What follows belongs to an exercise in optimizing a design on an open flow for a short achievable clock period; a production flow would make more cautious choices.
At most, simulation tests tie the RTL to the original design; equivalence was not proved.
Some runs may be left out. An edit can pass the tests and still lose a function that they never use.
No functional check of the RTL was part of runs 2, 3 and 6 to 11.

[design/flow/design.v]
module alu (
    input [7:0] operand1,
    input [7:0] operand2,
    input [2:0] operation,
    input enable,
    output reg [7:0] result
);
    always @(*) begin
        result = 8'b00000000;
        if (enable) begin
            case (operation)
                3'b011: result = operand1 + operand2;
                3'b100: result = operand1 - operand2;
                default: result = 8'b00000000;  
            endcase
        end
    end  
endmodule
module register (
    input clk,
    input write_enable,
    input [3:0] read_reg1,
    input [7:0] write_data,
    output reg [7:0] read_data1
);
    reg [7:0] reg_file [7:0];
    always @(posedge clk) begin
        if (!read_reg1[3])
            reg_file[read_reg1[2:0]] <= write_data;
    end
    always @(*) begin
        read_data1 = read_reg1[3] ? 8'h00 : reg_file[read_reg1[2:0]];
    end
endmodule
module memory (
    input wire clk,
    input wire write_enable,   
    input wire [7:0] addr,     
    input wire [7:0] data_in,  
    output wire [7:0] data_out  
);
    reg [7:0] mem [255:0];
    reg [7:0] data_hold;
    always @(posedge clk) begin
        if (write_enable) begin
            mem[addr] <= data_in;
        end else begin
            data_hold <= mem[addr];
        end
    end
    assign data_out = write_enable ? data_hold : mem[addr];
endmodule
module cpu (
    input wire clk,               
    input wire reset,             
    input wire [15:0] instr,      
    output reg [7:0] result       
);
    wire [7:0] operand1;          
    reg [7:0] operand2;           
    wire [7:0] alu_result;        
    reg [2:0] alu_op;             
    reg [3:0] dest_reg;           
    reg [7:0] reg_write_data;     
    reg [7:0] addr;               
    reg write_enable;             
    wire [7:0] data_out;         
    memory mem_inst (
        .clk(clk),
        .write_enable(write_enable),
        .addr(addr),
        .data_in(reg_write_data),
        .data_out(data_out)
    );
    register reg_file (
        .clk(clk),
        .write_enable(write_enable),
        .read_reg1(dest_reg),     
        .write_data(reg_write_data),
        .read_data1(operand1)
    );
    alu alu_inst (
        .operand1(operand1),
        .operand2(operand2),
        .operation(alu_op),
        .enable(1'b1),             
        .result(alu_result)
    );
    always @(*) begin
        alu_op = instr[14:12];    
    end
    always @(posedge clk or posedge reset) begin
        if (reset) begin
            result <= 8'b0;
            write_enable <= 0;
        end else begin
            case (alu_op)
                3'b000: begin  
                    write_enable <= 1;
                end
                3'b001: begin  
                    write_enable <= 1;
                end
                3'b010: begin  
                    write_enable <= 0;          
                    result <= data_out;  
                end
                3'b011: begin  
                    write_enable <= 1;
                    result <= alu_result;
                end
                default: begin
                    write_enable <= 0;
                end
            endcase
        end
    end
    always @(posedge clk) begin
        if (!reset) begin
            case (alu_op)
                3'b000: begin  
                    dest_reg <= instr[11:8]; 
                    reg_write_data <= instr[7:0];
                end
                3'b001: begin  
                    addr <= instr[7:0];
                    dest_reg <= instr[11:8];
                    reg_write_data <= operand1;
                end
                3'b010: begin  
                    addr <= instr[7:0];         
                    dest_reg <= instr[11:8];
                    reg_write_data <=data_out;     
                end
                3'b011: begin  
                    dest_reg <= instr[11:8]; 
                    operand2 <= instr[7:0];    
                    reg_write_data <=alu_result;
                end
                default: begin
                end
            endcase
        end
    end
endmodule
[design/flow/run.sh]
#!/bin/bash
# synth_recipe.tcl (not shown) runs the flow's synth.tcl, then flattens the netlist and writes it again
# the make line also repeats each setting of config.mk as NAME=value (left out here)
make -C /OpenROAD-flow-scripts/flow DESIGN_CONFIG=/design/flow/config.mk WORK_HOME=/design/flow/orfs CLKGATE_MAP_FILE= SYNTH_SCRIPT=/design/flow/synth_recipe.tcl finish
[design/flow/config.mk]
export PLATFORM = sky130hd
export DESIGN_NAME = cpu
export DESIGN_NICKNAME = cpu
export VERILOG_FILES = /design/flow/design.v
export SDC_FILE = /design/flow/constraint.sdc
export NUM_CORES = 8
export LEC_CHECK = 0
export CAP_MARGIN = 20
export CORE_MARGIN = 2
export CORE_UTILIZATION = 40
export SETUP_SLACK_MARGIN = 1.2
export SLEW_MARGIN = 20
[design/flow/constraint.sdc]
create_clock -name core_clock -period 4.0 [get_ports {clk}]
set_input_delay 0.8000 -clock core_clock [delete_from_list [all_inputs] [get_ports {clk}]]
set_output_delay 0.8000 -clock core_clock [all_outputs]
set_load 0.01 [all_outputs]
Figure 1. Placement by cell class (run 1).
(1 px per um)
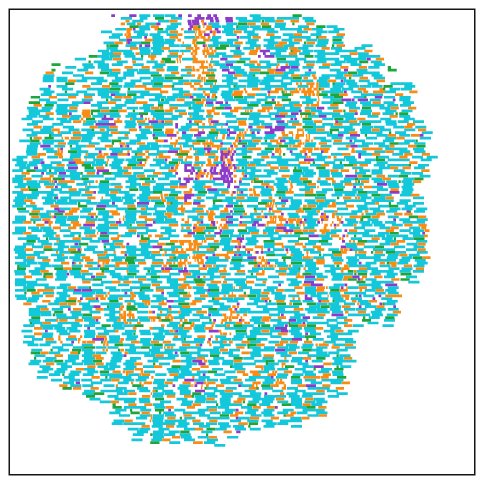
[clock drivers and dummy loads] green | cells: 401
[combinational and other logic] orange | cells: 1531
[other buffers and delay cells] purple | cells: 401
[flops] cyan | cells: 2168
Util after Layout: 0.4769
final non-filler cell area: 0.1002 sq mm
fraction of area in registers: 0.6480
core area: 0.2100 sq mm

Figure 2. Top view of the die (run 1).
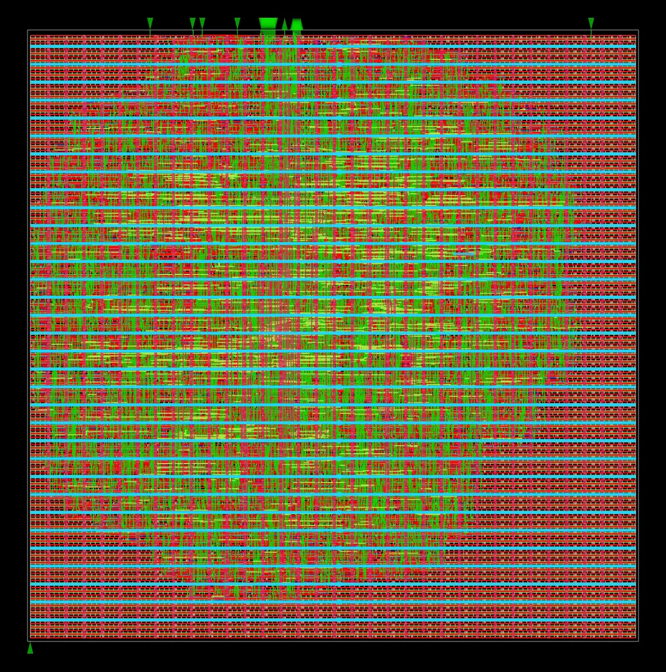
fin cells: 7308
num ports: 26

==> impl_metrics.yaml, run 1 <==
sta:
  finClkSkew_ps: 48.26
  finalSetupViolCount: 0
  final-max-slew-violation-count: 0
  hold_violations: 0
  period_needed_ps: 3401
  worstMarginPinSlew_ps: 1079
  rsz0062_at_grt: "true"
  final.setup.worst_slack_ps: 599.1
  max_slew_margin: 0.2810
  fin_crit_sh: 0.8502
clocking:
  ctsHoldBuffers: 0
  clock-root-buffer: "clkbuf_16"
  clkSlewWorstSetupHoldPaths_ps: 60
  numCtsBuffers: 214
  cts.path.max_buffers: 3
  cts_sinks: 2168
  insertion_delay_ps: 860
  tritoncts: "yes"
route:
  ant_nets: 0
  first_pass_iters: 7
  wirelength_mm: 223.1
  drt_iter0_markers: 5311
  via_count: 42200
  viasPerCell: 5.774
  drc_errors: 0
die:
  die_w_um: 464.0
  die_h_um: 464.0
  dieArea_sq_mm: 0.2153
  num_rows: 168
  initial_core_util: 0.4030
global_route:
  grt_max_degree: 153
  grt_pass1_vias: 42210
  grt_pass1_wl_mm: 317.9
  antenna_found_initial: 9
  gr-total-overflow: 0
yosys:
  synth_top_area_cell: "edfxtp_1"
  async_reset_ff_frac: 0.004151
  syn-num-nets: 3952
  synth_ff_type: "edfxtp_1"
  synth_cell_type_count: 71
  ys_seq_elements: 2168
  synth_area_leaders: "edfxtp_1 (76%), mux4_2 (15%), mux2i_1 (1.5%)"
  synth.top_cells.by_count: "edfxtp_1 (2140), mux4_2 (561), nor2_1 (312), nand2_1 (135), mux2i_1 (127)"
  synth_warnings: 4
  synth_most_common_cell: "edfxtp_1"
  synth_top_area_share: 0.7593
  avgSynthCellArea_sq_um: 21.56
  synth_edf_count: 2140
  synthesis.area_sq_mm: 0.08463
  yosysSeqAreaShare: 0.7665
  synthCells: 3926
layout:
  syn_to_final_growth_pct: 18.34
  multi_input_area_sq_mm: 0.01966
  fillCellCount: 17030
  drive_above_1_share: 0.3459
  top_register: "mem_inst.mem"
  register_area_sq_mm: 0.06489
  largest_register_ffs: 2048
placed_design:
  dpl_cell_area_sq_mm: 0.08954
  dp_hpwl_mm: 137.1
  gp_congestion: 0.8892
  placedCellCount: 6774
  port_buffers: 24
run:
  cap_violations: 0
setup_path:
  worstPathRequired_ps: 4590
  end_kind: "register"
  cp-start-kind: "register"
  crit_type: "register to register"
  cp.arrival_ps: 3990
  critPathMaxFanout: 5
outcome:
  status: "complete, no violations"
min_path:
  min_path_type: "primary input to async pin"
Figure 3. Ports around the boundary (run 1).
Pins as bars across the die edge, other pins in gray.
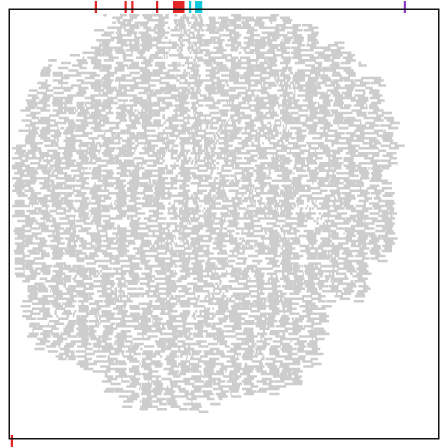
[result] cyan | pins: 8 | direction: output | edge: top
[instr] red | pins: 16 | direction: input | edge: 15 top, 1 bottom
[clk] purple | pins: 1 | direction: input | edge: top
all pins by edge: 25 top, 1 bottom

Figure 4. Routed metal, one color a layer (run 1).
(1 px per um)
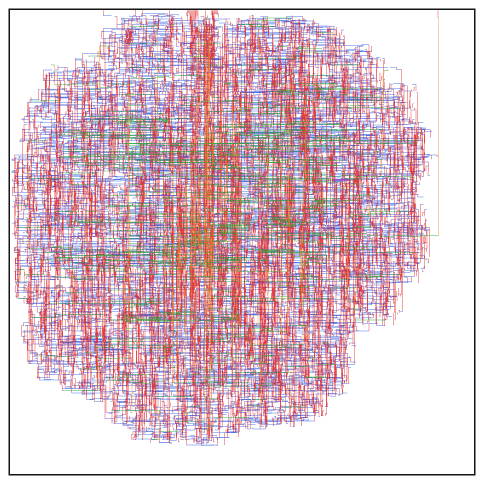
[metal 3] green | wire length: 17400 um
[metal 5] purple | wire length: 13.8 um
[metal 4] orange | wire length: 7490 um
[metal 1] blue | wire length: 91.8 mm
[metal 2] red | wire length: 106 mm
All-Layer GR Usage: 0.2061
routed len/inst: 30.52 um

==> run 1: cells in the final DEF (no fill, tap or decap), types with 61 or more instances in the layout <==
| cell | Yosys | final |
|---|---|---|
| nor2_1 | 312 | 133 |
| edfxtp_1 | 2140 | 2140 |
| nor2_2 | 0 | 143 |
| mux2i_1 | 127 | 107 |
| buf_12 | 6 | 61 |
| nand2_1 | 135 | 117 |
| mux4_2 | 561 | 564 |
| clkinv_1 | 2 | 63 |
| clkbuf_16 | 0 | 215 |
| buf_4 | 32 | 239 |
==> run 1: critical path, stage by stage (launching register included) <==
cell      delay [ps]
dfxtp_4          410
buf_12           140
buf_12           130
mux4_2           560
mux4_2           490
mux2_4           340
a221oi_4         310
a41oi_4          110
a32o_2           380
o21bai_4         130
o211ai_2         100
==> run 1: timing repair <==
action	CTS	global route
setup buffers	71	27
gates resized for setup	277	175
pin swaps	27	26
cloned	32	1
endpoints found under the setup margin	1258	1072
==> run 1: cell families (layout without fill, tap and decap cells) <==
family | Yosys count | in the layout | synth area share
AOI/OAI and AO/OA | 208 | 208 | 0.01740
and+or+nand+nor | 586 | 586 | 0.02938
muxes | 704 | 704 | 0.1677
adders and majority gates | 8 | 8 | 0.001271
other | 0 | 2 | 0
xor gates and xnor gates | 8 | 8 | 0.0008280
DFF | 2168 | 2168 | 0.7665
buffers and inverters | 244 | 819 | 0.01696
==> run 1: routing by layer <==
metal	wire length, um	vias to the layer above	global-route usage	part of all wire
met4	7486	2	0.07225	0.034
li1	-	17220	-	-
met3	17420	337	0.03871	0.078
met1	91800	22870	0.2910	0.41
met2	106300	1763	0.3221	0.48
met5	13	-	0	0.000058
==> run 1: worst paths after layout <==
check / endpoint / from / slack [ps] / cells past startpoint
worst max-delay path: reg_write_data[5] / register / 600 / 10
max in group asynchronous: result[6] / reset / 3410 / 2
worst min register to register: mem_inst.data_hold[6] / mem_inst.data_hold[6] / 470 / 2
min in group core_clock: mem_inst.data_hold[6] / mem_inst.data_hold[6] / 470 / 2
worst max register to register: reg_write_data[5] / register / 600 / 10
worst min-delay path: result[1] / reset / 300 / 2
==> run 1: layout make-up <==
class / count / share of cell area
well taps: 2805 / 0.03504
clock buffers: 259 / 0.05546
clock inverters: 142 / 0.01422
inverters: 17 / 0.0008370
multi-input cells: 1514 / 0.1963
flip-flops and latches: 2168 / 0.6480
repair buffers: 401 / 0.05011
diodes: 2 / 0.00004997
==> run 1: per-stage QoR <==
stage / hold WS (ps) / setup TNS [ps] / util
after floorplan: 422.1 / -330700 / -
after global placement: 440.9 / 0 / 0.4264
after detailed placement: 449.3 / 0 / 0.4264
after CTS: 226.9 / 0 / 0.4727
after global routing: 302.5 / 0 / 0.4769
final: 296.8 / 0 / 0.4769
--- run 2 (diff from run 1) ---
==> design/flow/design.v (replaced) <==
module alu (
    input  wire [7:0] operand1,
    input  wire [7:0] operand2,
    output wire [7:0] result
);
    assign result = operand1 + operand2;
endmodule
module register (
    input  wire       clk,
    input  wire [7:0] dsel,       
    input  wire [7:0] wdata,      
    input  wire       new_d,      
    input  wire [3:0] rd,         
    output reg  [7:0] op1
);
    reg [7:0] r [0:7];
    integer i;
    always @(posedge clk)
        for (i = 0; i < 8; i = i + 1)
            if (dsel[i]) r[i] <= wdata;
    wire       byp  = dsel[rd[2:0]];
    wire [7:0] rnew = rd[3] ? 8'h00 : (byp ? wdata : r[rd[2:0]]);
    wire [7:0] rold = (|dsel) ? wdata : 8'h00;
    always @(posedge clk)
        op1 <= new_d ? rnew : rold;
endmodule
module memory (
    input  wire        clk,
    input  wire        we,         
    input  wire [15:0] wsel,       
    input  wire [15:0] lo_oh,      
    input  wire [3:0]  lo,         
    input  wire [3:0]  hi,         
    input  wire [7:0]  wdata,      
    input  wire        new_a,      
    input  wire [3:0]  lo_new,     
    output wire [7:0]  data_out    
);
    reg [7:0] mem [0:255];
    reg [7:0] p [0:15];
    reg [7:0] hold;
    integer i, j;
    always @(posedge clk)
        for (i = 0; i < 256; i = i + 1)
            if (wsel[i >> 4] && lo_oh[i & 15]) mem[i] <= wdata;
    wire lo_hit = (lo == lo_new);
    always @(posedge clk)
        for (j = 0; j < 16; j = j + 1)
            if (new_a)
                p[j] <= (wsel[j] && lo_hit) ? wdata : mem[{j[3:0], lo_new}];
            else if (wsel[j])
                p[j] <= wdata;
    assign data_out = we ? hold : p[hi];
    always @(posedge clk)
        hold <= data_out;
endmodule
module cpu (
    input wire clk,               
    input wire reset,             
    input wire [15:0] instr,      
    output reg [7:0] result       
);
    wire [2:0] op  = instr[14:12];
    wire [3:0] rd  = instr[11:8];
    wire [7:0] imm = instr[7:0];
    wire is_li  = (op == 3'b000);
    wire is_st  = (op == 3'b001);
    wire is_ld  = (op == 3'b010);
    wire is_add = (op == 3'b011);
    wire we_nx  = is_li | is_st | is_add;
    reg        write_enable;      
    reg [15:0] wsel;              
    reg [3:0]  a_hi, a_lo;        
    reg [15:0] a_lo_oh;           
    reg [7:0]  dsel;              
    reg [7:0]  reg_write_data;    
    reg [7:0]  operand2;          
    wire [7:0] operand1;          
    wire [7:0] data_out;          
    wire [7:0] alu_result;        
    wire new_a = !reset && (is_st || is_ld);
    wire new_d = !reset && !op[2];
    wire [3:0] hi_nx = new_a ? imm[7:4] : a_hi;
    memory mem_inst (
        .clk(clk), .we(write_enable), .wsel(wsel), .lo_oh(a_lo_oh),
        .lo(a_lo), .hi(a_hi), .wdata(reg_write_data),
        .new_a(new_a), .lo_new(imm[3:0]), .data_out(data_out)
    );
    register reg_file (
        .clk(clk), .dsel(dsel), .wdata(reg_write_data),
        .new_d(new_d), .rd(rd), .op1(operand1)
    );
    alu alu_inst (.operand1(operand1), .operand2(operand2), .result(alu_result));
    always @(posedge clk or posedge reset) begin
        if (reset) begin
            result <= 8'b0;
            write_enable <= 1'b0;
            wsel <= 16'b0;
        end else begin
            write_enable <= we_nx;
            wsel <= we_nx ? (16'b1 << hi_nx) : 16'b0;
            if (is_ld)  result <= data_out;
            if (is_add) result <= alu_result;
        end
    end
    always @(posedge clk) begin
        if (!reset) begin
            case (op)
                3'b000: reg_write_data <= imm;
                3'b001: reg_write_data <= operand1;
                3'b010: reg_write_data <= data_out;
                3'b011: begin
                    reg_write_data <= alu_result;
                    operand2 <= imm;
                end
                default: ;
            endcase
            if (new_d) dsel <= rd[3] ? 8'b0 : (8'b1 << rd[2:0]);
            if (new_a) begin
                a_hi <= imm[7:4];
                a_lo <= imm[3:0];
                a_lo_oh <= 16'b1 << imm[3:0];
            end
        end
    end
endmodule
--- a/design/flow/config.mk
+++ b/design/flow/config.mk
@@ -5,8 +5,9 @@
 export SDC_FILE = /design/flow/constraint.sdc
 export NUM_CORES = 8
 export LEC_CHECK = 0
+export ABC_CLOCK_PERIOD_IN_PS = 1600
 export CAP_MARGIN = 20
 export CORE_MARGIN = 2
 export CORE_UTILIZATION = 40
-export SETUP_SLACK_MARGIN = 1.2
+export SETUP_SLACK_MARGIN = 2.4
 export SLEW_MARGIN = 20
Figure 5. Routed metal, one color a layer (run 2).
(1 px per um)
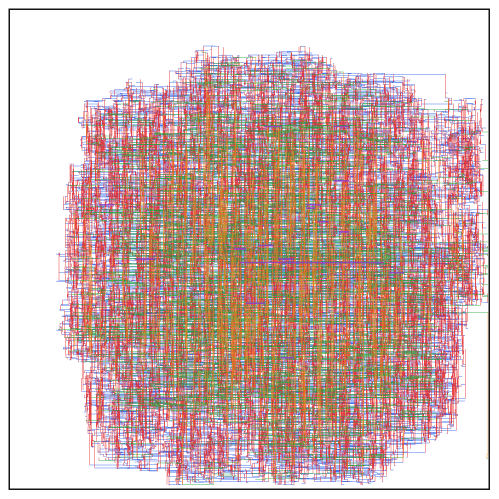
[metal 2] red | wire length: 159 mm
[metal 5] purple | wire length: 351 um
[metal 1] blue | wire length: 130 mm
[metal 3] green | wire length: 62.2 mm
[metal 4] orange | wire length: 28.3 mm

Figure 6. Top view of the die (run 2).
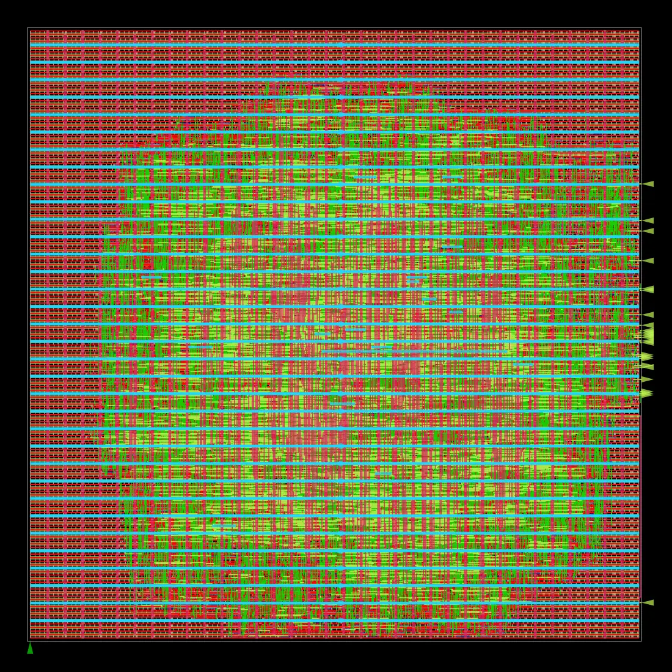
die area: 0.2291 sq mm
fin cells: 9431

==> impl_metrics.yaml, run 2 <==
outcome:
  status: "complete, no violations"
yosys:
  synth_top_area_cell: "edfxtp_1"
  synth_ff_type: "edfxtp_1"
  synth_most_common_cell: "edfxtp_1"
  synth_edf_count: 2288
  synthesis.area_sq_mm: 0.09010
  avgSynthCellArea_sq_um: 16.58
  synth_cell_type_count: 92
  synth_warnings: 6
  syn-num-nets: 5461
  ys_seq_elements: 2329
  synth.top_cells.by_count: "edfxtp_1 (2288), a22oi_1 (454), nand2_1 (268), and2_1 (267), nor2_1 (202)"
  synthCells: 5435
  yosysSeqAreaShare: 0.7730
clocking:
  ctsHoldBuffers: 0
  tritoncts: "yes"
  cts_sinks: 2329
  numCtsBuffers: 227
  clock-root-buffer: "clkbuf_16"
  insertion_delay_ps: 920
sta:
  final-max-slew-violation-count: 0
  rsz0062_at_grt: "true"
  tns_ps: 0
  finalSetupViolCount: 0
  period_needed_ps: 2576
  fin_crit_sh: 0.6439
  worstMarginPinSlew_ps: 1110
  final.setup.worst_slack_ps: 1424
  hold_violations: 0
layout:
  layout_common_cells: "edfxtp_1 (2288), buf_4 (458), a22oi_1 (400)"
  fillCellCount: 17750
  layout_commonest_cell: "edfxtp_1"
  largest_register_ffs: 2048
  multi_input_area_sq_mm: 0.02342
  fin_area_sq_mm: 0.1158
  top_register: "mem_inst.mem"
  drive_above_1_share: 0.3450
  register_area_sq_mm: 0.06967
placed_design:
  gp_congestion: 0.9881
  placedCellCount: 8440
  dp_hpwl_mm: 212.3
global_route:
  grt_pass1_wl_mm: 499.8
  grt_pass1_vias: 57260
  grt_max_degree: 165
  grt_use_total: 0.3189
route:
  wirelength_mm: 379.9
  ant_nets: 0
  first_pass_iters: 6
  drt_iter0_markers: 11890
  viasPerCell: 6.620
  drc_errors: 0
setup_path:
  crit_type: "register to register"
  worstPathRequired_ps: 4640
  cp.arrival_ps: 3220
  critPathMaxFanout: 9
  end_kind: "register"
  cp-start-kind: "register"
min_path:
  min_path_type: "primary input to async pin"
die:
  pin_count: 26
  num_rows: 174
  core_area_sq_mm: 0.2245
  initial_core_util: 0.4014
Figure 7. Ports around the boundary (run 2).
Pins as bars across the die edge, other pins in gray.
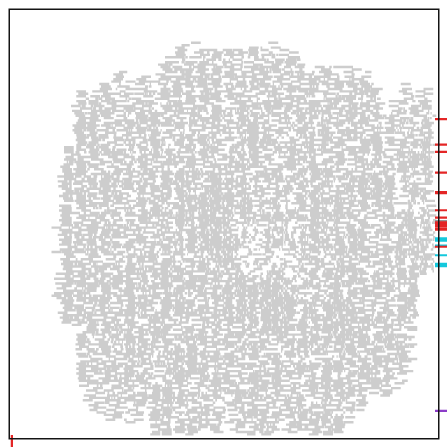
Die Wd: 478.6 um
Port Buf Inserts: 24

[run 2: cells by family (layout without fill, tap and decap cells)]
kind of cell / Yosys count / count (layout) / synth area share
flops: 2329 / 2329 / 0.7730
simple gates: 1028 / 1040 / 0.05905
compound gates: 1483 / 1483 / 0.1209
other cells: 0 / 37 / 0
xor+xnor: 10 / 10 / 0.0009721
mux: 178 / 178 / 0.02207
buf+inv: 399 / 1354 / 0.02282
fa+ha+maj: 8 / 8 / 0.001194
[run 2: worst max-delay path: stages, from the launching register on]
cell and delay [ps]:
edfxtp_1 430, buf_12 180, buf_12 140, and4b_2 270, a311oi_2 220, a41oi_2 120
o31ai_4 430, buf_4 200, a311o_1 220, o221ai_2 110
[run 2: cell type report]
cell class              instances  area share
inverters                      28    0.001264
repair buffers                906     0.09709
diodes                         37   0.0007994
well taps                    2992     0.03232
multi-input cells            2719      0.2022
clock inverters               128     0.01327
clock buffers                 292     0.05152
flip-flops and latches       2329      0.6015
[run 2: final timing paths]
kind | startpoint | end | cells past startpoint
min in group core_clock | instr[1] | a_lo[1] | 1
max reg2reg | a_hi[0] | reg_write_data[1] | 9
max in group asynchronous | reset | wsel[3] | 3
min reg2reg | mem_inst.hold[3] | mem_inst.hold[3] | 2
min | reset | result[4] | 2
max | a_hi[0] | reg_write_data[1] | 9
[run 2: through the flow]
| stage | hold slack, ps | util |
|---|---|---|
| 4_1_cts | 241.6 | 0.5015 |
| 2_1_floorplan | 419.5 | - |
| 6_report | 275.6 | 0.5160 |
| 5_1_grt | 285.8 | 0.5157 |
| 3_5_place_dp | 441.5 | 0.4276 |
| 3_3_place_gp | 432.9 | 0.4273 |
[run 2: layer usage]
layer | vias to the layer above | routed length [um] | global-route usage
li1 | 23710 | - | -
met1 | 31520 | 129700 | 0.4176
met2 | 5909 | 159400 | 0.4504
met3 | 1256 | 62170 | 0.1140
met4 | 34 | 28270 | 0.1994
met5 | - | 351 | 0.004350
[run 2: timing repair]
action / 4_1_cts / 5_1_grt
endpoints found under the setup margin: 3305 / 869
cloned: 63 / 10
endpoints found under the hold margin: 0 / 0
pin swaps: 328 / 288
gates resized for setup: 1096 / 459
buffers inserted: 366 / 95
--- run 3 (diff from run 2) ---
==> design/flow/design.v (replaced) <==
module alu (
    input  wire [7:0] operand1,
    input  wire [7:0] operand2,
    output wire [7:0] result
);
    assign result = operand1 + operand2;
endmodule
module register (
    input  wire       clk,
    input  wire [7:0] dsel,       
    input  wire [7:0] wdata,      
    input  wire       new_d,      
    input  wire [3:0] rd,         
    output reg  [7:0] op1
);
    reg [7:0] r [0:7];
    integer i;
    always @(posedge clk)
        for (i = 0; i < 8; i = i + 1)
            if (dsel[i]) r[i] <= wdata;
    wire       byp  = dsel[rd[2:0]];
    wire [7:0] rnew = rd[3] ? 8'h00 : (byp ? wdata : r[rd[2:0]]);
    wire [7:0] rold = (|dsel) ? wdata : 8'h00;
    always @(posedge clk)
        op1 <= new_d ? rnew : rold;
endmodule
module memory #(
    parameter LB = 4,
    parameter NP = 1 << (8 - LB),
    parameter NL = 1 << LB
) (
    input  wire          clk,
    input  wire          reset,
    input  wire          we,         
    input  wire [NP-1:0] wsel,       
    input  wire [NL-1:0] lo_oh,      
    input  wire [NP-1:0] rsel,       
    input  wire [NP-1:0] hi_oh,      
    input  wire [7:0]    wdata,      
    input  wire          new_a,      
    input  wire [LB-1:0] lo_new,     
    output reg  [7:0]    data_out,   
    output reg  [7:0]    hold        
);
    reg [7:0] mem [0:255];
    reg [7:0] pk [0:NP-1];
    reg [7:0] pq [0:NP-1];
    integer i, j;
    always @(posedge clk)
        for (i = 0; i < 256; i = i + 1)
            if (wsel[i / NL] && lo_oh[i % NL]) mem[i] <= wdata;
    wire [NL-1:0] new_oh = {{(NL-1){1'b0}}, 1'b1} << lo_new;
    wire          lo_hit = |(lo_oh & new_oh);
    reg  [7:0]    p_nx [0:NP-1];
    always @(*)
        for (j = 0; j < NP; j = j + 1)
            if (new_a)
                p_nx[j] = (wsel[j] && lo_hit) ? wdata : mem[(j << LB) | lo_new];
            else
                p_nx[j] = wsel[j] ? wdata : pk[j];
    always @(posedge clk)
        for (j = 0; j < NP; j = j + 1) begin
            pk[j] <= p_nx[j];
            pq[j] <= p_nx[j];
        end
    always @(*) begin
        data_out = we ? hold : 8'h00;
        for (j = 0; j < NP; j = j + 1)
            data_out = data_out | (pq[j] & {8{rsel[j]}});
    end
    reg [7:0] m_at_a;
    always @(*) begin
        m_at_a = 8'h00;
        for (j = 0; j < NP; j = j + 1)
            m_at_a = m_at_a | (pq[j] & {8{hi_oh[j]}});
    end
    always @(posedge clk)
        hold <= reset ? m_at_a : data_out;
endmodule
module cpu (
    input wire clk,               
    input wire reset,             
    input wire [15:0] instr,      
    output reg [7:0] result       
);
    localparam LB = 4;
    localparam NP = 1 << (8 - LB);
    localparam NL = 1 << LB;
    wire [2:0] op  = instr[14:12];
    wire [3:0] rd  = instr[11:8];
    wire [7:0] imm = instr[7:0];
    wire is_li  = (op == 3'b000);
    wire is_st  = (op == 3'b001);
    wire is_ld  = (op == 3'b010);
    wire is_add = (op == 3'b011);
    wire we_nx  = is_li | is_st | is_add;
    reg          write_enable;    
    reg [NP-1:0] wsel;            
    reg [NP-1:0] rsel;            
    reg [NP-1:0] a_hi_oh;         
    reg [NL-1:0] a_lo_oh;         
    reg [7:0]    dsel;            
    reg [7:0]    w_reg;           
    reg          w_ld;            
    reg [7:0]    operand2;        
    reg [7:0]    operand2_q;      
    wire [7:0]   operand1;        
    wire [7:0]   data_out;        
    wire [7:0]   alu_result;      
    wire [7:0]   hold;            
    wire new_a = !reset && (is_st || is_ld);
    wire new_d = !reset && !op[2];
    wire [NP-1:0] hi_nx = new_a ? ({{(NP-1){1'b0}}, 1'b1} << imm[7:LB]) : a_hi_oh;
    wire [7:0] reg_write_data = w_ld ? hold : w_reg;
    memory #(.LB(LB)) mem_inst (
        .clk(clk), .reset(reset), .we(write_enable), .wsel(wsel),
        .lo_oh(a_lo_oh), .rsel(rsel), .hi_oh(a_hi_oh), .wdata(reg_write_data),
        .new_a(new_a), .lo_new(imm[LB-1:0]), .data_out(data_out), .hold(hold)
    );
    register reg_file (
        .clk(clk), .dsel(dsel), .wdata(reg_write_data),
        .new_d(new_d), .rd(rd), .op1(operand1)
    );
    alu alu_inst (.operand1(operand1), .operand2(operand2_q), .result(alu_result));
    always @(posedge clk or posedge reset) begin
        if (reset) begin
            result <= 8'b0;
            write_enable <= 1'b0;
            wsel <= {NP{1'b0}};
        end else begin
            write_enable <= we_nx;
            wsel <= we_nx ? hi_nx : {NP{1'b0}};
            if (is_ld)  result <= data_out;
            if (is_add) result <= alu_result;
        end
    end
    always @(posedge clk) begin
        rsel <= reset ? a_hi_oh : (we_nx ? {NP{1'b0}} : hi_nx);
        w_ld <= !reset && is_ld;
        operand2_q <= (!reset && is_add) ? imm : operand2;
    end
    always @(posedge clk) begin
        if (!reset) begin
            case (op)
                3'b000: w_reg <= imm;
                3'b001: w_reg <= operand1;
                3'b011: begin
                    w_reg <= alu_result;
                    operand2 <= imm;
                end
                default: w_reg <= reg_write_data;
            endcase
            if (new_d) dsel <= rd[3] ? 8'b0 : (8'b1 << rd[2:0]);
            if (new_a) begin
                a_hi_oh <= hi_nx;
                a_lo_oh <= {{(NL-1){1'b0}}, 1'b1} << imm[LB-1:0];
            end
        end else
            w_reg <= reg_write_data;
    end
endmodule
Figure 8. Placement by cell class (run 3).
(1 px per um)
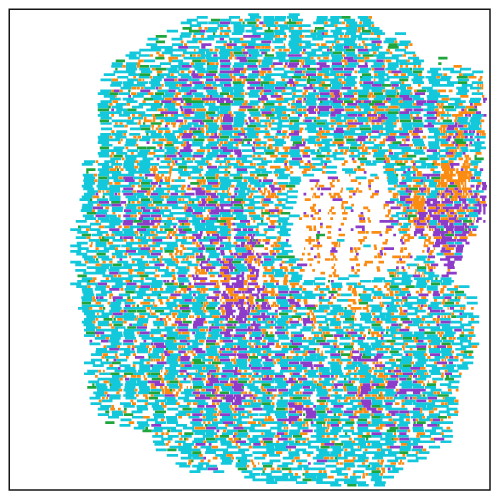
[flops] cyan | cells: 2362
[clock drivers and dummy loads] green | cells: 416
[other buffers and delay cells] purple | cells: 1083
[combinational and other logic] orange | cells: 2534

Figure 9. Ports around the boundary (run 3).
Pins as bars across the die edge, other pins in gray.
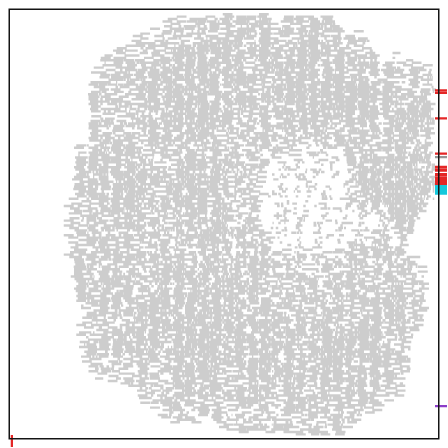
[clk] purple | pins: 1 | direction: input | edge: right
[result] cyan | pins: 8 | direction: output | edge: right
[instr] red | pins: 16 | direction: input | edge: 15 right, 1 bottom
all pins by edge: 25 right, 1 bottom

==> impl_metrics.yaml, run 3 <==
setup_path:
  worstPathCellList: "a32o_1 -> a2111o_1 -> or4_4 -> buf_12 -> o21a_4 -> buf_4 -> mux2i_1"
  startpoint: "a_lo_oh[13]"
  r2r-start: "a_lo_oh[13]"
  end_kind: "register"
  regToRegEndpoint: "mem_inst.pk[14][6]"
  reg2reg_depth: 7
global_route:
  grt_pass1_vias: 59540
  grt_max_degree: 66
clocking:
  tritoncts: "yes"
  numCtsBuffers: 225
  insertion_delay_ps: 920
  clock-root-buffer: "clkbuf_16"
yosys:
  synth_top_family_by_area: "compound AO/OA/AOI/OAI gates"
  yosysSeqAreaShare: 0.7780
  synthesis.area_sq_mm: 0.09038
  synth_ff_type: "edfxtp_1"
  synth_warnings: 8
  synth-simple-area-share: 0.04641
  ys_seq_elements: 2362
  synthCells: 5275
  syn-num-nets: 5301
placed_design:
  gp_congestion: 0.9977
  port_buffers: 24
die:
  pin_count: 26
  core_area_sq_mm: 0.2247
  num_rows: 174
  initial_core_util: 0.4023
route:
  drc_errors: 0
  viasPerCell: 6.882
  dr_wl_met2_mm: 173.6
  met1_length_mm: 138.9
sta:
  finalSetupViolCount: 0
  worstMarginPinSlew_ps: 1121
  hold_violations: 0
layout:
  top_register: "mem_inst.mem"
  largest_register_ffs: 2048
  layout_commonest_cell: "edfxtp_1"
  fillCellCount: 16890
outcome:
  status: "complete, no violations"
Figure 10. Routed metal, one color a layer (run 3).
(1 px per um)
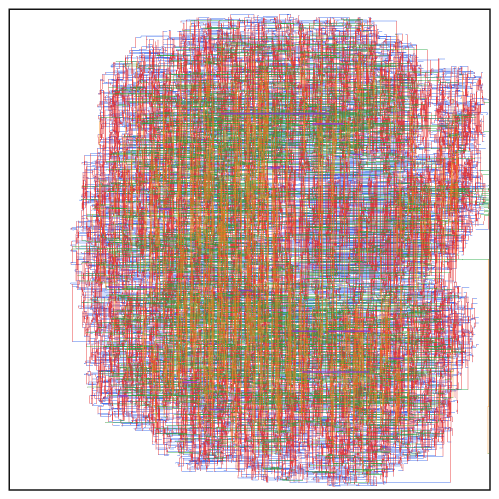
routed vias: 65230
All-Layer GR Usage: 0.3449
final WL: 411.6 mm

==> run 3: changes by cell type after synthesis, sizes merged, moves of 55 or more <==
cell | before | now
nand2 | 280 | 106
a21oi | 148 | 92
mux2i | 85 | 202
nor2 | 216 | 161
a221oi | 113 | 201
clkbuf | 141 | 257
o22ai | 107 | 26
buf | 230 | 128
o21ai | 196 | 103
a22o | 128 | 241
==> run 3: cell families (layout without fill, tap and decap cells) <==
group / Yosys count / in the layout
fa+ha+maj: 8 / 8
flops: 2362 / 2362
other cells: 0 / 91
xor+xnor: 6 / 6
buf+inv: 425 / 1542
simple gates: 791 / 794
mux: 277 / 277
compound gates: 1406 / 1406
==> run 3: routing by layer <==
layer	vias to the layer above	global-route usage
li1	23910	-
met3	1621	0.1363
met4	30	0.2085
met2	6740	0.4934
met1	32930	0.4403
met5	-	0.002486
==> run 3: repair_timing <==
item,4_1_cts,5_1_grt
pin swaps,78,56
buffers inserted,311,91
gates cloned,293,34
endpoints found under the hold margin,0,0
setup endpoints to repair,4559,2946
resized for setup,1154,305
==> run 3: layout make-up <==
cell class,count,area (sq um),area share
sequential,2362,70370,0.5790
multi-input combinational,2491,20870,0.1717
timing repair buffer,1083,18750,0.1543
clock buffer,283,6015,0.04949
tap,2992,3744,0.03080
clock inverter,133,1316,0.01083
antenna,91,227.7,0.001874
inverter,40,220.2,0.001812
timing repair inverter,3,22.52,0.0001853
==> run 3: how the worst max path moves through the flow <==
stage,to,depth (start not counted),slack [ps]
after floorplan,mem_inst.pk[7][5],4,250
after global placement,mem_inst.pk[1][0],10,-340
after detailed placement,mem_inst.pk[1][0],10,-30
after CTS,mem_inst.pk[14][6],7,1570
after global routing,mem_inst.pk[14][6],7,1520
final,mem_inst.pk[14][6],7,1500
==> run 3: metrics by stage <==
step	std cells	area (sq um)	TNS (ps)
after global routing	9413	121400	0
after detailed placement	8242	96560	-32.90
after global placement	8241	96530	-338.7
after floorplan	5275	90510	0
after CTS	9262	118300	0
final	9478	121500	0
==> run 3: worst max-delay path, delay by kind of cell (launching register included) <==
family	cells	cell delay, ps
compound gates	3	860
simple gates	1	440
flops	1	410
buf+inv	2	350
mux	1	140
--- run 4 (diff from run 3) ---
==> design/flow/design.v (replaced) <==
module alu (
    input  wire [7:0] operand1,
    input  wire [7:0] operand2,
    output wire [7:0] result
);
    assign result = operand1 + operand2;
endmodule
module register (
    input  wire       clk,
    input  wire [7:0] dsel,       
    input  wire [7:0] wdata,      
    input  wire       new_d,      
    input  wire [3:0] rd,         
    output reg  [7:0] op1
);
    reg [7:0] r [0:7];
    integer i;
    always @(posedge clk)
        for (i = 0; i < 8; i = i + 1)
            if (dsel[i]) r[i] <= wdata;
    wire       byp  = dsel[rd[2:0]];
    wire [7:0] rnew = rd[3] ? 8'h00 : (byp ? wdata : r[rd[2:0]]);
    wire [7:0] rold = (|dsel) ? wdata : 8'h00;
    always @(posedge clk)
        op1 <= new_d ? rnew : rold;
endmodule
module memory #(
    parameter LB = 4,
    parameter NP = 1 << (8 - LB),
    parameter NL = 1 << LB
) (
    input  wire          clk,
    input  wire [NP-1:0] wsel,       
    input  wire [NL-1:0] lo_oh,      
    input  wire [7:0]    wdata,      
    input  wire [LB-1:0] lo_new,     
    input  wire [NP-1:0] s_new,      
    input  wire          s_old,      
    input  wire          s_wb,       
    input  wire          we,         
    output reg  [7:0]    data_out,   
    output reg  [7:0]    hold        
);
    reg [7:0] mem [0:255];
    reg [7:0] pn [0:NP-1];
    reg [7:0] ma_old;
    reg [7:0] wb;
    integer i, j;
    always @(posedge clk)
        for (i = 0; i < 256; i = i + 1)
            if (wsel[i / NL] && lo_oh[i % NL]) mem[i] <= wdata;
    always @(posedge clk)
        for (j = 0; j < NP; j = j + 1)
            pn[j] <= mem[(j << LB) | lo_new];
    reg [7:0] m_at_a;
    always @(*) begin
        m_at_a = (ma_old & {8{s_old}}) | (wb & {8{s_wb}});
        for (j = 0; j < NP; j = j + 1)
            m_at_a = m_at_a | (pn[j] & {8{s_new[j]}});
    end
    always @(*) begin
        data_out = (ma_old & {8{s_old & !we}}) | (wb & {8{s_wb & !we}}) | (hold & {8{we}});
        for (j = 0; j < NP; j = j + 1)
            data_out = data_out | (pn[j] & {8{s_new[j] & !we}});
    end
    always @(posedge clk) begin
        ma_old <= m_at_a;
        wb <= wdata;
        hold <= data_out;
    end
endmodule
module cpu (
    input wire clk,               
    input wire reset,             
    input wire [15:0] instr,      
    output reg [7:0] result       
);
    localparam LB = 4;
    localparam NP = 1 << (8 - LB);
    localparam NL = 1 << LB;
    wire [2:0] op  = instr[14:12];
    wire [3:0] rd  = instr[11:8];
    wire [7:0] imm = instr[7:0];
    wire is_li  = (op == 3'b000);
    wire is_st  = (op == 3'b001);
    wire is_ld  = (op == 3'b010);
    wire is_add = (op == 3'b011);
    wire we_nx  = is_li | is_st | is_add;
    reg          write_enable;    
    reg [7:0]    addr;            
    reg [NP-1:0] wsel;            
    reg [NP-1:0] a_hi_oh;         
    reg [NL-1:0] a_lo_oh;         
    reg [NP-1:0] s_new;           
    reg          s_old, s_wb;
    reg [7:0]    dsel;            
    reg [7:0]    reg_write_data;  
    reg [7:0]    operand2;        
    reg [7:0]    operand2_q;      
    wire [7:0]   operand1;        
    wire [7:0]   data_out;        
    wire [7:0]   alu_result;      
    wire [7:0]   hold;            
    wire new_a = !reset && (is_st || is_ld);
    wire new_d = !reset && !op[2];
    wire          a_hit  = write_enable && (addr == imm);
    wire          sel_wb = new_a ? a_hit : write_enable;
    wire [NP-1:0] hi_new = {{(NP-1){1'b0}}, 1'b1} << imm[7:LB];
    memory #(.LB(LB)) mem_inst (
        .clk(clk), .wsel(wsel), .lo_oh(a_lo_oh),
        .wdata(reg_write_data), .lo_new(imm[LB-1:0]),
        .s_new(s_new), .s_old(s_old), .s_wb(s_wb),
        .we(write_enable),
        .data_out(data_out), .hold(hold)
    );
    register reg_file (
        .clk(clk), .dsel(dsel), .wdata(reg_write_data),
        .new_d(new_d), .rd(rd), .op1(operand1)
    );
    alu alu_inst (.operand1(operand1), .operand2(operand2_q), .result(alu_result));
    always @(posedge clk or posedge reset) begin
        if (reset) begin
            result <= 8'b0;
            write_enable <= 1'b0;
            wsel <= {NP{1'b0}};
        end else begin
            write_enable <= we_nx;
            wsel <= we_nx ? (new_a ? hi_new : a_hi_oh) : {NP{1'b0}};
            if (is_ld)  result <= data_out;
            if (is_add) result <= alu_result;
        end
    end
    always @(posedge clk) begin
        s_new <= (new_a && !sel_wb) ? hi_new : {NP{1'b0}};
        s_old <= !new_a && !sel_wb;
        s_wb  <= sel_wb;
        operand2_q <= (!reset && is_add) ? imm : operand2;
    end
    always @(posedge clk) begin
        if (!reset) begin
            case (op)
                3'b000: reg_write_data <= imm;
                3'b001: reg_write_data <= operand1;
                3'b010: reg_write_data <= data_out;
                3'b011: begin
                    reg_write_data <= alu_result;
                    operand2 <= imm;
                end
                default: ;
            endcase
            if (new_d) dsel <= rd[3] ? 8'b0 : (8'b1 << rd[2:0]);
            if (new_a) begin
                addr <= imm;
                a_hi_oh <= hi_new;
                a_lo_oh <= {{(NL-1){1'b0}}, 1'b1} << imm[LB-1:0];
            end
        end
    end
endmodule
Figure 11. Top view of the die (run 4).
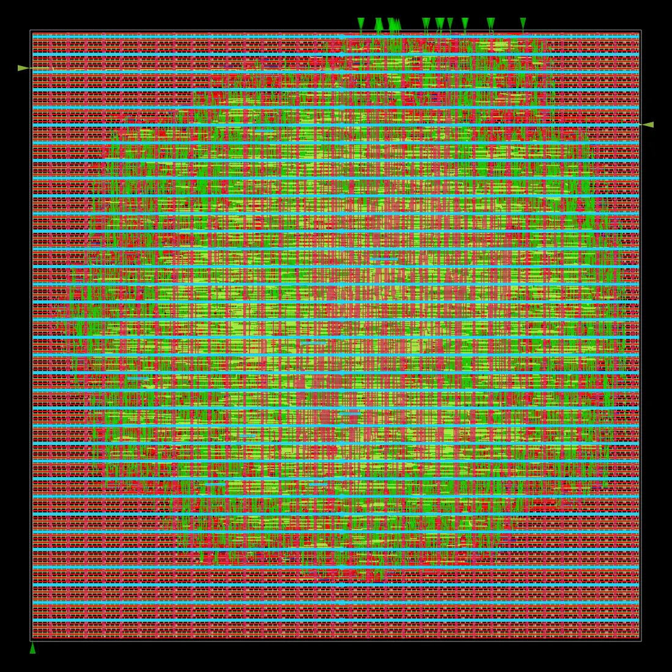
# rows: 171
Util after Layout: 0.5152

Figure 12. Ports around the boundary (run 4).
Pins as bars across the die edge, other pins in gray.
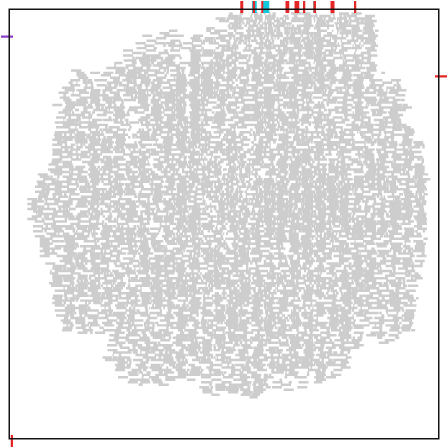
[result] cyan | pins: 8 | direction: output | edge: top
[clk] purple | pins: 1 | direction: input | edge: left
[instr] red | pins: 16 | direction: input | edge: 14 top, 1 bottom, 1 right
all pins by edge: 23 top, 1 left, 1 bottom, 1 right
Chip Height: 470.3 um
Die Wd: 470.3 um

==> impl_metrics.yaml, run 4 <==
die:
  dieArea_sq_mm: 0.2212
  pin_count: 26
  initial_core_util: 0.4013
  core_area_sq_mm: 0.2167
setup_path:
  critPathMaxFanout: 5
  end_kind: "register"
  reg2reg_depth: 5
  cp-start-kind: "register"
layout:
  fillCellCount: 16900
  fin_area_sq_mm: 0.1117
  final_cells: 8749
  layout_common_cells: "edfxtp_1 (2176), a22oi_1 (525), buf_4 (380)"
  drive_above_1_share: 0.3372
  top_register: "mem_inst.mem"
  largest_register_ffs: 2048
  layout_commonest_cell: "edfxtp_1"
clocking:
  tritoncts: "yes"
  numCtsBuffers: 229
  h-tree-depth: 4
  clock-root-buffer: "clkbuf_16"
  insertion_delay_ps: 900
outcome:
  status: "complete, no violations"
route:
  ant_nets: 0
  first_pass_iters: 9
  via_count: 56100
  viasPerCell: 6.412
  drc_errors: 0
sta:
  fin_crit_sh: 0.5723
  finalSetupViolCount: 0
  worstMarginPinSlew_ps: 1230
  hold_violations: 0
  max_clock_freq_mhz: 436.8
  final-max-slew-violation-count: 0
  tns_ps: 0
placed_design:
  dp_hpwl_mm: 168.8
  gp_congestion: 0.9424
  port_buffers: 24
  placedCellCount: 7679
  dpl_cell_area_sq_mm: 0.09176
yosys:
  synth_top_area_cell: "edfxtp_1"
  syn-num-nets: 4927
  synth_ff_type: "edfxtp_1"
  yosysSeqAreaShare: 0.8013
  synthCells: 4901
  async_reset_ff_frac: 0.01047
  ys_seq_elements: 2387
  synthesis.area_sq_mm: 0.08697
  synth.top_cells.by_count: "edfxtp_1 (2176), a22oi_1 (726), and2_1 (280), dfxtp_1 (186), buf_2 (161)"
  synth_warnings: 6
global_route:
  grt_pass1_wl_mm: 435.3
  grt_pass1_vias: 51830
  grt_use_total: 0.2845
  grt_max_degree: 160
run:
  cap_violations: 0
Figure 13. Routed metal, one color a layer (run 4).
(1 px per um)
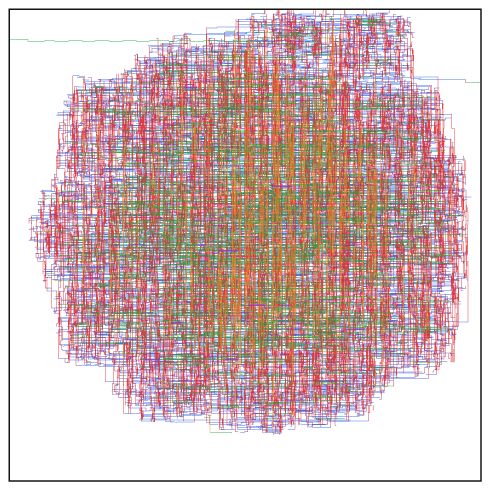
final WL: 328.0 mm
routed len/inst: 37.49 um

## run 4: cells by family after synthesis
kind of cell / synth area share
adders and majority gates: 0.001237
AOI/OAI and AO/OA: 0.1135
buffers and inverters: 0.01941
xor gates and xnor gates: 0.001309
muxes: 0.01017
DFF: 0.8013
and+or+nand+nor: 0.05307
## run 4: path summary, 6_finish.rpt
path | to | startpoint
worst max-delay path | reg_write_data[6] | s_new[1]
worst min-delay path | write_enable | reset
worst max register to register | reg_write_data[6] | s_new[1]
worst min register to register | operand2_q[5] | operand2[5]
max in group asynchronous | write_enable | reset
min in group core_clock | mem_inst.pn[0][6] | instr[1]
## run 4: stage by stage
stage          setup WS [ps]  utilization
5_1_grt                 1702       0.5150
2_1_floorplan         -186.3            -
6_report                1711       0.5152
3_3_place_gp           582.9       0.4230
3_5_place_dp           540.4       0.4234
4_1_cts                 1764       0.5021
## run 4: critical path: stages, from the launching register on
cell and delay [ps]:
dfxtp_4 390, a22oi_2 390, nand2_1 140, or4_4 510
and3_4 200, o32a_1 360
## run 4: layer usage
layer,wire [um],global-route usage,vias up
li1,-,-,21830
met1,116900,0.3768,28760
met2,141800,0.4223,4555
met3,48820,0.09026,940
met4,20430,0.1424,16
met5,113,0,-
## run 4: final cells by class
cell class,instances,area (sq um),share of cell area
sequential,2387,69770,0.6248
multi-input combinational,2174,18940,0.1696
timing repair buffer,859,11500,0.1030
clock buffer,304,6302,0.05644
tap,2854,3571,0.03198
clock inverter,132,1434,0.01284
inverter,18,93.84,0.0008404
antenna,20,50.05,0.0004482
timing repair inverter,1,8.758,0.00007844
## run 4: repair_timing
item                       4_1_cts  5_1_grt
setup endpoints to repair     3343      873
setup buffers                  398      129
pin swaps                      317      237
gates cloned                    76       11
resized for setup              969      368
--- run 5 (diff from run 4) ---
==> design/flow/config.mk (replaced) <==
export PLATFORM = sky130hd
export DESIGN_NAME = cpu
export DESIGN_NICKNAME = cpu
export VERILOG_FILES = /design/flow/design.v
export SDC_FILE = /design/flow/constraint.sdc
export NUM_CORES = 8
export LEC_CHECK = 0
export CAP_MARGIN = 20
export CORE_MARGIN = 2
export CORE_UTILIZATION = 40
export SETUP_SLACK_MARGIN = 1.8
export SLEW_MARGIN = 20
Figure 14. Placement by cell class (run 5).
(1 px per um)
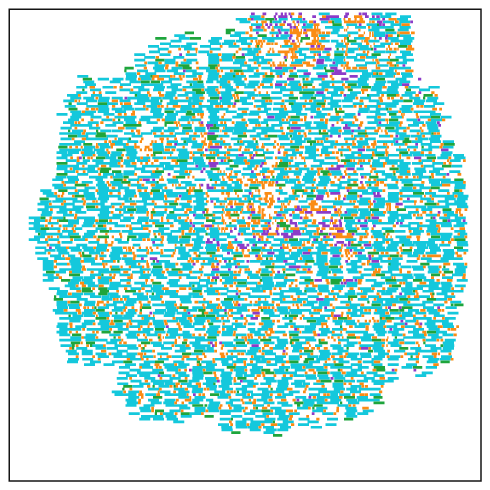
core area: 0.2167 sq mm
Util after Layout: 0.4647
fraction of area in registers: 0.6924

Figure 15. Top view of the die (run 5).
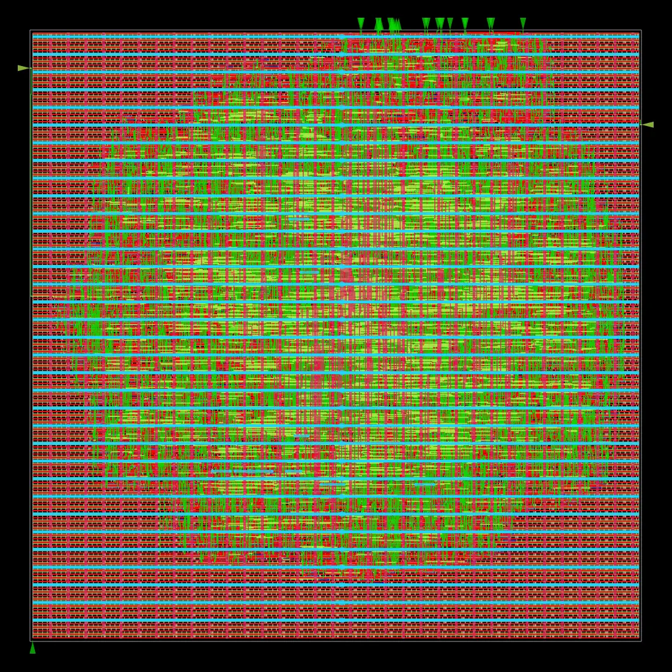
final WL: 283.7 mm
fin cells: 8204
final non-filler cell area: 0.1007 sq mm

==> impl_metrics.yaml, run 5 <==
sta:
  max_clock_freq_mhz: 429.1
  rsz0062_at_grt: "true"
  final-max-slew-violation-count: 0
  worstMarginPinSlew_ps: 1027
  tns_ps: 0
  hold_violations: 0
  finalSetupViolCount: 0
  fin_crit_sh: 0.5826
global_route:
  grt_max_degree: 204
  grt_use_total: 0.2498
  grt_pass1_wl_mm: 389.5
  grt_pass1_vias: 48320
clocking:
  clkSlewWorstSetupHoldPaths_ps: 70
  numCtsBuffers: 229
  clock-root-buffer: "clkbuf_16"
  tritoncts: "yes"
  insertion_delay_ps: 900
  h-tree-depth: 4
yosys:
  synth_top_area_share: 0.7513
  async_reset_ff_frac: 0.01047
  synth_compound_area_frac: 0.1135
  ys_seq_elements: 2387
  synth_ff_type: "edfxtp_1"
  synthCells: 4901
  syn-num-nets: 4927
  synth.top_cells.by_count: "edfxtp_1 (2176), a22oi_1 (726), and2_1 (280), dfxtp_1 (186), buf_2 (161)"
  synth-simple-area-share: 0.05307
  yosysSeqAreaShare: 0.8013
  synth_warnings: 6
  synthesis.area_sq_mm: 0.08697
  synthAdderAreaFrac: 0.001237
  synth_top_family_by_area: "compound AO/OA/AOI/OAI gates"
  muxShareOfSynthArea: 0.01017
  synth_xor_area_frac: 0.001309
  synth_top_area_cell: "edfxtp_1"
placed_design:
  port_buffers: 24
  gp_congestion: 0.9424
  dp_hpwl_mm: 168.8
  dpl_cell_area_sq_mm: 0.09176
die:
  num_rows: 171
  die_h_um: 470.3
  die_w_um: 470.3
  initial_core_util: 0.4013
  pin_count: 26
  dieArea_sq_mm: 0.2212
layout:
  top_register: "mem_inst.mem"
  layout_commonest_cell: "edfxtp_1"
  drive_above_1_share: 0.1541
  layout_common_cells: "edfxtp_1 (2176), a22oi_1 (705), and2_1 (272)"
  fillCellCount: 18130
  largest_register_ffs: 2048
setup_path:
  crit_type: "register to register"
  startpoint: "s_new[1]"
  critPathMaxFanout: 8
  end_kind: "register"
  r2r-start: "s_new[1]"
  cp-start-kind: "register"
route:
  avgRoutedWirePerCell_um: 34.58
  via_count: 51180
  first_pass_iters: 6
  ant_nets: 0
  viasPerCell: 6.238
  drc_errors: 0
run:
  cap_violations: 0
min_path:
  min_from: "instr[1]"
outcome:
  status: "complete, no violations"
Figure 16. Routed metal, one color a layer (run 5).
(1 px per um)
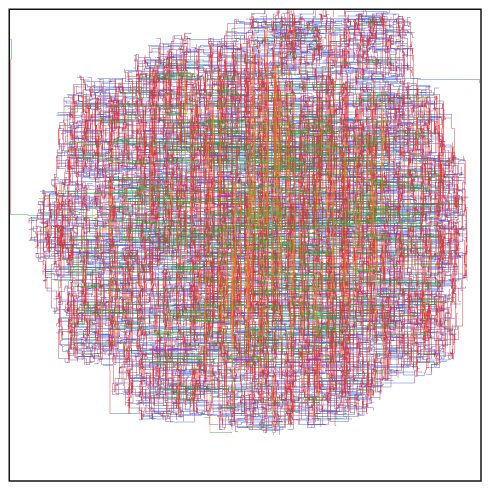
[metal 2] red | wire length: 128 mm
[metal 5] purple | wire length: 121 um
[metal 1] blue | wire length: 109 mm
[metal 3] green | wire length: 34.1 mm
[metal 4] orange | wire length: 11900 um

run 5: changes by cell type in the layout (fill, tap and decap cells not counted), sizes merged:
cell / delta
buf: -517
clkbuf: -10
diode: -9
bufbuf: -8
clkdlybuf4s50: +5
clkdlybuf4s15: -4
and2: -2
clkinvlp: -2
and4b: -1
bufinv: +1
dlygate4sd2: +1
dlymetal6s2s: +1
run 5: timing repair:
item / in CTS / in global routing
hold buffers: 0 / 0
setup endpoints to repair: 248 / 137
pin swaps: 22 / 18
gates cloned: 9 / 1
buffers inserted: 54 / 14
gates resized for setup: 103 / 49
run 5: cell type report:
cell class	instances	area, sq um	share of cell area
flip-flops and latches	2387	69730	0.6924
multi-input cells	2171	16050	0.1594
clock buffers	304	6302	0.06257
well taps	2854	3571	0.03545
repair buffers	327	3516	0.03491
clock inverters	132	1434	0.01424
inverters	18	81.33	0.0008075
diodes	11	27.53	0.0002733
run 5: cells by family after synthesis:
logic type	after synthesis
adders and majority gates	8
xor gates and xnor gates	13
muxes	75
and+or+nand+nor	803
buffers and inverters	350
AOI/OAI and AO/OA	1265
DFF	2387
run 5: critical path, cell delays in order (launching register included):
cell and delay [ps]:
dfxtp_4 420, a22oi_2 410, nand2_1 140, or4_4 490, and3_1 230, o32a_1 360
run 5: routing by layer:
metal	wire length, um	share of wire	GRT usage	vias up
met5	121	0.00043	0	-
met4	11860	0.042	0.09403	16
met3	34140	0.12	0.06072	577
met2	128400	0.45	0.3832	3346
met1	109200	0.38	0.3451	26570
li1	-	-	-	20680
run 5: path summary, 6_finish.rpt:
path                                          end  slack (ps)  cells past startpoint
worst max-delay path            reg_write_data[6]        1670                      5
worst max register to register  reg_write_data[6]        1670                      5
worst min register to register      operand2_q[5]         470                      1
min in group asynchronous            write_enable         700                      2
worst min-delay path            mem_inst.pn[0][6]         400                      3
max in group asynchronous            write_enable        2660                      2
run 5: through the flow:
stage                     instances  worst slack (ps)
after detailed placement       7679             540.4
after global routing           8194              1664
after global placement         7675             582.9
final                          8204              1670
after floorplan                4901            -186.3
after CTS                      8178              1663
--- run 6 (diff from run 5) ---
--- a/design/flow/design.v
+++ b/design/flow/design.v
@@ -1,9 +1,15 @@
 module alu (
-    input  wire [7:0] operand1,
-    input  wire [7:0] operand2,
+    input  wire [7:0] g,
+    input  wire [7:0] p,
     output wire [7:0] result
 );
-    assign result = operand1 + operand2;
+    wire [7:0] g1, p1, g2, p2, g3;
+    assign g1 = g | (p & {g[6:0], 1'b0});
+    assign p1 = p & {p[6:0], 1'b1};
+    assign g2 = g1 | (p1 & {g1[5:0], 2'b0});
+    assign p2 = p1 & {p1[5:0], 2'b11};
+    assign g3 = g2 | (p2 & {g2[3:0], 4'b0});
+    assign result = p ^ {g3[6:0], 1'b0};
 endmodule
 module register (
     input  wire       clk,
@@ -11,7 +17,8 @@
     input  wire [7:0] wdata,      
     input  wire       new_d,      
     input  wire [3:0] rd,         
-    output reg  [7:0] op1
+    output reg  [7:0] op1,
+    output wire [7:0] op1_nx
 );
     reg [7:0] r [0:7];
     integer i;
@@ -21,8 +28,9 @@
     wire       byp  = dsel[rd[2:0]];
     wire [7:0] rnew = rd[3] ? 8'h00 : (byp ? wdata : r[rd[2:0]]);
     wire [7:0] rold = (|dsel) ? wdata : 8'h00;
+    assign op1_nx = new_d ? rnew : rold;
     always @(posedge clk)
-        op1 <= new_d ? rnew : rold;
+        op1 <= op1_nx;
 endmodule
 module memory #(
     parameter LB = 4,
@@ -96,7 +104,8 @@
     reg [7:0]    dsel;            
     reg [7:0]    reg_write_data;  
     reg [7:0]    operand2;        
-    reg [7:0]    operand2_q;      
+    reg [7:0]    add_g, add_p;    
+    wire [7:0]   op1_nx;          
     wire [7:0]   operand1;        
     wire [7:0]   data_out;        
     wire [7:0]   alu_result;      
@@ -115,9 +124,10 @@
     );
     register reg_file (
         .clk(clk), .dsel(dsel), .wdata(reg_write_data),
-        .new_d(new_d), .rd(rd), .op1(operand1)
+        .new_d(new_d), .rd(rd), .op1(operand1), .op1_nx(op1_nx)
     );
-    alu alu_inst (.operand1(operand1), .operand2(operand2_q), .result(alu_result));
+    alu alu_inst (.g(add_g), .p(add_p), .result(alu_result));
+    wire [7:0] b_nx = (!reset && is_add) ? imm : operand2;
     always @(posedge clk or posedge reset) begin
         if (reset) begin
             result <= 8'b0;
@@ -134,7 +144,8 @@
         s_new <= (new_a && !sel_wb) ? hi_new : {NP{1'b0}};
         s_old <= !new_a && !sel_wb;
         s_wb  <= sel_wb;
-        operand2_q <= (!reset && is_add) ? imm : operand2;
+        add_g <= op1_nx & b_nx;
+        add_p <= op1_nx ^ b_nx;
     end
     always @(posedge clk) begin
         if (!reset) begin
==> design/flow/config.mk (replaced) <==
export PLATFORM = sky130hd
export DESIGN_NAME = cpu
export DESIGN_NICKNAME = cpu
export VERILOG_FILES = /design/flow/design.v
export SDC_FILE = /design/flow/constraint.sdc
export NUM_CORES = 8
export LEC_CHECK = 0
export ABC_CLOCK_PERIOD_IN_PS = 1600
export CAP_MARGIN = 20
export CORE_MARGIN = 2
export CORE_UTILIZATION = 65
export CTS_CLUSTER_DIAMETER = 60
export CTS_CLUSTER_SIZE = 30
export SETUP_SLACK_MARGIN = 2.4
export SLEW_MARGIN = 20
Figure 17. Routed metal, one color a layer (run 6).
(1 px per um)
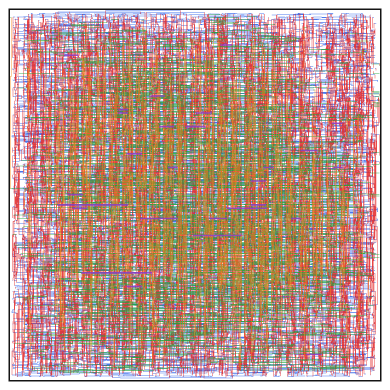
routed vias: 58790
routed len/inst: 46.14 um

Figure 18. Top view of the die (run 6).
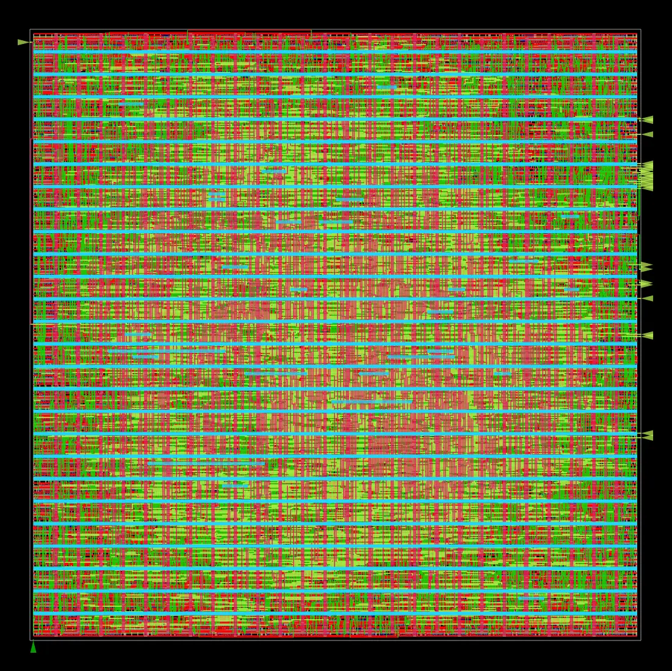
Chip Height: 370.0 um
die area: 0.1369 sq mm
Util after Layout: 0.8184
Die Wd: 370.0 um
# rows: 134

==> impl_metrics.yaml, run 6 <==
yosys:
  synth_ff_type: "edfxtp_1"
  async_reset_ff_frac: 0.01044
  yosysSeqAreaShare: 0.8022
  synth_warnings: 6
  synth.top_cells.by_count: "edfxtp_1 (2176), a22oi_1 (503), and2_1 (287), a22o_1 (248), dfxtp_1 (193)"
  syn-num-nets: 4880
  synth_top_area_cell: "edfxtp_1"
  synth_top_area_share: 0.7506
  synthesis.area_sq_mm: 0.08705
  synthCells: 4854
  ys_seq_elements: 2394
placed_design:
  port_buffers: 24
  dp_hpwl_mm: 171.4
  dpl_worst_slack_ps: 380.3
  gp_congestion: 1.000
  dpl_cell_area_sq_mm: 0.09063
setup_path:
  cp-start-kind: "primary input"
  r2r_setup_slack_ps: 1800
  critPathTopFamily: "buffers and inverters"
  critical_path.max_stage_delay_ps: 580
  critPathMaxFanout: 5
  end_kind: "register"
  cpMaxStageDelayCell: "nand4_1"
  cp.arrival_ps: 2940
  worstPathCellList: "buf_16 -> buf_16 -> buf_12 -> nor4bb_4 -> buf_6 -> buf_12 -> buf_12 -> a22o_4 -> a221oi_4 -> o2111a_1 -> nand4_1"
  crit_path_frequent_cell: "buf_12"
  crit_buf_inv: 6
  crit_type: "primary input to register"
clocking:
  tritoncts: "yes"
  cts.path.max_buffers: 3
  insertion_delay_ps: 830
  cts_sinks: 2394
  numCtsBuffers: 144
  h-tree-depth: 4
  ctsHoldBuffers: 0
  clock-root-buffer: "clkbuf_16"
  clkSlewWorstSetupHoldPaths_ps: 90
global_route:
  grt_max_degree: 165
  grt_use_total: 0.4887
  grt_pass1_vias: 52580
  grt_pass1_wl_mm: 445.0
sta:
  final-max-slew-violation-count: 0
  finalSetupViolCount: 0
  final.setup.worst_slack_ps: 1498
  max_slew_margin: 0.3140
  max_clock_freq_mhz: 399.6
  rsz0062_at_grt: "true"
  finClkSkew_ps: 31.43
  worstMarginPinSlew_ps: 1029
  period_needed_ps: 2502
  fin_crit_sh: 0.6256
  hold_violations: 0
die:
  pin_count: 26
  core_area_sq_mm: 0.1331
  initial_core_util: 0.6539
route:
  first_pass_iters: 9
  drc_errors: 0
  viasPerCell: 7.839
  wirelength_mm: 346.0
  ant_nets: 0
layout:
  largest_register_ffs: 2048
  drive_above_1_share: 0.3354
  syn_to_final_growth_pct: 25.16
  layout_common_cells: "edfxtp_1 (2176), a22oi_1 (418), buf_4 (403)"
  top_register: "mem_inst.mem"
  fin_area_sq_mm: 0.1090
  layout_commonest_cell: "edfxtp_1"
outcome:
  status: "complete, no violations"
run:
  cap_violations: 0
Figure 19. Ports around the boundary (run 6).
(1 px per um) Pins as bars across the die edge, other pins in gray.
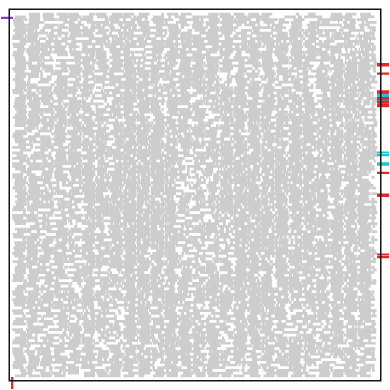
[instr] red | pins: 16 | direction: input | edge: 15 right, 1 bottom
[clk] purple | pins: 1 | direction: input | edge: left
[result] cyan | pins: 8 | direction: output | edge: right
all pins by edge: 24 right, 1 left, 1 bottom

-- run 6: cell count changes after synthesis, sizes merged, moves of 31 or more --
cell,delta
a22oi,-223
nand2,-35
nand4,-63
a221oi,+101
a222oi,+34
o21ai,+31
a22o,+103
-- run 6: layer usage --
metal / wire length [um] / global-route usage
met2: 141400 / 0.6702
met4: 32370 / 0.3370
met5: 528 / 0.01014
met1: 108700 / 0.6286
met3: 62940 / 0.2144
-- run 6: path summary, 6_finish.rpt --
kind / startpoint / end / depth (start not counted)
worst max-delay path: instr[3] / mem_inst.pn[3][6] / 11
worst min-delay path: instr[1] / addr[1] / 1
worst max register to register: mem_inst.pn[2][2] / reg_write_data[2] / 7
worst min register to register: mem_inst.mem[0][1] / mem_inst.pn[0][1] / 1
max in group asynchronous: reset / write_enable / 3
min in group asynchronous: reset / wsel[1] / 2
-- run 6: cell type report --
class                   instances  area, sq um
inverters                      11        70.07
well taps                    1768         2212
flip-flops and latches       2394        69920
clock buffers                 156         3700
diodes                         40        100.1
fillers                      6396        24170
repair buffers                906        12140
multi-input cells            2125        19520
clock inverters                99         1285
-- run 6: cells by family (layout without fill, tap and decap cells) --
| family | after synthesis | in the layout | synth area share |
|---|---|---|---|
| AO/OA/AOI/OAI | 1305 | 1305 | 0.1203 |
| AND/OR/NAND/NOR | 710 | 712 | 0.04595 |
| XOR/XNOR | 15 | 15 | 0.001509 |
| multiplexers | 85 | 85 | 0.01121 |
| buffers and inverters | 337 | 1172 | 0.01769 |
| other | 0 | 40 | 0 |
| flip-flops | 2394 | 2394 | 0.8022 |
| adder cells (fa/ha/maj) | 8 | 8 | 0.001150 |
-- run 6: metrics by stage --
step,std cells,hold WS [ps],setup TNS [ps],utilization
floorplan,4854,420.7,-393650,-
global placement,6554,459.1,0,0.6808
detailed placement,6554,463.1,0,0.6808
CTS,7291,244.3,0,0.7924
global route,7464,266.6,0,0.8178
finish,7499,290.8,0,0.8184
-- run 6: timing repair --
| action | CTS | global route |
|---|---|---|
| setup endpoints to repair | 3826 | 781 |
| gates resized for setup | 1060 | 367 |
| cloned | 79 | 12 |
| setup buffers | 403 | 156 |
| pin swaps | 318 | 276 |
--- run 7 (diff from run 6) ---
--- a/design/flow/design.v
+++ b/design/flow/design.v
@@ -14,6 +14,8 @@
 module register (
     input  wire       clk,
     input  wire [7:0] dsel,       
+    input  wire [2:0] dlow,       
+    input  wire       dvalid,     
     input  wire [7:0] wdata,      
     input  wire       new_d,      
     input  wire [3:0] rd,         
@@ -25,9 +27,9 @@
     always @(posedge clk)
         for (i = 0; i < 8; i = i + 1)
             if (dsel[i]) r[i] <= wdata;
-    wire       byp  = dsel[rd[2:0]];
+    wire       byp  = dvalid && (dlow == rd[2:0]);
     wire [7:0] rnew = rd[3] ? 8'h00 : (byp ? wdata : r[rd[2:0]]);
-    wire [7:0] rold = (|dsel) ? wdata : 8'h00;
+    wire [7:0] rold = dvalid ? wdata : 8'h00;
     assign op1_nx = new_d ? rnew : rold;
     always @(posedge clk)
         op1 <= op1_nx;
@@ -83,7 +85,7 @@
     input wire [15:0] instr,      
     output reg [7:0] result       
 );
-    localparam LB = 4;
+    localparam LB = 3;
     localparam NP = 1 << (8 - LB);
     localparam NL = 1 << LB;
     wire [2:0] op  = instr[14:12];
@@ -102,6 +104,8 @@
     reg [NP-1:0] s_new;           
     reg          s_old, s_wb;
     reg [7:0]    dsel;            
+    reg [3:0]    dest_reg;        
+    reg [3:0]    dest_q;          
     reg [7:0]    reg_write_data;  
     reg [7:0]    operand2;        
     reg [7:0]    add_g, add_p;    
@@ -123,7 +127,7 @@
         .data_out(data_out), .hold(hold)
     );
     register reg_file (
-        .clk(clk), .dsel(dsel), .wdata(reg_write_data),
+        .clk(clk), .dsel(dsel), .dlow(dest_q[2:0]), .dvalid(!dest_q[3]), .wdata(reg_write_data),
         .new_d(new_d), .rd(rd), .op1(operand1), .op1_nx(op1_nx)
     );
     alu alu_inst (.g(add_g), .p(add_p), .result(alu_result));
@@ -146,6 +150,7 @@
         s_wb  <= sel_wb;
         add_g <= op1_nx & b_nx;
         add_p <= op1_nx ^ b_nx;
+        dest_q <= new_d ? rd : dest_reg;
     end
     always @(posedge clk) begin
         if (!reset) begin
@@ -159,7 +164,10 @@
                 end
                 default: ;
             endcase
-            if (new_d) dsel <= rd[3] ? 8'b0 : (8'b1 << rd[2:0]);
+            if (new_d) begin
+                dsel <= rd[3] ? 8'b0 : (8'b1 << rd[2:0]);
+                dest_reg <= rd;
+            end
             if (new_a) begin
                 addr <= imm;
                 a_hi_oh <= hi_new;
==> design/flow/config.mk (replaced) <==
export PLATFORM = sky130hd
export DESIGN_NAME = cpu
export DESIGN_NICKNAME = cpu
export VERILOG_FILES = /design/flow/design.v
export SDC_FILE = /design/flow/constraint.sdc
export NUM_CORES = 8
export LEC_CHECK = 0
export CAP_MARGIN = 20
export CORE_MARGIN = 2
export CORE_UTILIZATION = 65
export SETUP_SLACK_MARGIN = 2.4
export SLEW_MARGIN = 20
Figure 20. Ports around the boundary (run 7).
(1 px per um) Pins as bars across the die edge, other pins in gray.
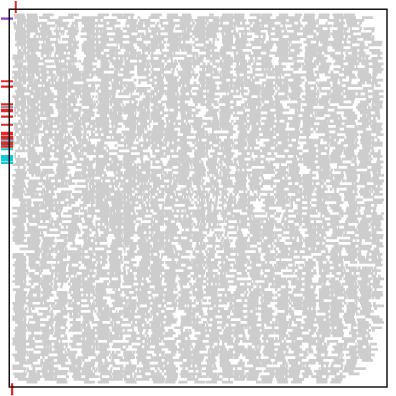
Die Wd: 376.2 um
Chip Height: 376.2 um

Figure 21. Placement by cell class (run 7).
(1.5 px per um)
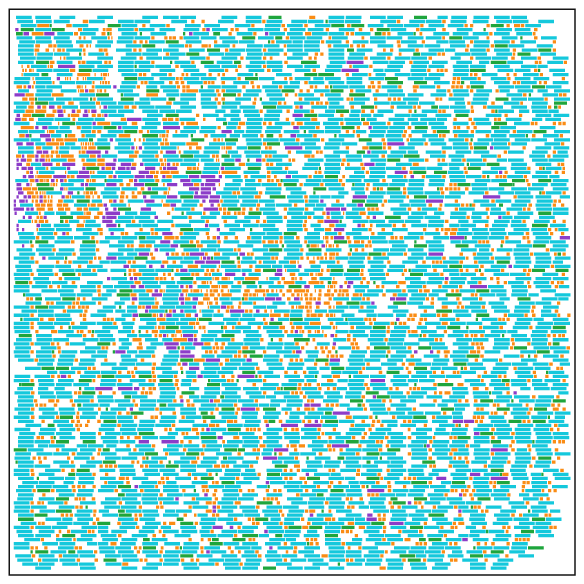
[clock drivers and dummy loads] green | cells: 451
[flops] cyan | cells: 2570
[combinational and other logic] orange | cells: 2162
[other buffers and delay cells] purple | cells: 339

==> impl_metrics.yaml, run 7 <==
layout:
  largest_register_ffs: 2048
  nNetsFinal: 5334
  register_area_sq_mm: 0.07366
  drive_above_1_share: 0.2249
  layout_common_cells: "edfxtp_1 (2188), a22oi_1 (1034), dfxtp_1 (305)"
  fillCellCount: 7648
  multi_input_area_sq_mm: 0.01660
  top_register: "mem_inst.mem"
  syn_to_final_growth_pct: 16.86
  fin_area_sq_mm: 0.1052
setup_path:
  worstPathRequired_ps: 4570
  end_kind: "register"
  critPathMaxFanout: 4
  r2r_setup_slack_ps: 1580
  crit_type: "register to register"
  cp-start-kind: "register"
  cp.arrival_ps: 2990
outcome:
  status: "complete, no violations"
placed_design:
  dpl_cell_area_sq_mm: 0.09306
  gp_congestion: 0.9464
  dp_hpwl_mm: 141.3
  dpl_worst_slack_ps: 642.2
  port_buffers: 24
route:
  avgRoutedWirePerCell_um: 35.25
  via_count: 51170
  first_pass_iters: 7
  ant_nets: 0
  viasPerCell: 6.991
  wirelength_mm: 258.0
  drt_iter0_markers: 8242
  drc_errors: 0
clocking:
  cts.path.max_buffers: 3
  numCtsBuffers: 235
  h-tree-depth: 4
  tritoncts: "yes"
  cts_sinks: 2570
  insertion_delay_ps: 850
  clkSlewWorstSetupHoldPaths_ps: 60
  clock-root-buffer: "clkbuf_16"
sta:
  final.setup.worst_slack_ps: 1585
  finClkSkew_ps: 27.28
  worstMarginPinSlew_ps: 910.4
  period_needed_ps: 2415
  whs_ps: 174.5
  max_clock_freq_mhz: 414.1
  fin_crit_sh: 0.6038
  final-max-slew-violation-count: 0
  rsz0062_at_grt: "true"
  finalSetupViolCount: 0
  hold_violations: 0
  max_slew_margin: 0.3930
yosys:
  synthesis.area_sq_mm: 0.09006
  avgSynthCellArea_sq_um: 17.83
  synth_top_family_by_area: "compound AO/OA/AOI/OAI gates"
  yosysSeqAreaShare: 0.8167
  synth_top_area_share: 0.7296
  synthAdderAreaFrac: 0.001111
  muxShareOfSynthArea: 0.006377
  synth_warnings: 6
  synthCells: 5052
  synth.top_cells.by_count: "edfxtp_1 (2188), a22oi_1 (1122), dfxtp_1 (341), and2_1 (290), nand4_1 (279)"
  synth_ff_type: "edfxtp_1"
  synth_xor_area_frac: 0.001751
  syn-num-nets: 5078
  synth-simple-area-share: 0.05139
  async_reset_ff_frac: 0.01595
  synth_cell_type_count: 68
  ys_seq_elements: 2570
  synth_edf_count: 2188
  synth_top_area_cell: "edfxtp_1"
  synth_area_leaders: "edfxtp_1 (73%), a22oi_1 (9.4%), dfxtp_1 (7.6%)"
  synth_compound_area_frac: 0.1055
  synth_most_common_cell: "edfxtp_1"
global_route:
  grt_pass1_vias: 48730
  grt_use_total: 0.3642
  grt_pass1_wl_mm: 360.8
  gr-total-overflow: 0
  antenna_found_initial: 15
  grt_max_degree: 218
die:
  core_area_sq_mm: 0.1375
  dieArea_sq_mm: 0.1415
  pin_count: 26
  initial_core_util: 0.6550
  num_rows: 136
run:
  cap_violations: 0
min_path:
  min_path_type: "primary input to register"
Figure 22. Gate-type map (run 7).
(1.5 px per um)
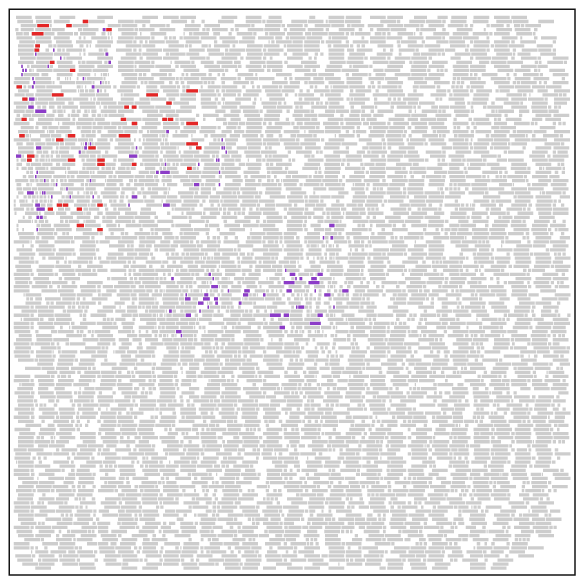
[NOR gates] purple | cells: 108 | most used: nor2_1
[multiplexers] red | cells: 44 | most used: mux2_2 | where: upper left
multi-input logic portion of the cell area: 0.1577
fin cells: 7319
most common cell after layout, fill and taps aside: edfxtp_1

-- run 7: stage by stage --
step	cells	utilization	TNS, ps
after global placement	6711	0.6768	0
after global routing	7318	0.7654	0
after floorplan	5052	-	-393500
after CTS	7288	0.7580	0
final	7319	0.7654	0
after detailed placement	6711	0.6768	0
-- run 7: area by class of cell --
| class | count | area share |
|---|---|---|
| clock inverter | 124 | 0.01396 |
| timing repair inverter | 1 | 0.00008322 |
| multi-input combinational | 2145 | 0.1577 |
| sequential | 2570 | 0.6999 |
| antenna | 3 | 0.00007133 |
| tap | 1794 | 0.02133 |
| timing repair buffer | 339 | 0.04351 |
| inverter | 16 | 0.001011 |
| clock buffer | 327 | 0.06239 |
-- run 7: cells by family after synthesis --
logic type / count (synthesis)
AND/OR/NAND/NOR: 800
flip-flops: 2570
buffers and inverters: 339
adder cells (fa/ha/maj): 8
multiplexers: 44
XOR/XNOR: 18
AO/OA/AOI/OAI: 1273
-- run 7: what timing repair did --
action,in CTS,in global routing
cloned,26,4
resized for setup,571,228
endpoints found under the setup margin,3121,862
pin swaps,82,59
hold buffers,0,0
setup buffers,100,24
-- run 7: path summary, 6_finish.rpt --
kind	startpoint	endpoint	cells past startpoint
setup / recovery	s_new[16]	reg_write_data[3]	8
hold / removal	instr[0]	addr[0]	1
setup reg to reg	s_new[16]	reg_write_data[3]	8
hold reg to reg	mem_inst.mem[0][3]	mem_inst.pn[0][3]	2
max in group asynchronous	reset	wsel[28]	3
min in group asynchronous	reset	wsel[31]	2
-- run 7: routing by layer --
| layer | global-route usage | up-vias | wire, um |
|---|---|---|---|
| li1 | - | 21140 | - |
| met1 | 0.5210 | 26090 | 96120 |
| met2 | 0.5402 | 3328 | 117300 |
| met3 | 0.09374 | 597 | 31820 |
| met4 | 0.1550 | 6 | 12630 |
| met5 | 0 | - | 109 |
-- run 7: critical path, cell delays in order, from the launching register on --
cell and delay [ps]:
dfxtp_4 380, buf_12 140, a22oi_2 360, nand4_1 180
nor4_2 240, nand4_1 150, buf_6 190, a221oi_4 350
a31oi_1 120
--- run 8 (diff from run 7) ---
--- a/design/flow/design.v
+++ b/design/flow/design.v
@@ -85,7 +85,7 @@
     input wire [15:0] instr,      
     output reg [7:0] result       
 );
-    localparam LB = 3;
+    localparam LB = 4;
     localparam NP = 1 << (8 - LB);
     localparam NL = 1 << LB;
     wire [2:0] op  = instr[14:12];
Figure 23. Top view of the die (run 8).
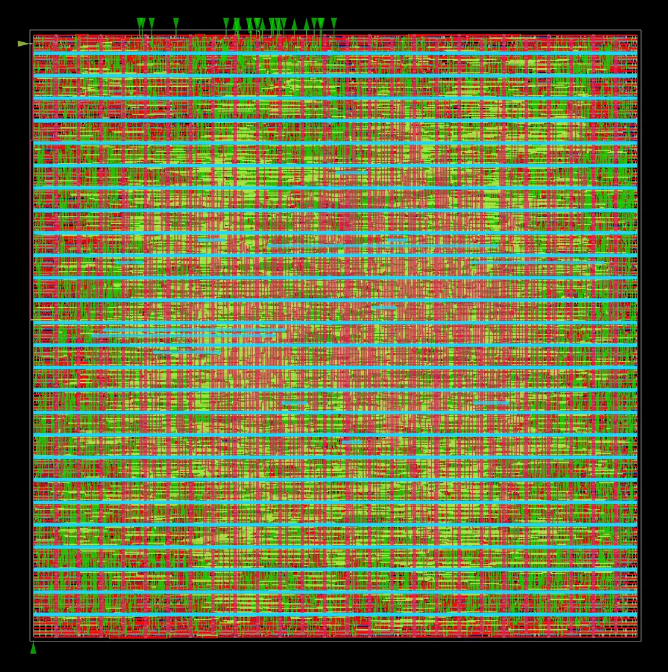
Chip Height: 370.4 um
final non-filler cell area: 0.1111 sq mm
Util after Layout: 0.8335
die area: 0.1372 sq mm

Figure 24. Ports around the boundary (run 8).
(1 px per um) Pins as bars across the die edge, other pins in gray.
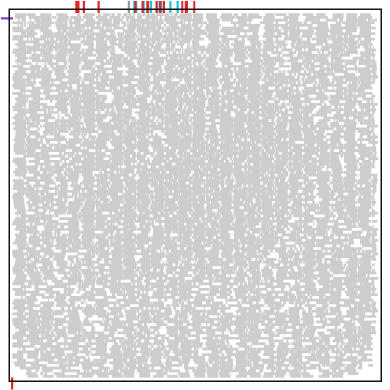
[instr] red | pins: 16 | direction: input | edge: 15 top, 1 bottom
[result] cyan | pins: 8 | direction: output | edge: top
[clk] purple | pins: 1 | direction: input | edge: left
Die Wd: 370.4 um

==> impl_metrics.yaml, run 8 <==
outcome:
  status: "complete, no violations"
setup_path:
  cp-start-kind: "register"
  crit_type: "register to register"
  worstPathRequired_ps: 4740
  end_kind: "register"
  cp.arrival_ps: 3230
  critPathMaxFanout: 5
sta:
  tns_ps: 0
  worstMarginPinSlew_ps: 1122
  final-max-slew-violation-count: 0
  max_slew_margin: 0.2517
  finClkSkew_ps: 34.01
  max_clock_freq_mhz: 401.5
  fin_crit_sh: 0.6226
  hold_violations: 0
  period_needed_ps: 2490
  rsz0062_at_grt: "true"
  finalSetupViolCount: 0
yosys:
  muxShareOfSynthArea: 0.01662
  synth.top_cells.by_count: "edfxtp_1 (2180), a22oi_1 (538), and2_1 (279), dfxtp_1 (197), a22o_1 (178)"
  synth_edf_count: 2180
  synthCells: 4922
  avgSynthCellArea_sq_um: 17.73
  synth_cell_type_count: 78
  yosysSeqAreaShare: 0.8025
  ys_seq_elements: 2402
  async_reset_ff_frac: 0.01041
  synth_top_area_cell: "edfxtp_1"
  synth_compound_area_frac: 0.1099
  synthAdderAreaFrac: 0.001147
  syn-num-nets: 4948
  synthesis.area_sq_mm: 0.08727
  synth-simple-area-share: 0.05068
  synth_top_family_by_area: "compound AO/OA/AOI/OAI gates"
  synth_top_area_share: 0.7501
  synth_most_common_cell: "edfxtp_1"
  synth_xor_area_frac: 0.001806
  synth_ff_type: "edfxtp_1"
  synth_warnings: 6
  synth_area_leaders: "edfxtp_1 (75%), a22oi_1 (4.6%), dfxtp_1 (4.5%)"
clocking:
  ctsHoldBuffers: 0
  tritoncts: "yes"
  clkSlewWorstSetupHoldPaths_ps: 70
  h-tree-depth: 4
  numCtsBuffers: 224
  cts_sinks: 2402
  cts.path.max_buffers: 3
  clock-root-buffer: "clkbuf_16"
  insertion_delay_ps: 890
route:
  drt_iter0_markers: 12050
  viasPerCell: 7.551
  via_count: 58600
  first_pass_iters: 10
  wirelength_mm: 331.8
  drc_errors: 0
  ant_nets: 0
  avgRoutedWirePerCell_um: 42.75
layout:
  layout_common_cells: "edfxtp_1 (2180), a22oi_1 (402), buf_4 (396)"
  layout_commonest_cell: "edfxtp_1"
  top_register: "mem_inst.mem"
  drive_above_1_share: 0.3446
  syn_to_final_growth_pct: 27.31
  fillCellCount: 6121
  nNetsFinal: 5760
  largest_register_ffs: 2048
  final_cells: 7760
global_route:
  grt_use_total: 0.4704
  grt_max_degree: 189
  gr-total-overflow: 0
  grt_pass1_wl_mm: 433.6
  grt_pass1_vias: 53130
  antenna_found_initial: 39
placed_design:
  gp_congestion: 0.9804
  port_buffers: 24
  placedCellCount: 6627
  dp_hpwl_mm: 166.4
die:
  num_rows: 134
  pin_count: 26
  core_area_sq_mm: 0.1333
  initial_core_util: 0.6547
run:
  cap_violations: 0
min_path:
  min_path_type: "primary input to register"
Figure 25. Gate-type map (run 8).
(1.5 px per um)
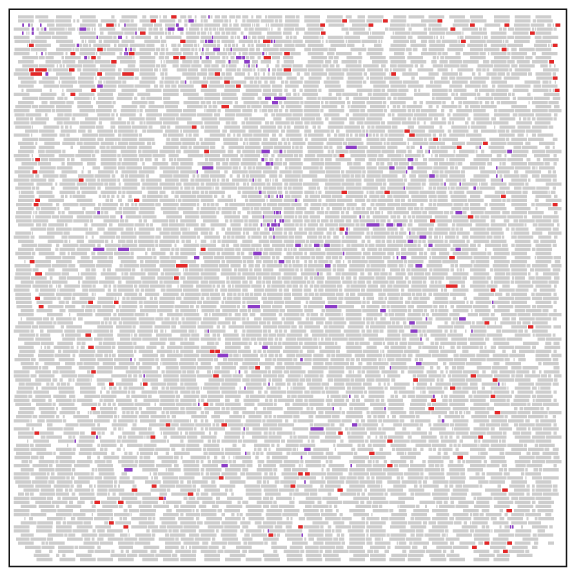
[multiplexers] red | cells: 134 | most used: mux2i_1 | where: widely spread
[NOR gates] purple | cells: 169 | most used: nor2_1 | where: widely spread

run 8: cell count changes in the layout (fill, tap and decap cells not counted), sizes merged, moves of 43 or more:
cell	previous run	this run
nand3	18	65
buf	306	863
a222oi	1	61
a22o	8	178
a22oi	1127	538
diode	3	57
nor2	78	121
a221oi	16	160
o21ai	31	89
nand4	280	113
mux2i	9	83
a21oi	23	78
dfxtp	341	197
run 8: cell type report:
cell class | count | area (sq um) | area share
sequential | 2402 | 70090 | 0.6308
multi-input combinational | 2194 | 19360 | 0.1743
timing repair buffer | 899 | 11810 | 0.1063
clock buffer | 335 | 6539 | 0.05885
tap | 1768 | 2212 | 0.01991
clock inverter | 92 | 867.1 | 0.007804
antenna | 57 | 142.6 | 0.001284
inverter | 12 | 76.32 | 0.0006870
timing repair inverter | 1 | 8.758 | 0.00007883
run 8: through the flow:
| step | instance area [sq um] | worst slack [ps] | util | hold slack [ps] |
|---|---|---|---|---|
| floorplan | 87270 | -186.7 | - | 444.3 |
| detailed placement | 90750 | 374.0 | 0.6809 | 470.0 |
| finish | 111100 | 1510 | 0.8335 | 292.4 |
| global placement | 90720 | 385.4 | 0.6807 | 459.4 |
| CTS | 108000 | 1762 | 0.8099 | 259.6 |
| global route | 111000 | 1284 | 0.8327 | 275.4 |
run 8: path summary, 6_finish.rpt:
check	startpoint	end	slack (ps)	depth (start not counted)
setup / recovery	s_new[1]	result[5]	1510	6
hold / removal	instr[5]	addr[5]	290	2
setup reg to reg	s_new[1]	result[5]	1510	6
hold reg to reg	result[7]	result[7]	480	2
max in group asynchronous	reset	write_enable	2690	3
min in group asynchronous	reset	result[2]	490	2
run 8: worst max-delay path: stages (launching register included):
cell and delay [ps]:
dfxtp_4 400, a22o_4 280, a221oi_4 570, and3_4 340, nand4_4 150, mux2_4 330
a221o_1 290
run 8: what timing repair did:
item | in CTS | in global routing
buffers inserted | 427 | 150
gates cloned | 60 | 12
endpoints found under the setup margin | 2993 | 850
hold endpoints to repair | 0 | 0
pin swaps | 336 | 215
gates resized for setup | 1116 | 387
run 8: cell families (layout without fill, tap and decap cells):
| kind of cell | Yosys count | after routing |
|---|---|---|
| and+or+nand+nor | 801 | 801 |
| AOI/OAI and AO/OA | 1233 | 1233 |
| DFF | 2402 | 2402 |
| buffers and inverters | 326 | 1339 |
| xor gates and xnor gates | 18 | 18 |
| muxes | 134 | 134 |
| adders and majority gates | 8 | 8 |
| other | 0 | 57 |
run 8: layer usage:
| metal | up-vias | share of wire | track usage |
|---|---|---|---|
| met5 | - | 0.0018 | 0.005245 |
| met3 | 1623 | 0.17 | 0.1829 |
| met1 | 29080 | 0.32 | 0.6185 |
| met2 | 5947 | 0.42 | 0.6457 |
| met4 | 26 | 0.091 | 0.3316 |
| li1 | 21920 | - | - |
--- run 9 (diff from run 8) ---
--- a/design/flow/design.v
+++ b/design/flow/design.v
@@ -85,7 +85,7 @@
     input wire [15:0] instr,      
     output reg [7:0] result       
 );
-    localparam LB = 4;
+    localparam LB = 3;
     localparam NP = 1 << (8 - LB);
     localparam NL = 1 << LB;
     wire [2:0] op  = instr[14:12];
--- a/design/flow/config.mk
+++ b/design/flow/config.mk
@@ -7,6 +7,6 @@
 export LEC_CHECK = 0
 export CAP_MARGIN = 20
 export CORE_MARGIN = 2
-export CORE_UTILIZATION = 65
+export CORE_UTILIZATION = 40
 export SETUP_SLACK_MARGIN = 2.4
 export SLEW_MARGIN = 20
Figure 26. Top view of the die (run 9).
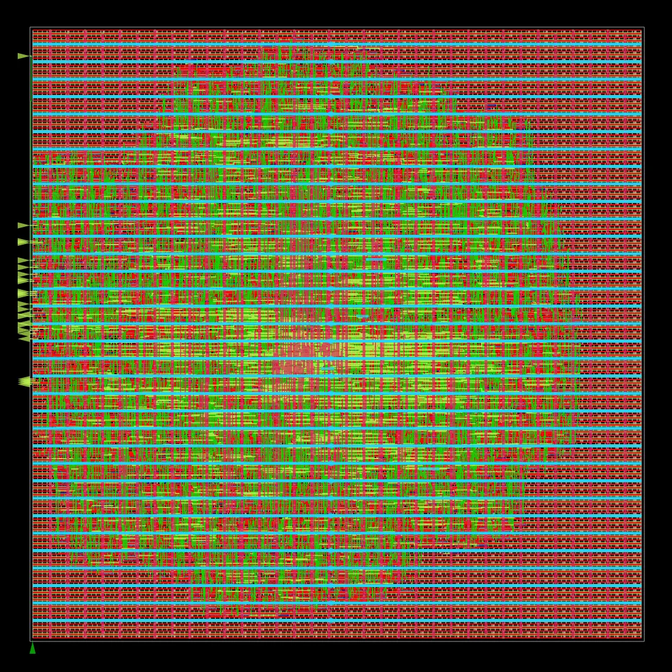
Chip Height: 478.5 um
Util after Layout: 0.4766
final WL: 262.2 mm
die area: 0.2290 sq mm

Figure 27. Ports around the boundary (run 9).
Pins as bars across the die edge, other pins in gray.
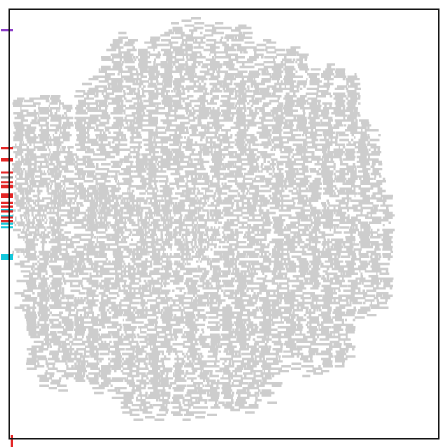
[clk] purple | pins: 1 | direction: input | edge: left
[result] cyan | pins: 8 | direction: output | edge: left
[instr] red | pins: 16 | direction: input | edge: 15 left, 1 bottom
Die Wd: 478.5 um

==> impl_metrics.yaml, run 9 <==
placed_design:
  placedCellCount: 7898
  gp_congestion: 0.9234
  port_buffers: 24
  dp_hpwl_mm: 144.6
yosys:
  synthCells: 5052
  synth_cell_type_count: 68
  synthesis.area_sq_mm: 0.09006
  async_reset_ff_frac: 0.01595
  ys_seq_elements: 2570
  synth_top_area_share: 0.7296
  synth_top_area_cell: "edfxtp_1"
  synth_warnings: 6
  synth.top_cells.by_count: "edfxtp_1 (2188), a22oi_1 (1122), dfxtp_1 (341), and2_1 (290), nand4_1 (279)"
  synth_ff_type: "edfxtp_1"
  syn-num-nets: 5078
global_route:
  grt_max_degree: 194
  grt_pass1_vias: 48670
  antenna_found_initial: 22
  gr-total-overflow: 0
  grt_pass1_wl_mm: 365.7
layout:
  drive_above_1_share: 0.2135
  nNetsFinal: 5348
  final_cells: 8515
  largest_register_ffs: 2048
  layout_common_cells: "edfxtp_1 (2188), a22oi_1 (1042), dfxtp_1 (311)"
  top_register: "mem_inst.mem"
setup_path:
  crit_type: "register to register"
  cp.depth: 8
  r2r-start: "s_new[28]"
  reg2reg_depth: 8
  worstPathRequired_ps: 4770
  critPathMaxFanout: 4
  crit_buf_inv: 2
  cp-start-kind: "register"
  critPathTopFamily: "simple AND/OR/NAND/NOR gates"
  worstPathCellList: "a22oi_2 -> nand4_1 -> nor4_4 -> nand4_2 -> buf_6 -> buf_6 -> a222oi_1 -> o21ai_1"
  cpMaxStageDelayCell: "a22oi_2"
  crit_path_frequent_cell: "buf_6"
  critical_path.max_stage_delay_ps: 440
clocking:
  clock-root-buffer: "clkbuf_16"
  insertion_delay_ps: 950
  cts.path.max_buffers: 4
  tritoncts: "yes"
  clkSlewWorstSetupHoldPaths_ps: 60
route:
  wl_met3_mm: 27.21
  met1_length_mm: 104.2
  drt_iter0_markers: 6854
  dr.max_layer_used: "met5"
  ant_nets: 0
  viasPerCell: 5.946
  first_pass_iters: 8
  dr_wl_met2_mm: 118.5
  drc_errors: 0
run:
  cap_violations: 0
sta:
  final-max-slew-violation-count: 0
  rsz0062_at_grt: "true"
  hold_violations: 0
  fin_crit_sh: 0.6325
  max_clock_freq_mhz: 395.3
  finalSetupViolCount: 0
  finClkSkew_ps: 67.44
min_path:
  min_from: "instr[2]"
  hold_path_end: "addr[2]"
  hold_depth: 2
  min_path_type: "primary input to register"
outcome:
  status: "complete, no violations"
die:
  pin_count: 26
  core_area_sq_mm: 0.2242
  initial_core_util: 0.4016
Figure 28. Routed metal, one color a layer (run 9).
(1 px per um)
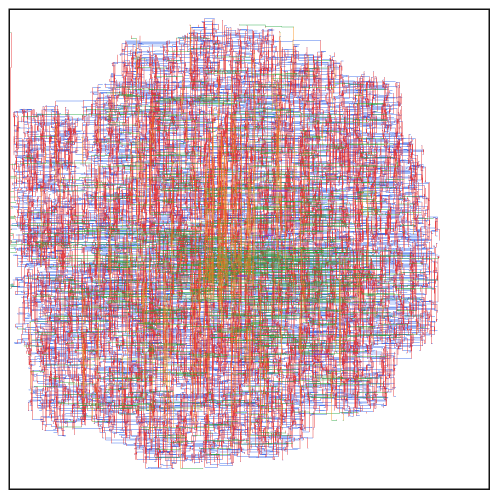
[metal 4] orange | wire length: 12200 um
[metal 2] red | wire length: 118 mm
[metal 5] purple | wire length: 43.2 um
[metal 3] green | wire length: 27.2 mm
[metal 1] blue | wire length: 104 mm
routed vias: 50630
routed len/inst: 30.79 um
All-Layer GR Usage: 0.2221

[run 9: changes by cell type after synthesis, moves of 74 or more]
cell,change
mux2i_1,-74
dfxtp_1,+144
a22o_1,-170
nand4_1,+167
a221oi_1,-146
a22oi_1,+584
[run 9: final cells by class]
class	count	area, sq um	area share
flip-flops and latches	2570	73630	0.6890
multi-input cells	2145	16280	0.1524
clock buffers	383	7797	0.07297
repair buffers	314	4456	0.04169
well taps	2992	3744	0.03503
clock inverters	88	845.8	0.007915
inverters	16	86.33	0.0008079
diodes	6	15.01	0.0001405
repair inverters	1	8.758	0.00008196
[run 9: worst max-delay path by stage]
| stage | startpoint | endpoint | slack [ps] |
|---|---|---|---|
| after global routing | s_new[28] | result[7] | 1520 |
| after floorplan | reg_write_data[7] | mem_inst.mem[0][7] | -190 |
| after CTS | s_new[28] | result[7] | 1660 |
| after global placement | instr[10] | add_p[4] | 640 |
| after detailed placement | instr[14] | s_new[11] | 660 |
| final | s_new[28] | result[7] | 1470 |
[run 9: cell families (layout without fill, tap and decap cells)]
kind of cell / count (synthesis) / in the layout / share of synthesized area
flip-flops: 2570 / 2570 / 0.8167
AO/OA/AOI/OAI: 1273 / 1273 / 0.1055
AND/OR/NAND/NOR: 800 / 802 / 0.05139
buffers and inverters: 339 / 802 / 0.01712
multiplexers: 44 / 44 / 0.006377
XOR/XNOR: 18 / 18 / 0.001751
adder cells (fa/ha/maj): 8 / 8 / 0.001111
other: 0 / 6 / 0
[run 9: what timing repair did]
item,4_1_cts,5_1_grt
gates resized for setup,480,205
cloned,24,11
buffers inserted,92,13
endpoints found under the setup margin,2873,828
hold buffers,0,0
pin swaps,89,50
[run 9: per-layer routing]
metal	vias to the layer above	GRT usage
li1	21170	-
met5	-	0
met3	547	0.05285
met2	2790	0.3360
met1	26120	0.3058
met4	8	0.09761
[run 9: stage by stage]
step	hold WS (ps)	setup WS [ps]	utilization	setup TNS [ps]	instance area [sq um]
6_report	253.0	1470	0.4766	0	106900
2_1_floorplan	432.9	-186.7	-	-393500	90060
5_1_grt	225.5	1517	0.4765	0	106900
4_1_cts	237.4	1663	0.4723	0	105900
3_3_place_gp	455.0	640.5	0.4216	0	94540
3_5_place_dp	456.2	656.4	0.4216	0	94540
--- run 10 (diff from run 9) ---
--- a/design/flow/config.mk
+++ b/design/flow/config.mk
@@ -8,5 +8,5 @@
 export CAP_MARGIN = 20
 export CORE_MARGIN = 2
 export CORE_UTILIZATION = 40
-export SETUP_SLACK_MARGIN = 2.4
+export SETUP_SLACK_MARGIN = 1.8
 export SLEW_MARGIN = 20
Figure 29. Routed metal, one color a layer (run 10).
(1 px per um)
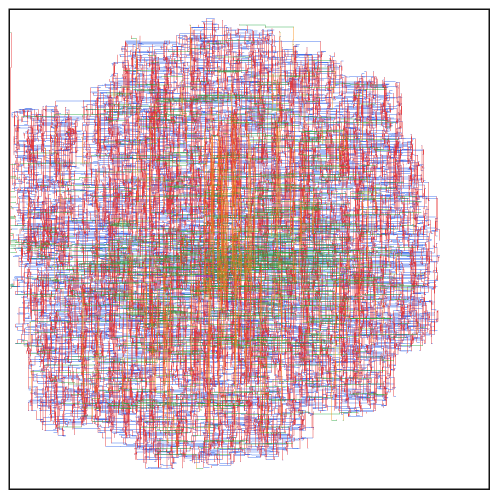
routed vias: 49130
final WL: 248.7 mm

Figure 30. Ports around the boundary (run 10).
Pins as bars across the die edge, other pins in gray.
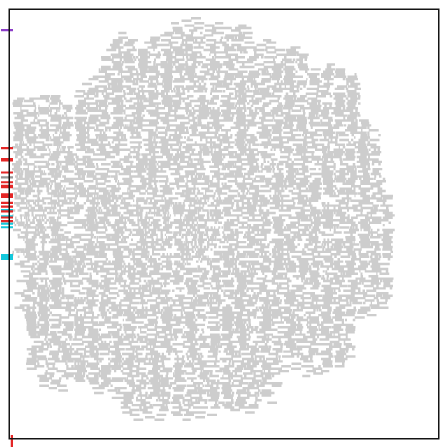
[clk] purple | pins: 1 | direction: input | edge: left
[result] cyan | pins: 8 | direction: output | edge: left
[instr] red | pins: 16 | direction: input | edge: 15 left, 1 bottom
all pins by edge: 25 left, 1 bottom

==> impl_metrics.yaml, run 10 <==
setup_path:
  crit_path_frequent_cell: "buf_6"
  cp-start-kind: "register"
  cpMaxStageDelayCell: "a22oi_2"
  critical_path.max_stage_delay_ps: 440
  end_kind: "register"
  crit_type: "register to register"
  worstPathCellList: "a22oi_2 -> nand4_1 -> nor4_4 -> nand4_2 -> buf_6 -> buf_6 -> a222oi_1 -> o21ai_1"
  critPathMaxFanout: 5
  worstPathRequired_ps: 4770
  cp.arrival_ps: 3390
route:
  ant_nets: 0
  drc_errors: 0
  avgRoutedWirePerCell_um: 29.48
  viasPerCell: 5.824
  first_pass_iters: 6
  drt_iter0_markers: 6266
yosys:
  synth_ff_type: "edfxtp_1"
  syn-num-nets: 5078
  synth_top_area_cell: "edfxtp_1"
  synthesis.area_sq_mm: 0.09006
  synth_most_common_cell: "edfxtp_1"
  avgSynthCellArea_sq_um: 17.83
  synth_edf_count: 2188
  synth_warnings: 6
  synth_top_area_share: 0.7296
  yosysSeqAreaShare: 0.8167
  async_reset_ff_frac: 0.01595
  synth_cell_type_count: 68
  synthCells: 5052
  synth_area_leaders: "edfxtp_1 (73%), a22oi_1 (9.4%), dfxtp_1 (7.6%)"
  ys_seq_elements: 2570
  synth.top_cells.by_count: "edfxtp_1 (2188), a22oi_1 (1122), dfxtp_1 (341), and2_1 (290), nand4_1 (279)"
clocking:
  cts_sinks: 2570
  clkSlewWorstSetupHoldPaths_ps: 60
  numCtsBuffers: 274
  h-tree-depth: 5
  cts.path.max_buffers: 4
  tritoncts: "yes"
  insertion_delay_ps: 950
  clock-root-buffer: "clkbuf_16"
  ctsHoldBuffers: 0
layout:
  layout_commonest_cell: "edfxtp_1"
  top_register: "mem_inst.mem"
  largest_register_ffs: 2048
  nNetsFinal: 5264
  drive_above_1_share: 0.1395
  layout_common_cells: "edfxtp_1 (2188), a22oi_1 (1084), dfxtp_1 (313)"
  syn_to_final_growth_pct: 15.88
global_route:
  grt_use_total: 0.2124
  grt_max_degree: 194
  grt_pass1_wl_mm: 352.5
  gr-total-overflow: 0
  antenna_found_initial: 16
  grt_pass1_vias: 47920
sta:
  final-max-slew-violation-count: 0
  rsz0062_at_grt: "true"
  finClkSkew_ps: 63.63
  max_clock_freq_mhz: 381.2
  worstMarginPinSlew_ps: 1159
  hold_violations: 0
  max_slew_margin: 0.2276
  period_needed_ps: 2623
  finalSetupViolCount: 0
  tns_ps: 0
  fin_crit_sh: 0.6558
placed_design:
  dpl_cell_area_sq_mm: 0.09454
  dp_hpwl_mm: 144.6
  port_buffers: 24
  placedCellCount: 7898
  gp_congestion: 0.9234
die:
  die_h_um: 478.5
  pin_count: 26
  initial_core_util: 0.4016
  dieArea_sq_mm: 0.2290
  core_area_sq_mm: 0.2242
  die_w_um: 478.5
run:
  cap_violations: 0
outcome:
  status: "complete, no violations"
min_path:
  min_path_type: "primary input to register"
Figure 31. Top view of the die (run 10).
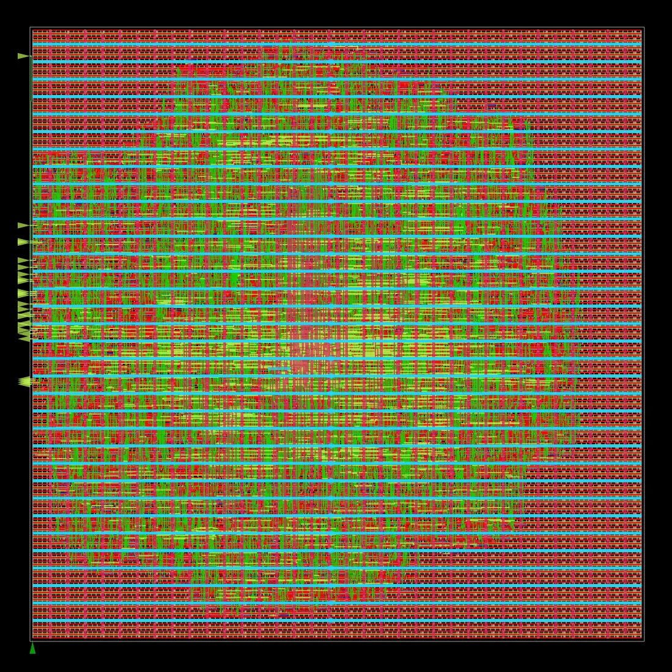
fin cells: 8435
final non-filler cell area: 0.1044 sq mm
Util after Layout: 0.4654
# rows: 174

[run 10: cell count changes in the layout (fill, tap and decap cells not counted), sizes merged, moves of 4 or more]
cell | previous run | this run
buf | 276 | 215
clkdlybuf4s50 | 0 | 12
clkbuf | 394 | 384
diode | 6 | 10
dlymetal6s2s | 5 | 1
bufbuf | 20 | 1
[run 10: repair_timing]
item / 4_1_cts / 5_1_grt
resized for setup: 149 / 42
setup endpoints to repair: 264 / 173
pin swaps: 42 / 25
gates cloned: 1 / 1
setup buffers: 43 / 11
[run 10: path summary, 6_finish.rpt]
check                                     start                  to  slack [ps]  cells after the start
setup / recovery                      s_new[28]           result[7]        1380                      8
hold / removal                         instr[2]             addr[2]         430                      2
setup reg to reg                      s_new[28]           result[7]        1380                      8
hold reg to reg            mem_inst.mem[210][3]  mem_inst.pn[26][3]         440                      2
max in group asynchronous                 reset            wsel[22]        2580                      3
min in group asynchronous                 reset             wsel[4]         750                      2
[run 10: cells by family after synthesis]
logic type | count (synthesis) | share of synthesized area
DFF | 2570 | 0.8167
AOI/OAI and AO/OA | 1273 | 0.1055
adders and majority gates | 8 | 0.001111
muxes | 44 | 0.006377
and+or+nand+nor | 800 | 0.05139
buffers and inverters | 339 | 0.01712
xor gates and xnor gates | 18 | 0.001751
[run 10: per-layer routing]
| layer | up-vias | track usage | wire length (um) |
|---|---|---|---|
| met2 | 2512 | 0.3228 | 113200 |
| met1 | 25150 | 0.2921 | 99060 |
| met3 | 510 | 0.05002 | 25190 |
| met5 | - | 0 | 15 |
| met4 | 2 | 0.09222 | 11210 |
| li1 | 20950 | - | - |
[run 10: area by class of cell]
cell class                 instances  area [sq um]
sequential                      2570         73620
tap                             2992          3744
timing repair buffer             233          2801
fill                           18900        119900
antenna                           10         25.02
clock inverter                    88         845.8
inverter                          16         92.59
clock buffer                     383          7797
multi-input combinational       2143         15430
[run 10: critical path, delay by kind of cell, from the launching register on]
| kind | cells | cell delay (ps) |
|---|---|---|
| AND/OR/NAND/NOR | 3 | 850 |
| flip-flops | 1 | 400 |
| AO/OA/AOI/OAI | 3 | 850 |
| buffers and inverters | 2 | 330 |
[run 10: per-stage QoR]
step | hold slack [ps] | worst slack [ps] | util
final | 425.1 | 1377 | 0.4654
after global routing | 407.4 | 1453 | 0.4653
after CTS | 437.3 | 1656 | 0.4640
after detailed placement | 456.2 | 656.4 | 0.4216
after global placement | 455.0 | 640.5 | 0.4216
after floorplan | 432.9 | -186.7 | -
--- run 11 (diff from run 10) ---
--- a/design/flow/design.v
+++ b/design/flow/design.v
@@ -68,11 +68,8 @@
         for (j = 0; j < NP; j = j + 1)
             m_at_a = m_at_a | (pn[j] & {8{s_new[j]}});
     end
-    always @(*) begin
-        data_out = (ma_old & {8{s_old & !we}}) | (wb & {8{s_wb & !we}}) | (hold & {8{we}});
-        for (j = 0; j < NP; j = j + 1)
-            data_out = data_out | (pn[j] & {8{s_new[j] & !we}});
-    end
+    always @(*)
+        data_out = we ? hold : m_at_a;
     always @(posedge clk) begin
         ma_old <= m_at_a;
         wb <= wdata;
@@ -106,7 +103,9 @@
     reg [7:0]    dsel;            
     reg [3:0]    dest_reg;        
     reg [3:0]    dest_q;          
-    reg [7:0]    reg_write_data;  
+    reg [7:0]    w_reg;           
+    reg          w_h;             
+    wire [7:0]   reg_write_data;  
     reg [7:0]    operand2;        
     reg [7:0]    add_g, add_p;    
     wire [7:0]   op1_nx;          
@@ -131,6 +130,7 @@
         .new_d(new_d), .rd(rd), .op1(operand1), .op1_nx(op1_nx)
     );
     alu alu_inst (.g(add_g), .p(add_p), .result(alu_result));
+    assign reg_write_data = w_h ? hold : w_reg;
     wire [7:0] b_nx = (!reset && is_add) ? imm : operand2;
     always @(posedge clk or posedge reset) begin
         if (reset) begin
@@ -151,18 +151,20 @@
         add_g <= op1_nx & b_nx;
         add_p <= op1_nx ^ b_nx;
         dest_q <= new_d ? rd : dest_reg;
+        w_h <= !reset && is_ld;
     end
     always @(posedge clk) begin
-        if (!reset) begin
+        if (reset)
+            w_reg <= reg_write_data;
+        else begin
             case (op)
-                3'b000: reg_write_data <= imm;
-                3'b001: reg_write_data <= operand1;
-                3'b010: reg_write_data <= data_out;
+                3'b000: w_reg <= imm;
+                3'b001: w_reg <= operand1;
                 3'b011: begin
-                    reg_write_data <= alu_result;
+                    w_reg <= alu_result;
                     operand2 <= imm;
                 end
-                default: ;
+                default: w_reg <= reg_write_data;
             endcase
             if (new_d) begin
                 dsel <= rd[3] ? 8'b0 : (8'b1 << rd[2:0]);
--- a/design/flow/config.mk
+++ b/design/flow/config.mk
@@ -7,6 +7,6 @@
 export LEC_CHECK = 0
 export CAP_MARGIN = 20
 export CORE_MARGIN = 2
-export CORE_UTILIZATION = 40
-export SETUP_SLACK_MARGIN = 1.8
+export CORE_UTILIZATION = 65
+export SETUP_SLACK_MARGIN = 2.4
 export SLEW_MARGIN = 20
Figure 32. Gate-type map (run 11).
(1.5 px per um)
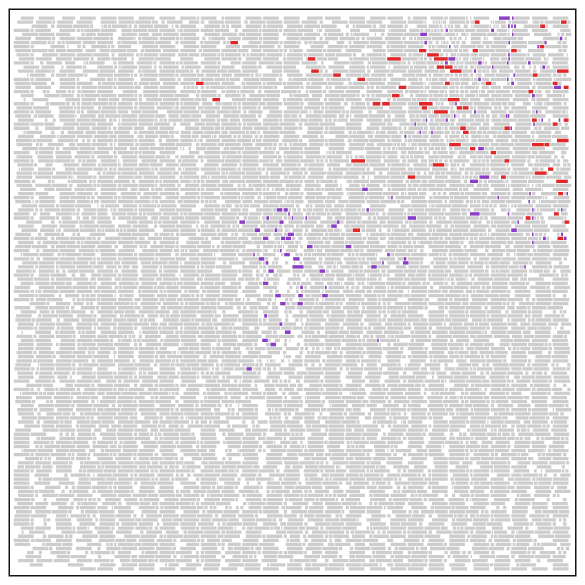
[multiplexers] red | cells: 63 | most used: mux2i_1 | where: upper right
[NOR gates] purple | cells: 118 | most used: nor2_1

Figure 33. Placement by cell class (run 11).
(1.5 px per um)
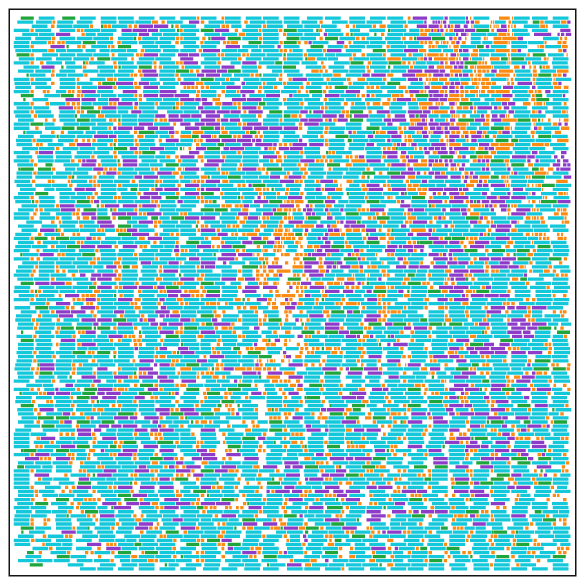
[clock drivers and dummy loads] green | cells: 445
[other buffers and delay cells] purple | cells: 1012
[combinational and other logic] orange | cells: 2245
[flops] cyan | cells: 2571
fraction of area in registers: 0.6083
core area: 0.1377 sq mm
# rows: 136
final non-filler cell area: 0.1210 sq mm

==> impl_metrics.yaml, run 11 <==
outcome:
  status: "complete, no violations"
die:
  pin_count: 26
  die_w_um: 376.7
  initial_core_util: 0.6558
  dieArea_sq_mm: 0.1419
  die_h_um: 376.7
setup_path:
  worstPathRequired_ps: 4770
  cp-start-kind: "register"
  end_kind: "register"
  cp.arrival_ps: 3160
  r2r_setup_slack_ps: 1610
  critPathMaxFanout: 4
route:
  avgRoutedWirePerCell_um: 46.09
  ant_nets: 0
  dr_wl_met2_mm: 156.1
  drt_iter0_markers: 12160
  first_pass_iters: 14
  wirelength_mm: 374.8
  drc_errors: 0
  via_count: 63820
  viasPerCell: 7.849
sta:
  worstMarginPinSlew_ps: 1139
  max_slew_margin: 0.2394
  max_clock_freq_mhz: 418.6
  hold_violations: 0
  fin_crit_sh: 0.5973
  period_needed_ps: 2389
  final-max-slew-violation-count: 0
  finalSetupViolCount: 0
  finClkSkew_ps: 58.03
yosys:
  synth_top_area_share: 0.7252
  avgSynthCellArea_sq_um: 17.63
  synth_edf_count: 2180
  synth_most_common_cell: "edfxtp_1"
  yosysSeqAreaShare: 0.8141
  syn-num-nets: 5146
  synthCells: 5120
  synth_ff_type: "edfxtp_1"
  synth_top_area_cell: "edfxtp_1"
  ys_seq_elements: 2571
  synth.top_cells.by_count: "edfxtp_1 (2180), a22oi_1 (1118), dfxtp_1 (350), and2_1 (290), nand4_1 (275)"
  synthesis.area_sq_mm: 0.09027
  synth_area_leaders: "edfxtp_1 (73%), a22oi_1 (9.3%), dfxtp_1 (7.8%)"
  synth_cell_type_count: 67
  synth_warnings: 6
min_path:
  min_path_type: "primary input to async pin"
clocking:
  clock-root-buffer: "clkbuf_16"
  insertion_delay_ps: 930
  ctsHoldBuffers: 0
  clkSlewWorstSetupHoldPaths_ps: 70
  tritoncts: "yes"
  numCtsBuffers: 237
  cts.path.max_buffers: 3
  h-tree-depth: 4
global_route:
  grt_pass1_wl_mm: 467.1
  grt_max_degree: 78
  gr-total-overflow: 0
  grt_use_total: 0.4866
  grt_pass1_vias: 57330
  antenna_found_initial: 46
placed_design:
  gp_congestion: 0.9693
  dp_hpwl_mm: 147.6
  port_buffers: 24
  dpl_worst_slack_ps: 559.0
  placedCellCount: 6790
  dpl_cell_area_sq_mm: 0.09363
layout:
  drive_above_1_share: 0.3112
  largest_register_ffs: 2048
  final_cells: 8131
  top_register: "mem_inst.mem"
  layout_commonest_cell: "edfxtp_1"
run:
  cap_violations: 0
Figure 34. Ports around the boundary (run 11).
(1 px per um) Pins as bars across the die edge, other pins in gray.
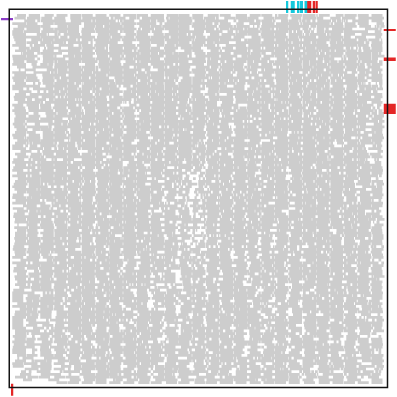
[instr] red | pins: 16 | direction: input | edge: 10 right, 5 top, 1 bottom
[result] cyan | pins: 8 | direction: output | edge: top
[clk] purple | pins: 1 | direction: input | edge: left

==> run 11: cell count changes after synthesis, moves of 10 or more <==
cell      previous run  this run
buf_2              126       154
buf_6               11         1
mux2i_1              9        23
clkbuf_1           158       147
buf_1               22        11
inv_1               13        33
==> run 11: worst paths after layout <==
kind,startpoint,to,cells after the start
min,reset,result[7],3
min reg2reg,mem_inst.mem[115][3],mem_inst.pn[14][3],2
max,s_new[6],result[3],7
min in group core_clock,reset,w_h,2
max in group asynchronous,reset,wsel[14],3
max reg2reg,s_new[6],result[3],7
==> run 11: area by class of cell <==
| cell class | count | area, sq um |
|---|---|---|
| fillers | 5068 | 16660 |
| inverters | 35 | 187.7 |
| clock inverters | 100 | 883.3 |
| repair buffers | 1012 | 19320 |
| clock buffers | 345 | 6833 |
| diodes | 64 | 160.2 |
| repair inverters | 4 | 31.28 |
| well taps | 1794 | 2245 |
| flip-flops and latches | 2571 | 73600 |
| multi-input cells | 2206 | 17740 |
==> run 11: layer usage <==
layer	GRT usage	vias to the layer above
met1	0.6057	31050
met5	0.01338	-
met4	0.3482	34
met3	0.2018	2201
li1	-	23030
met2	0.6905	7499
==> run 11: timing repair <==
item,4_1_cts,5_1_grt
endpoints found under the hold margin,0,0
buffers inserted,325,116
gates resized for setup,1080,458
cloned,333,58
pin swaps,101,112
endpoints found under the setup margin,4049,2864
==> run 11: logic make-up (layout without fill, tap and decap cells) <==
family          Yosys count  in the layout  share of synthesized area
xor+xnor                 14             14                   0.001358
flops                  2571           2571                     0.8141
fa+ha+maj                 8              8                   0.001109
compound gates         1302           1302                     0.1077
mux                      45             63                   0.005918
simple gates            817            819                    0.05188
buf+inv                 363           1496                    0.01792
other cells               0             64                          0
==> run 11: per-stage QoR <==
| step | hold WS (ps) | utilization |
|---|---|---|
| after floorplan | 430.6 | - |
| after global placement | 451.1 | 0.6801 |
| after detailed placement | 457.6 | 0.6801 |
| after CTS | 329.0 | 0.8500 |
| after global routing | 70.24 | 0.8781 |
| final | 51.30 | 0.8790 |
==> run 11: worst max-delay path: stages (launching register included) <==
cell     delay (ps)
dfxtp_4         350
buf_12          150
buf_6           130
a22oi_2         430
nand4_1         240
nor2_4          220
nand4_1         380
a22o_1          360

==> screenshots <==
Placement by cell class.
(a)
(1.5 px per um)
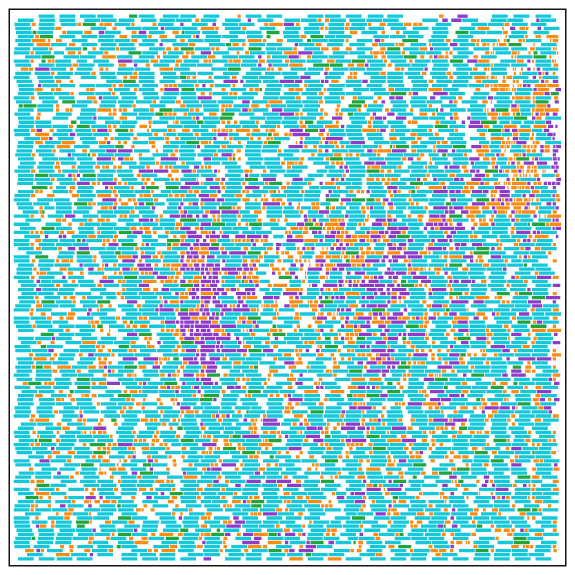
(b)
(1 px per um)
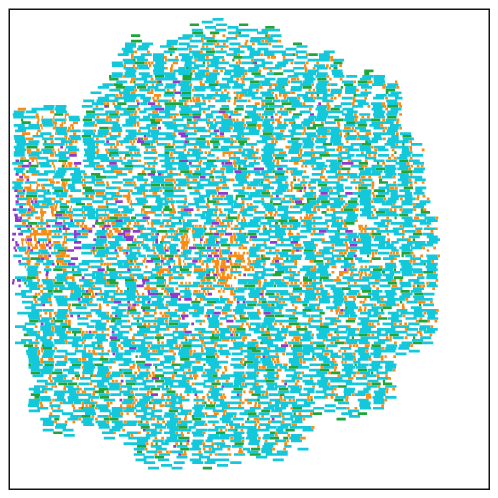
(c)
(1 px per um)
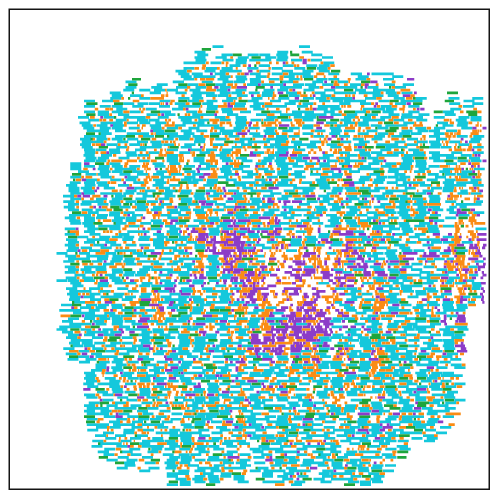
(d)
(1.5 px per um)
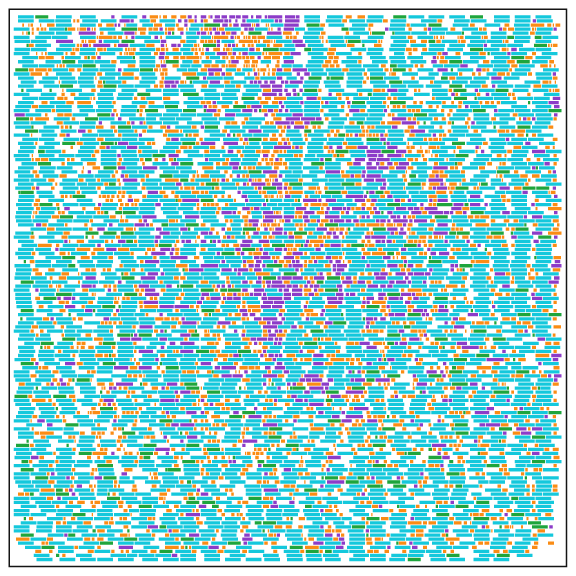
(e)
(1 px per um)
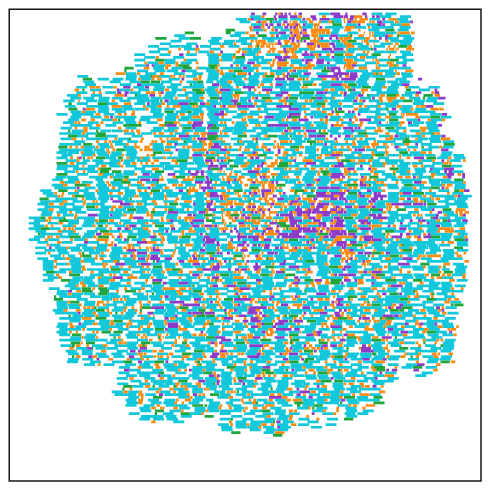
run 2: (c)
run 8: (d)
run 6: (a)
run 4: (e)
run 10: (b)

Key to (d):
[other buffers and delay cells] purple | cells: 899
[clock drivers and dummy loads] green | cells: 427
[combinational and other logic] orange | cells: 2207
[flops] cyan | cells: 2402


## Gallery

Routed metal, one color a layer.
(1 px per um)
panel A
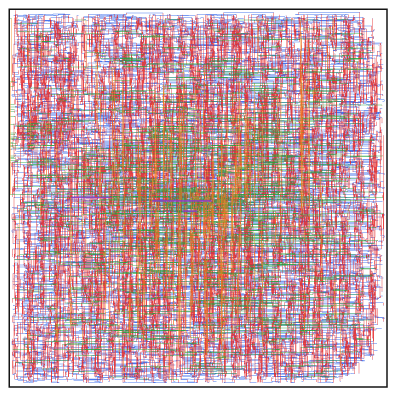
panel B
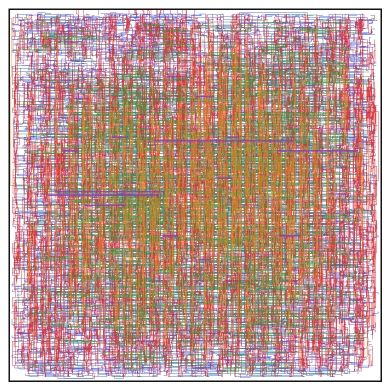
panel C
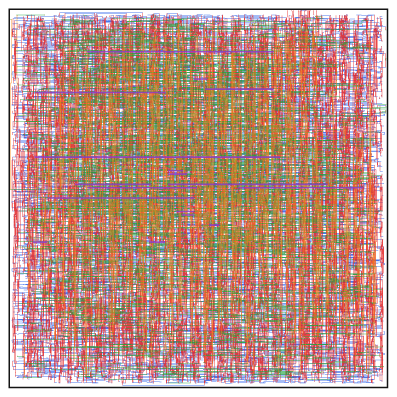
| from | picture |
|---|---|
| run 11 | panel C |
| run 8 | panel B |
| run 7 | panel A |
The one with the least wire is panel A.

Key to panel A:
[metal 1] blue | wire length: 96.1 mm
[metal 2] red | wire length: 117 mm
[metal 4] orange | wire length: 12600 um
[metal 3] green | wire length: 31.8 mm
[metal 5] purple | wire length: 109 um

-- what the ideal ports hide --
The flow's constraints put no driver on any port. The routed layouts listed below were extracted and timed again, unchanged, in two steps.
Step 1 assumes that a clkbuf_16 drives the clock port and a buf_2 every other input.
Step 2, shift: input delay + t, output delay - t, t = (earliest + latest rising clock arrival at the registers) / 2. This alone moves slack from input paths to output paths.
Three values: no drivers, after step 1, after step 2; two values: the first two.
run | shift t [ns] | setup slack, ns | worst setup path at the end | worst register clock-pin slew, ns
run 1 | 0.929 | 0.599 / 0.599 / 0.599 | register to register | 0.07 / 0.07
run 2 | 0.981 | 1.424 / 1.424 / 0.511 | input to register | 0.07 / 0.07
run 3 | 0.974 | 1.501 / 1.227 / 0.252 | input to register | 0.07 / 0.07
run 4 | 0.961 | 1.711 / 1.711 / 0.894 | input to register | 0.07 / 0.07
run 5 | 0.960 | 1.670 / 1.670 / 0.776 | input to register | 0.07 / 0.07
run 6 | 0.899 | 1.498 / 1.186 / 0.287 | input to register | 0.11 / 0.11
run 7 | 0.917 | 1.585 / 1.585 / 1.332 | input to register | 0.07 / 0.07
run 8 | 0.951 | 1.510 / 1.389 / 0.438 | input to register | 0.07 / 0.07
run 9 | 0.990 | 1.470 / 1.470 / 1.398 | input to register | 0.07 / 0.07
run 10 | 0.992 | 1.377 / 1.377 / 0.840 | input to register | 0.07 / 0.07
run 11 | 0.983 | 1.611 / 1.611 / 0.930 | input to register | 0.08 / 0.08
After both steps every run listed still meets setup and hold. The setup slack of run 3, which loses most, moves by -0.274 ns with the drivers and by -1.249 ns with both steps.
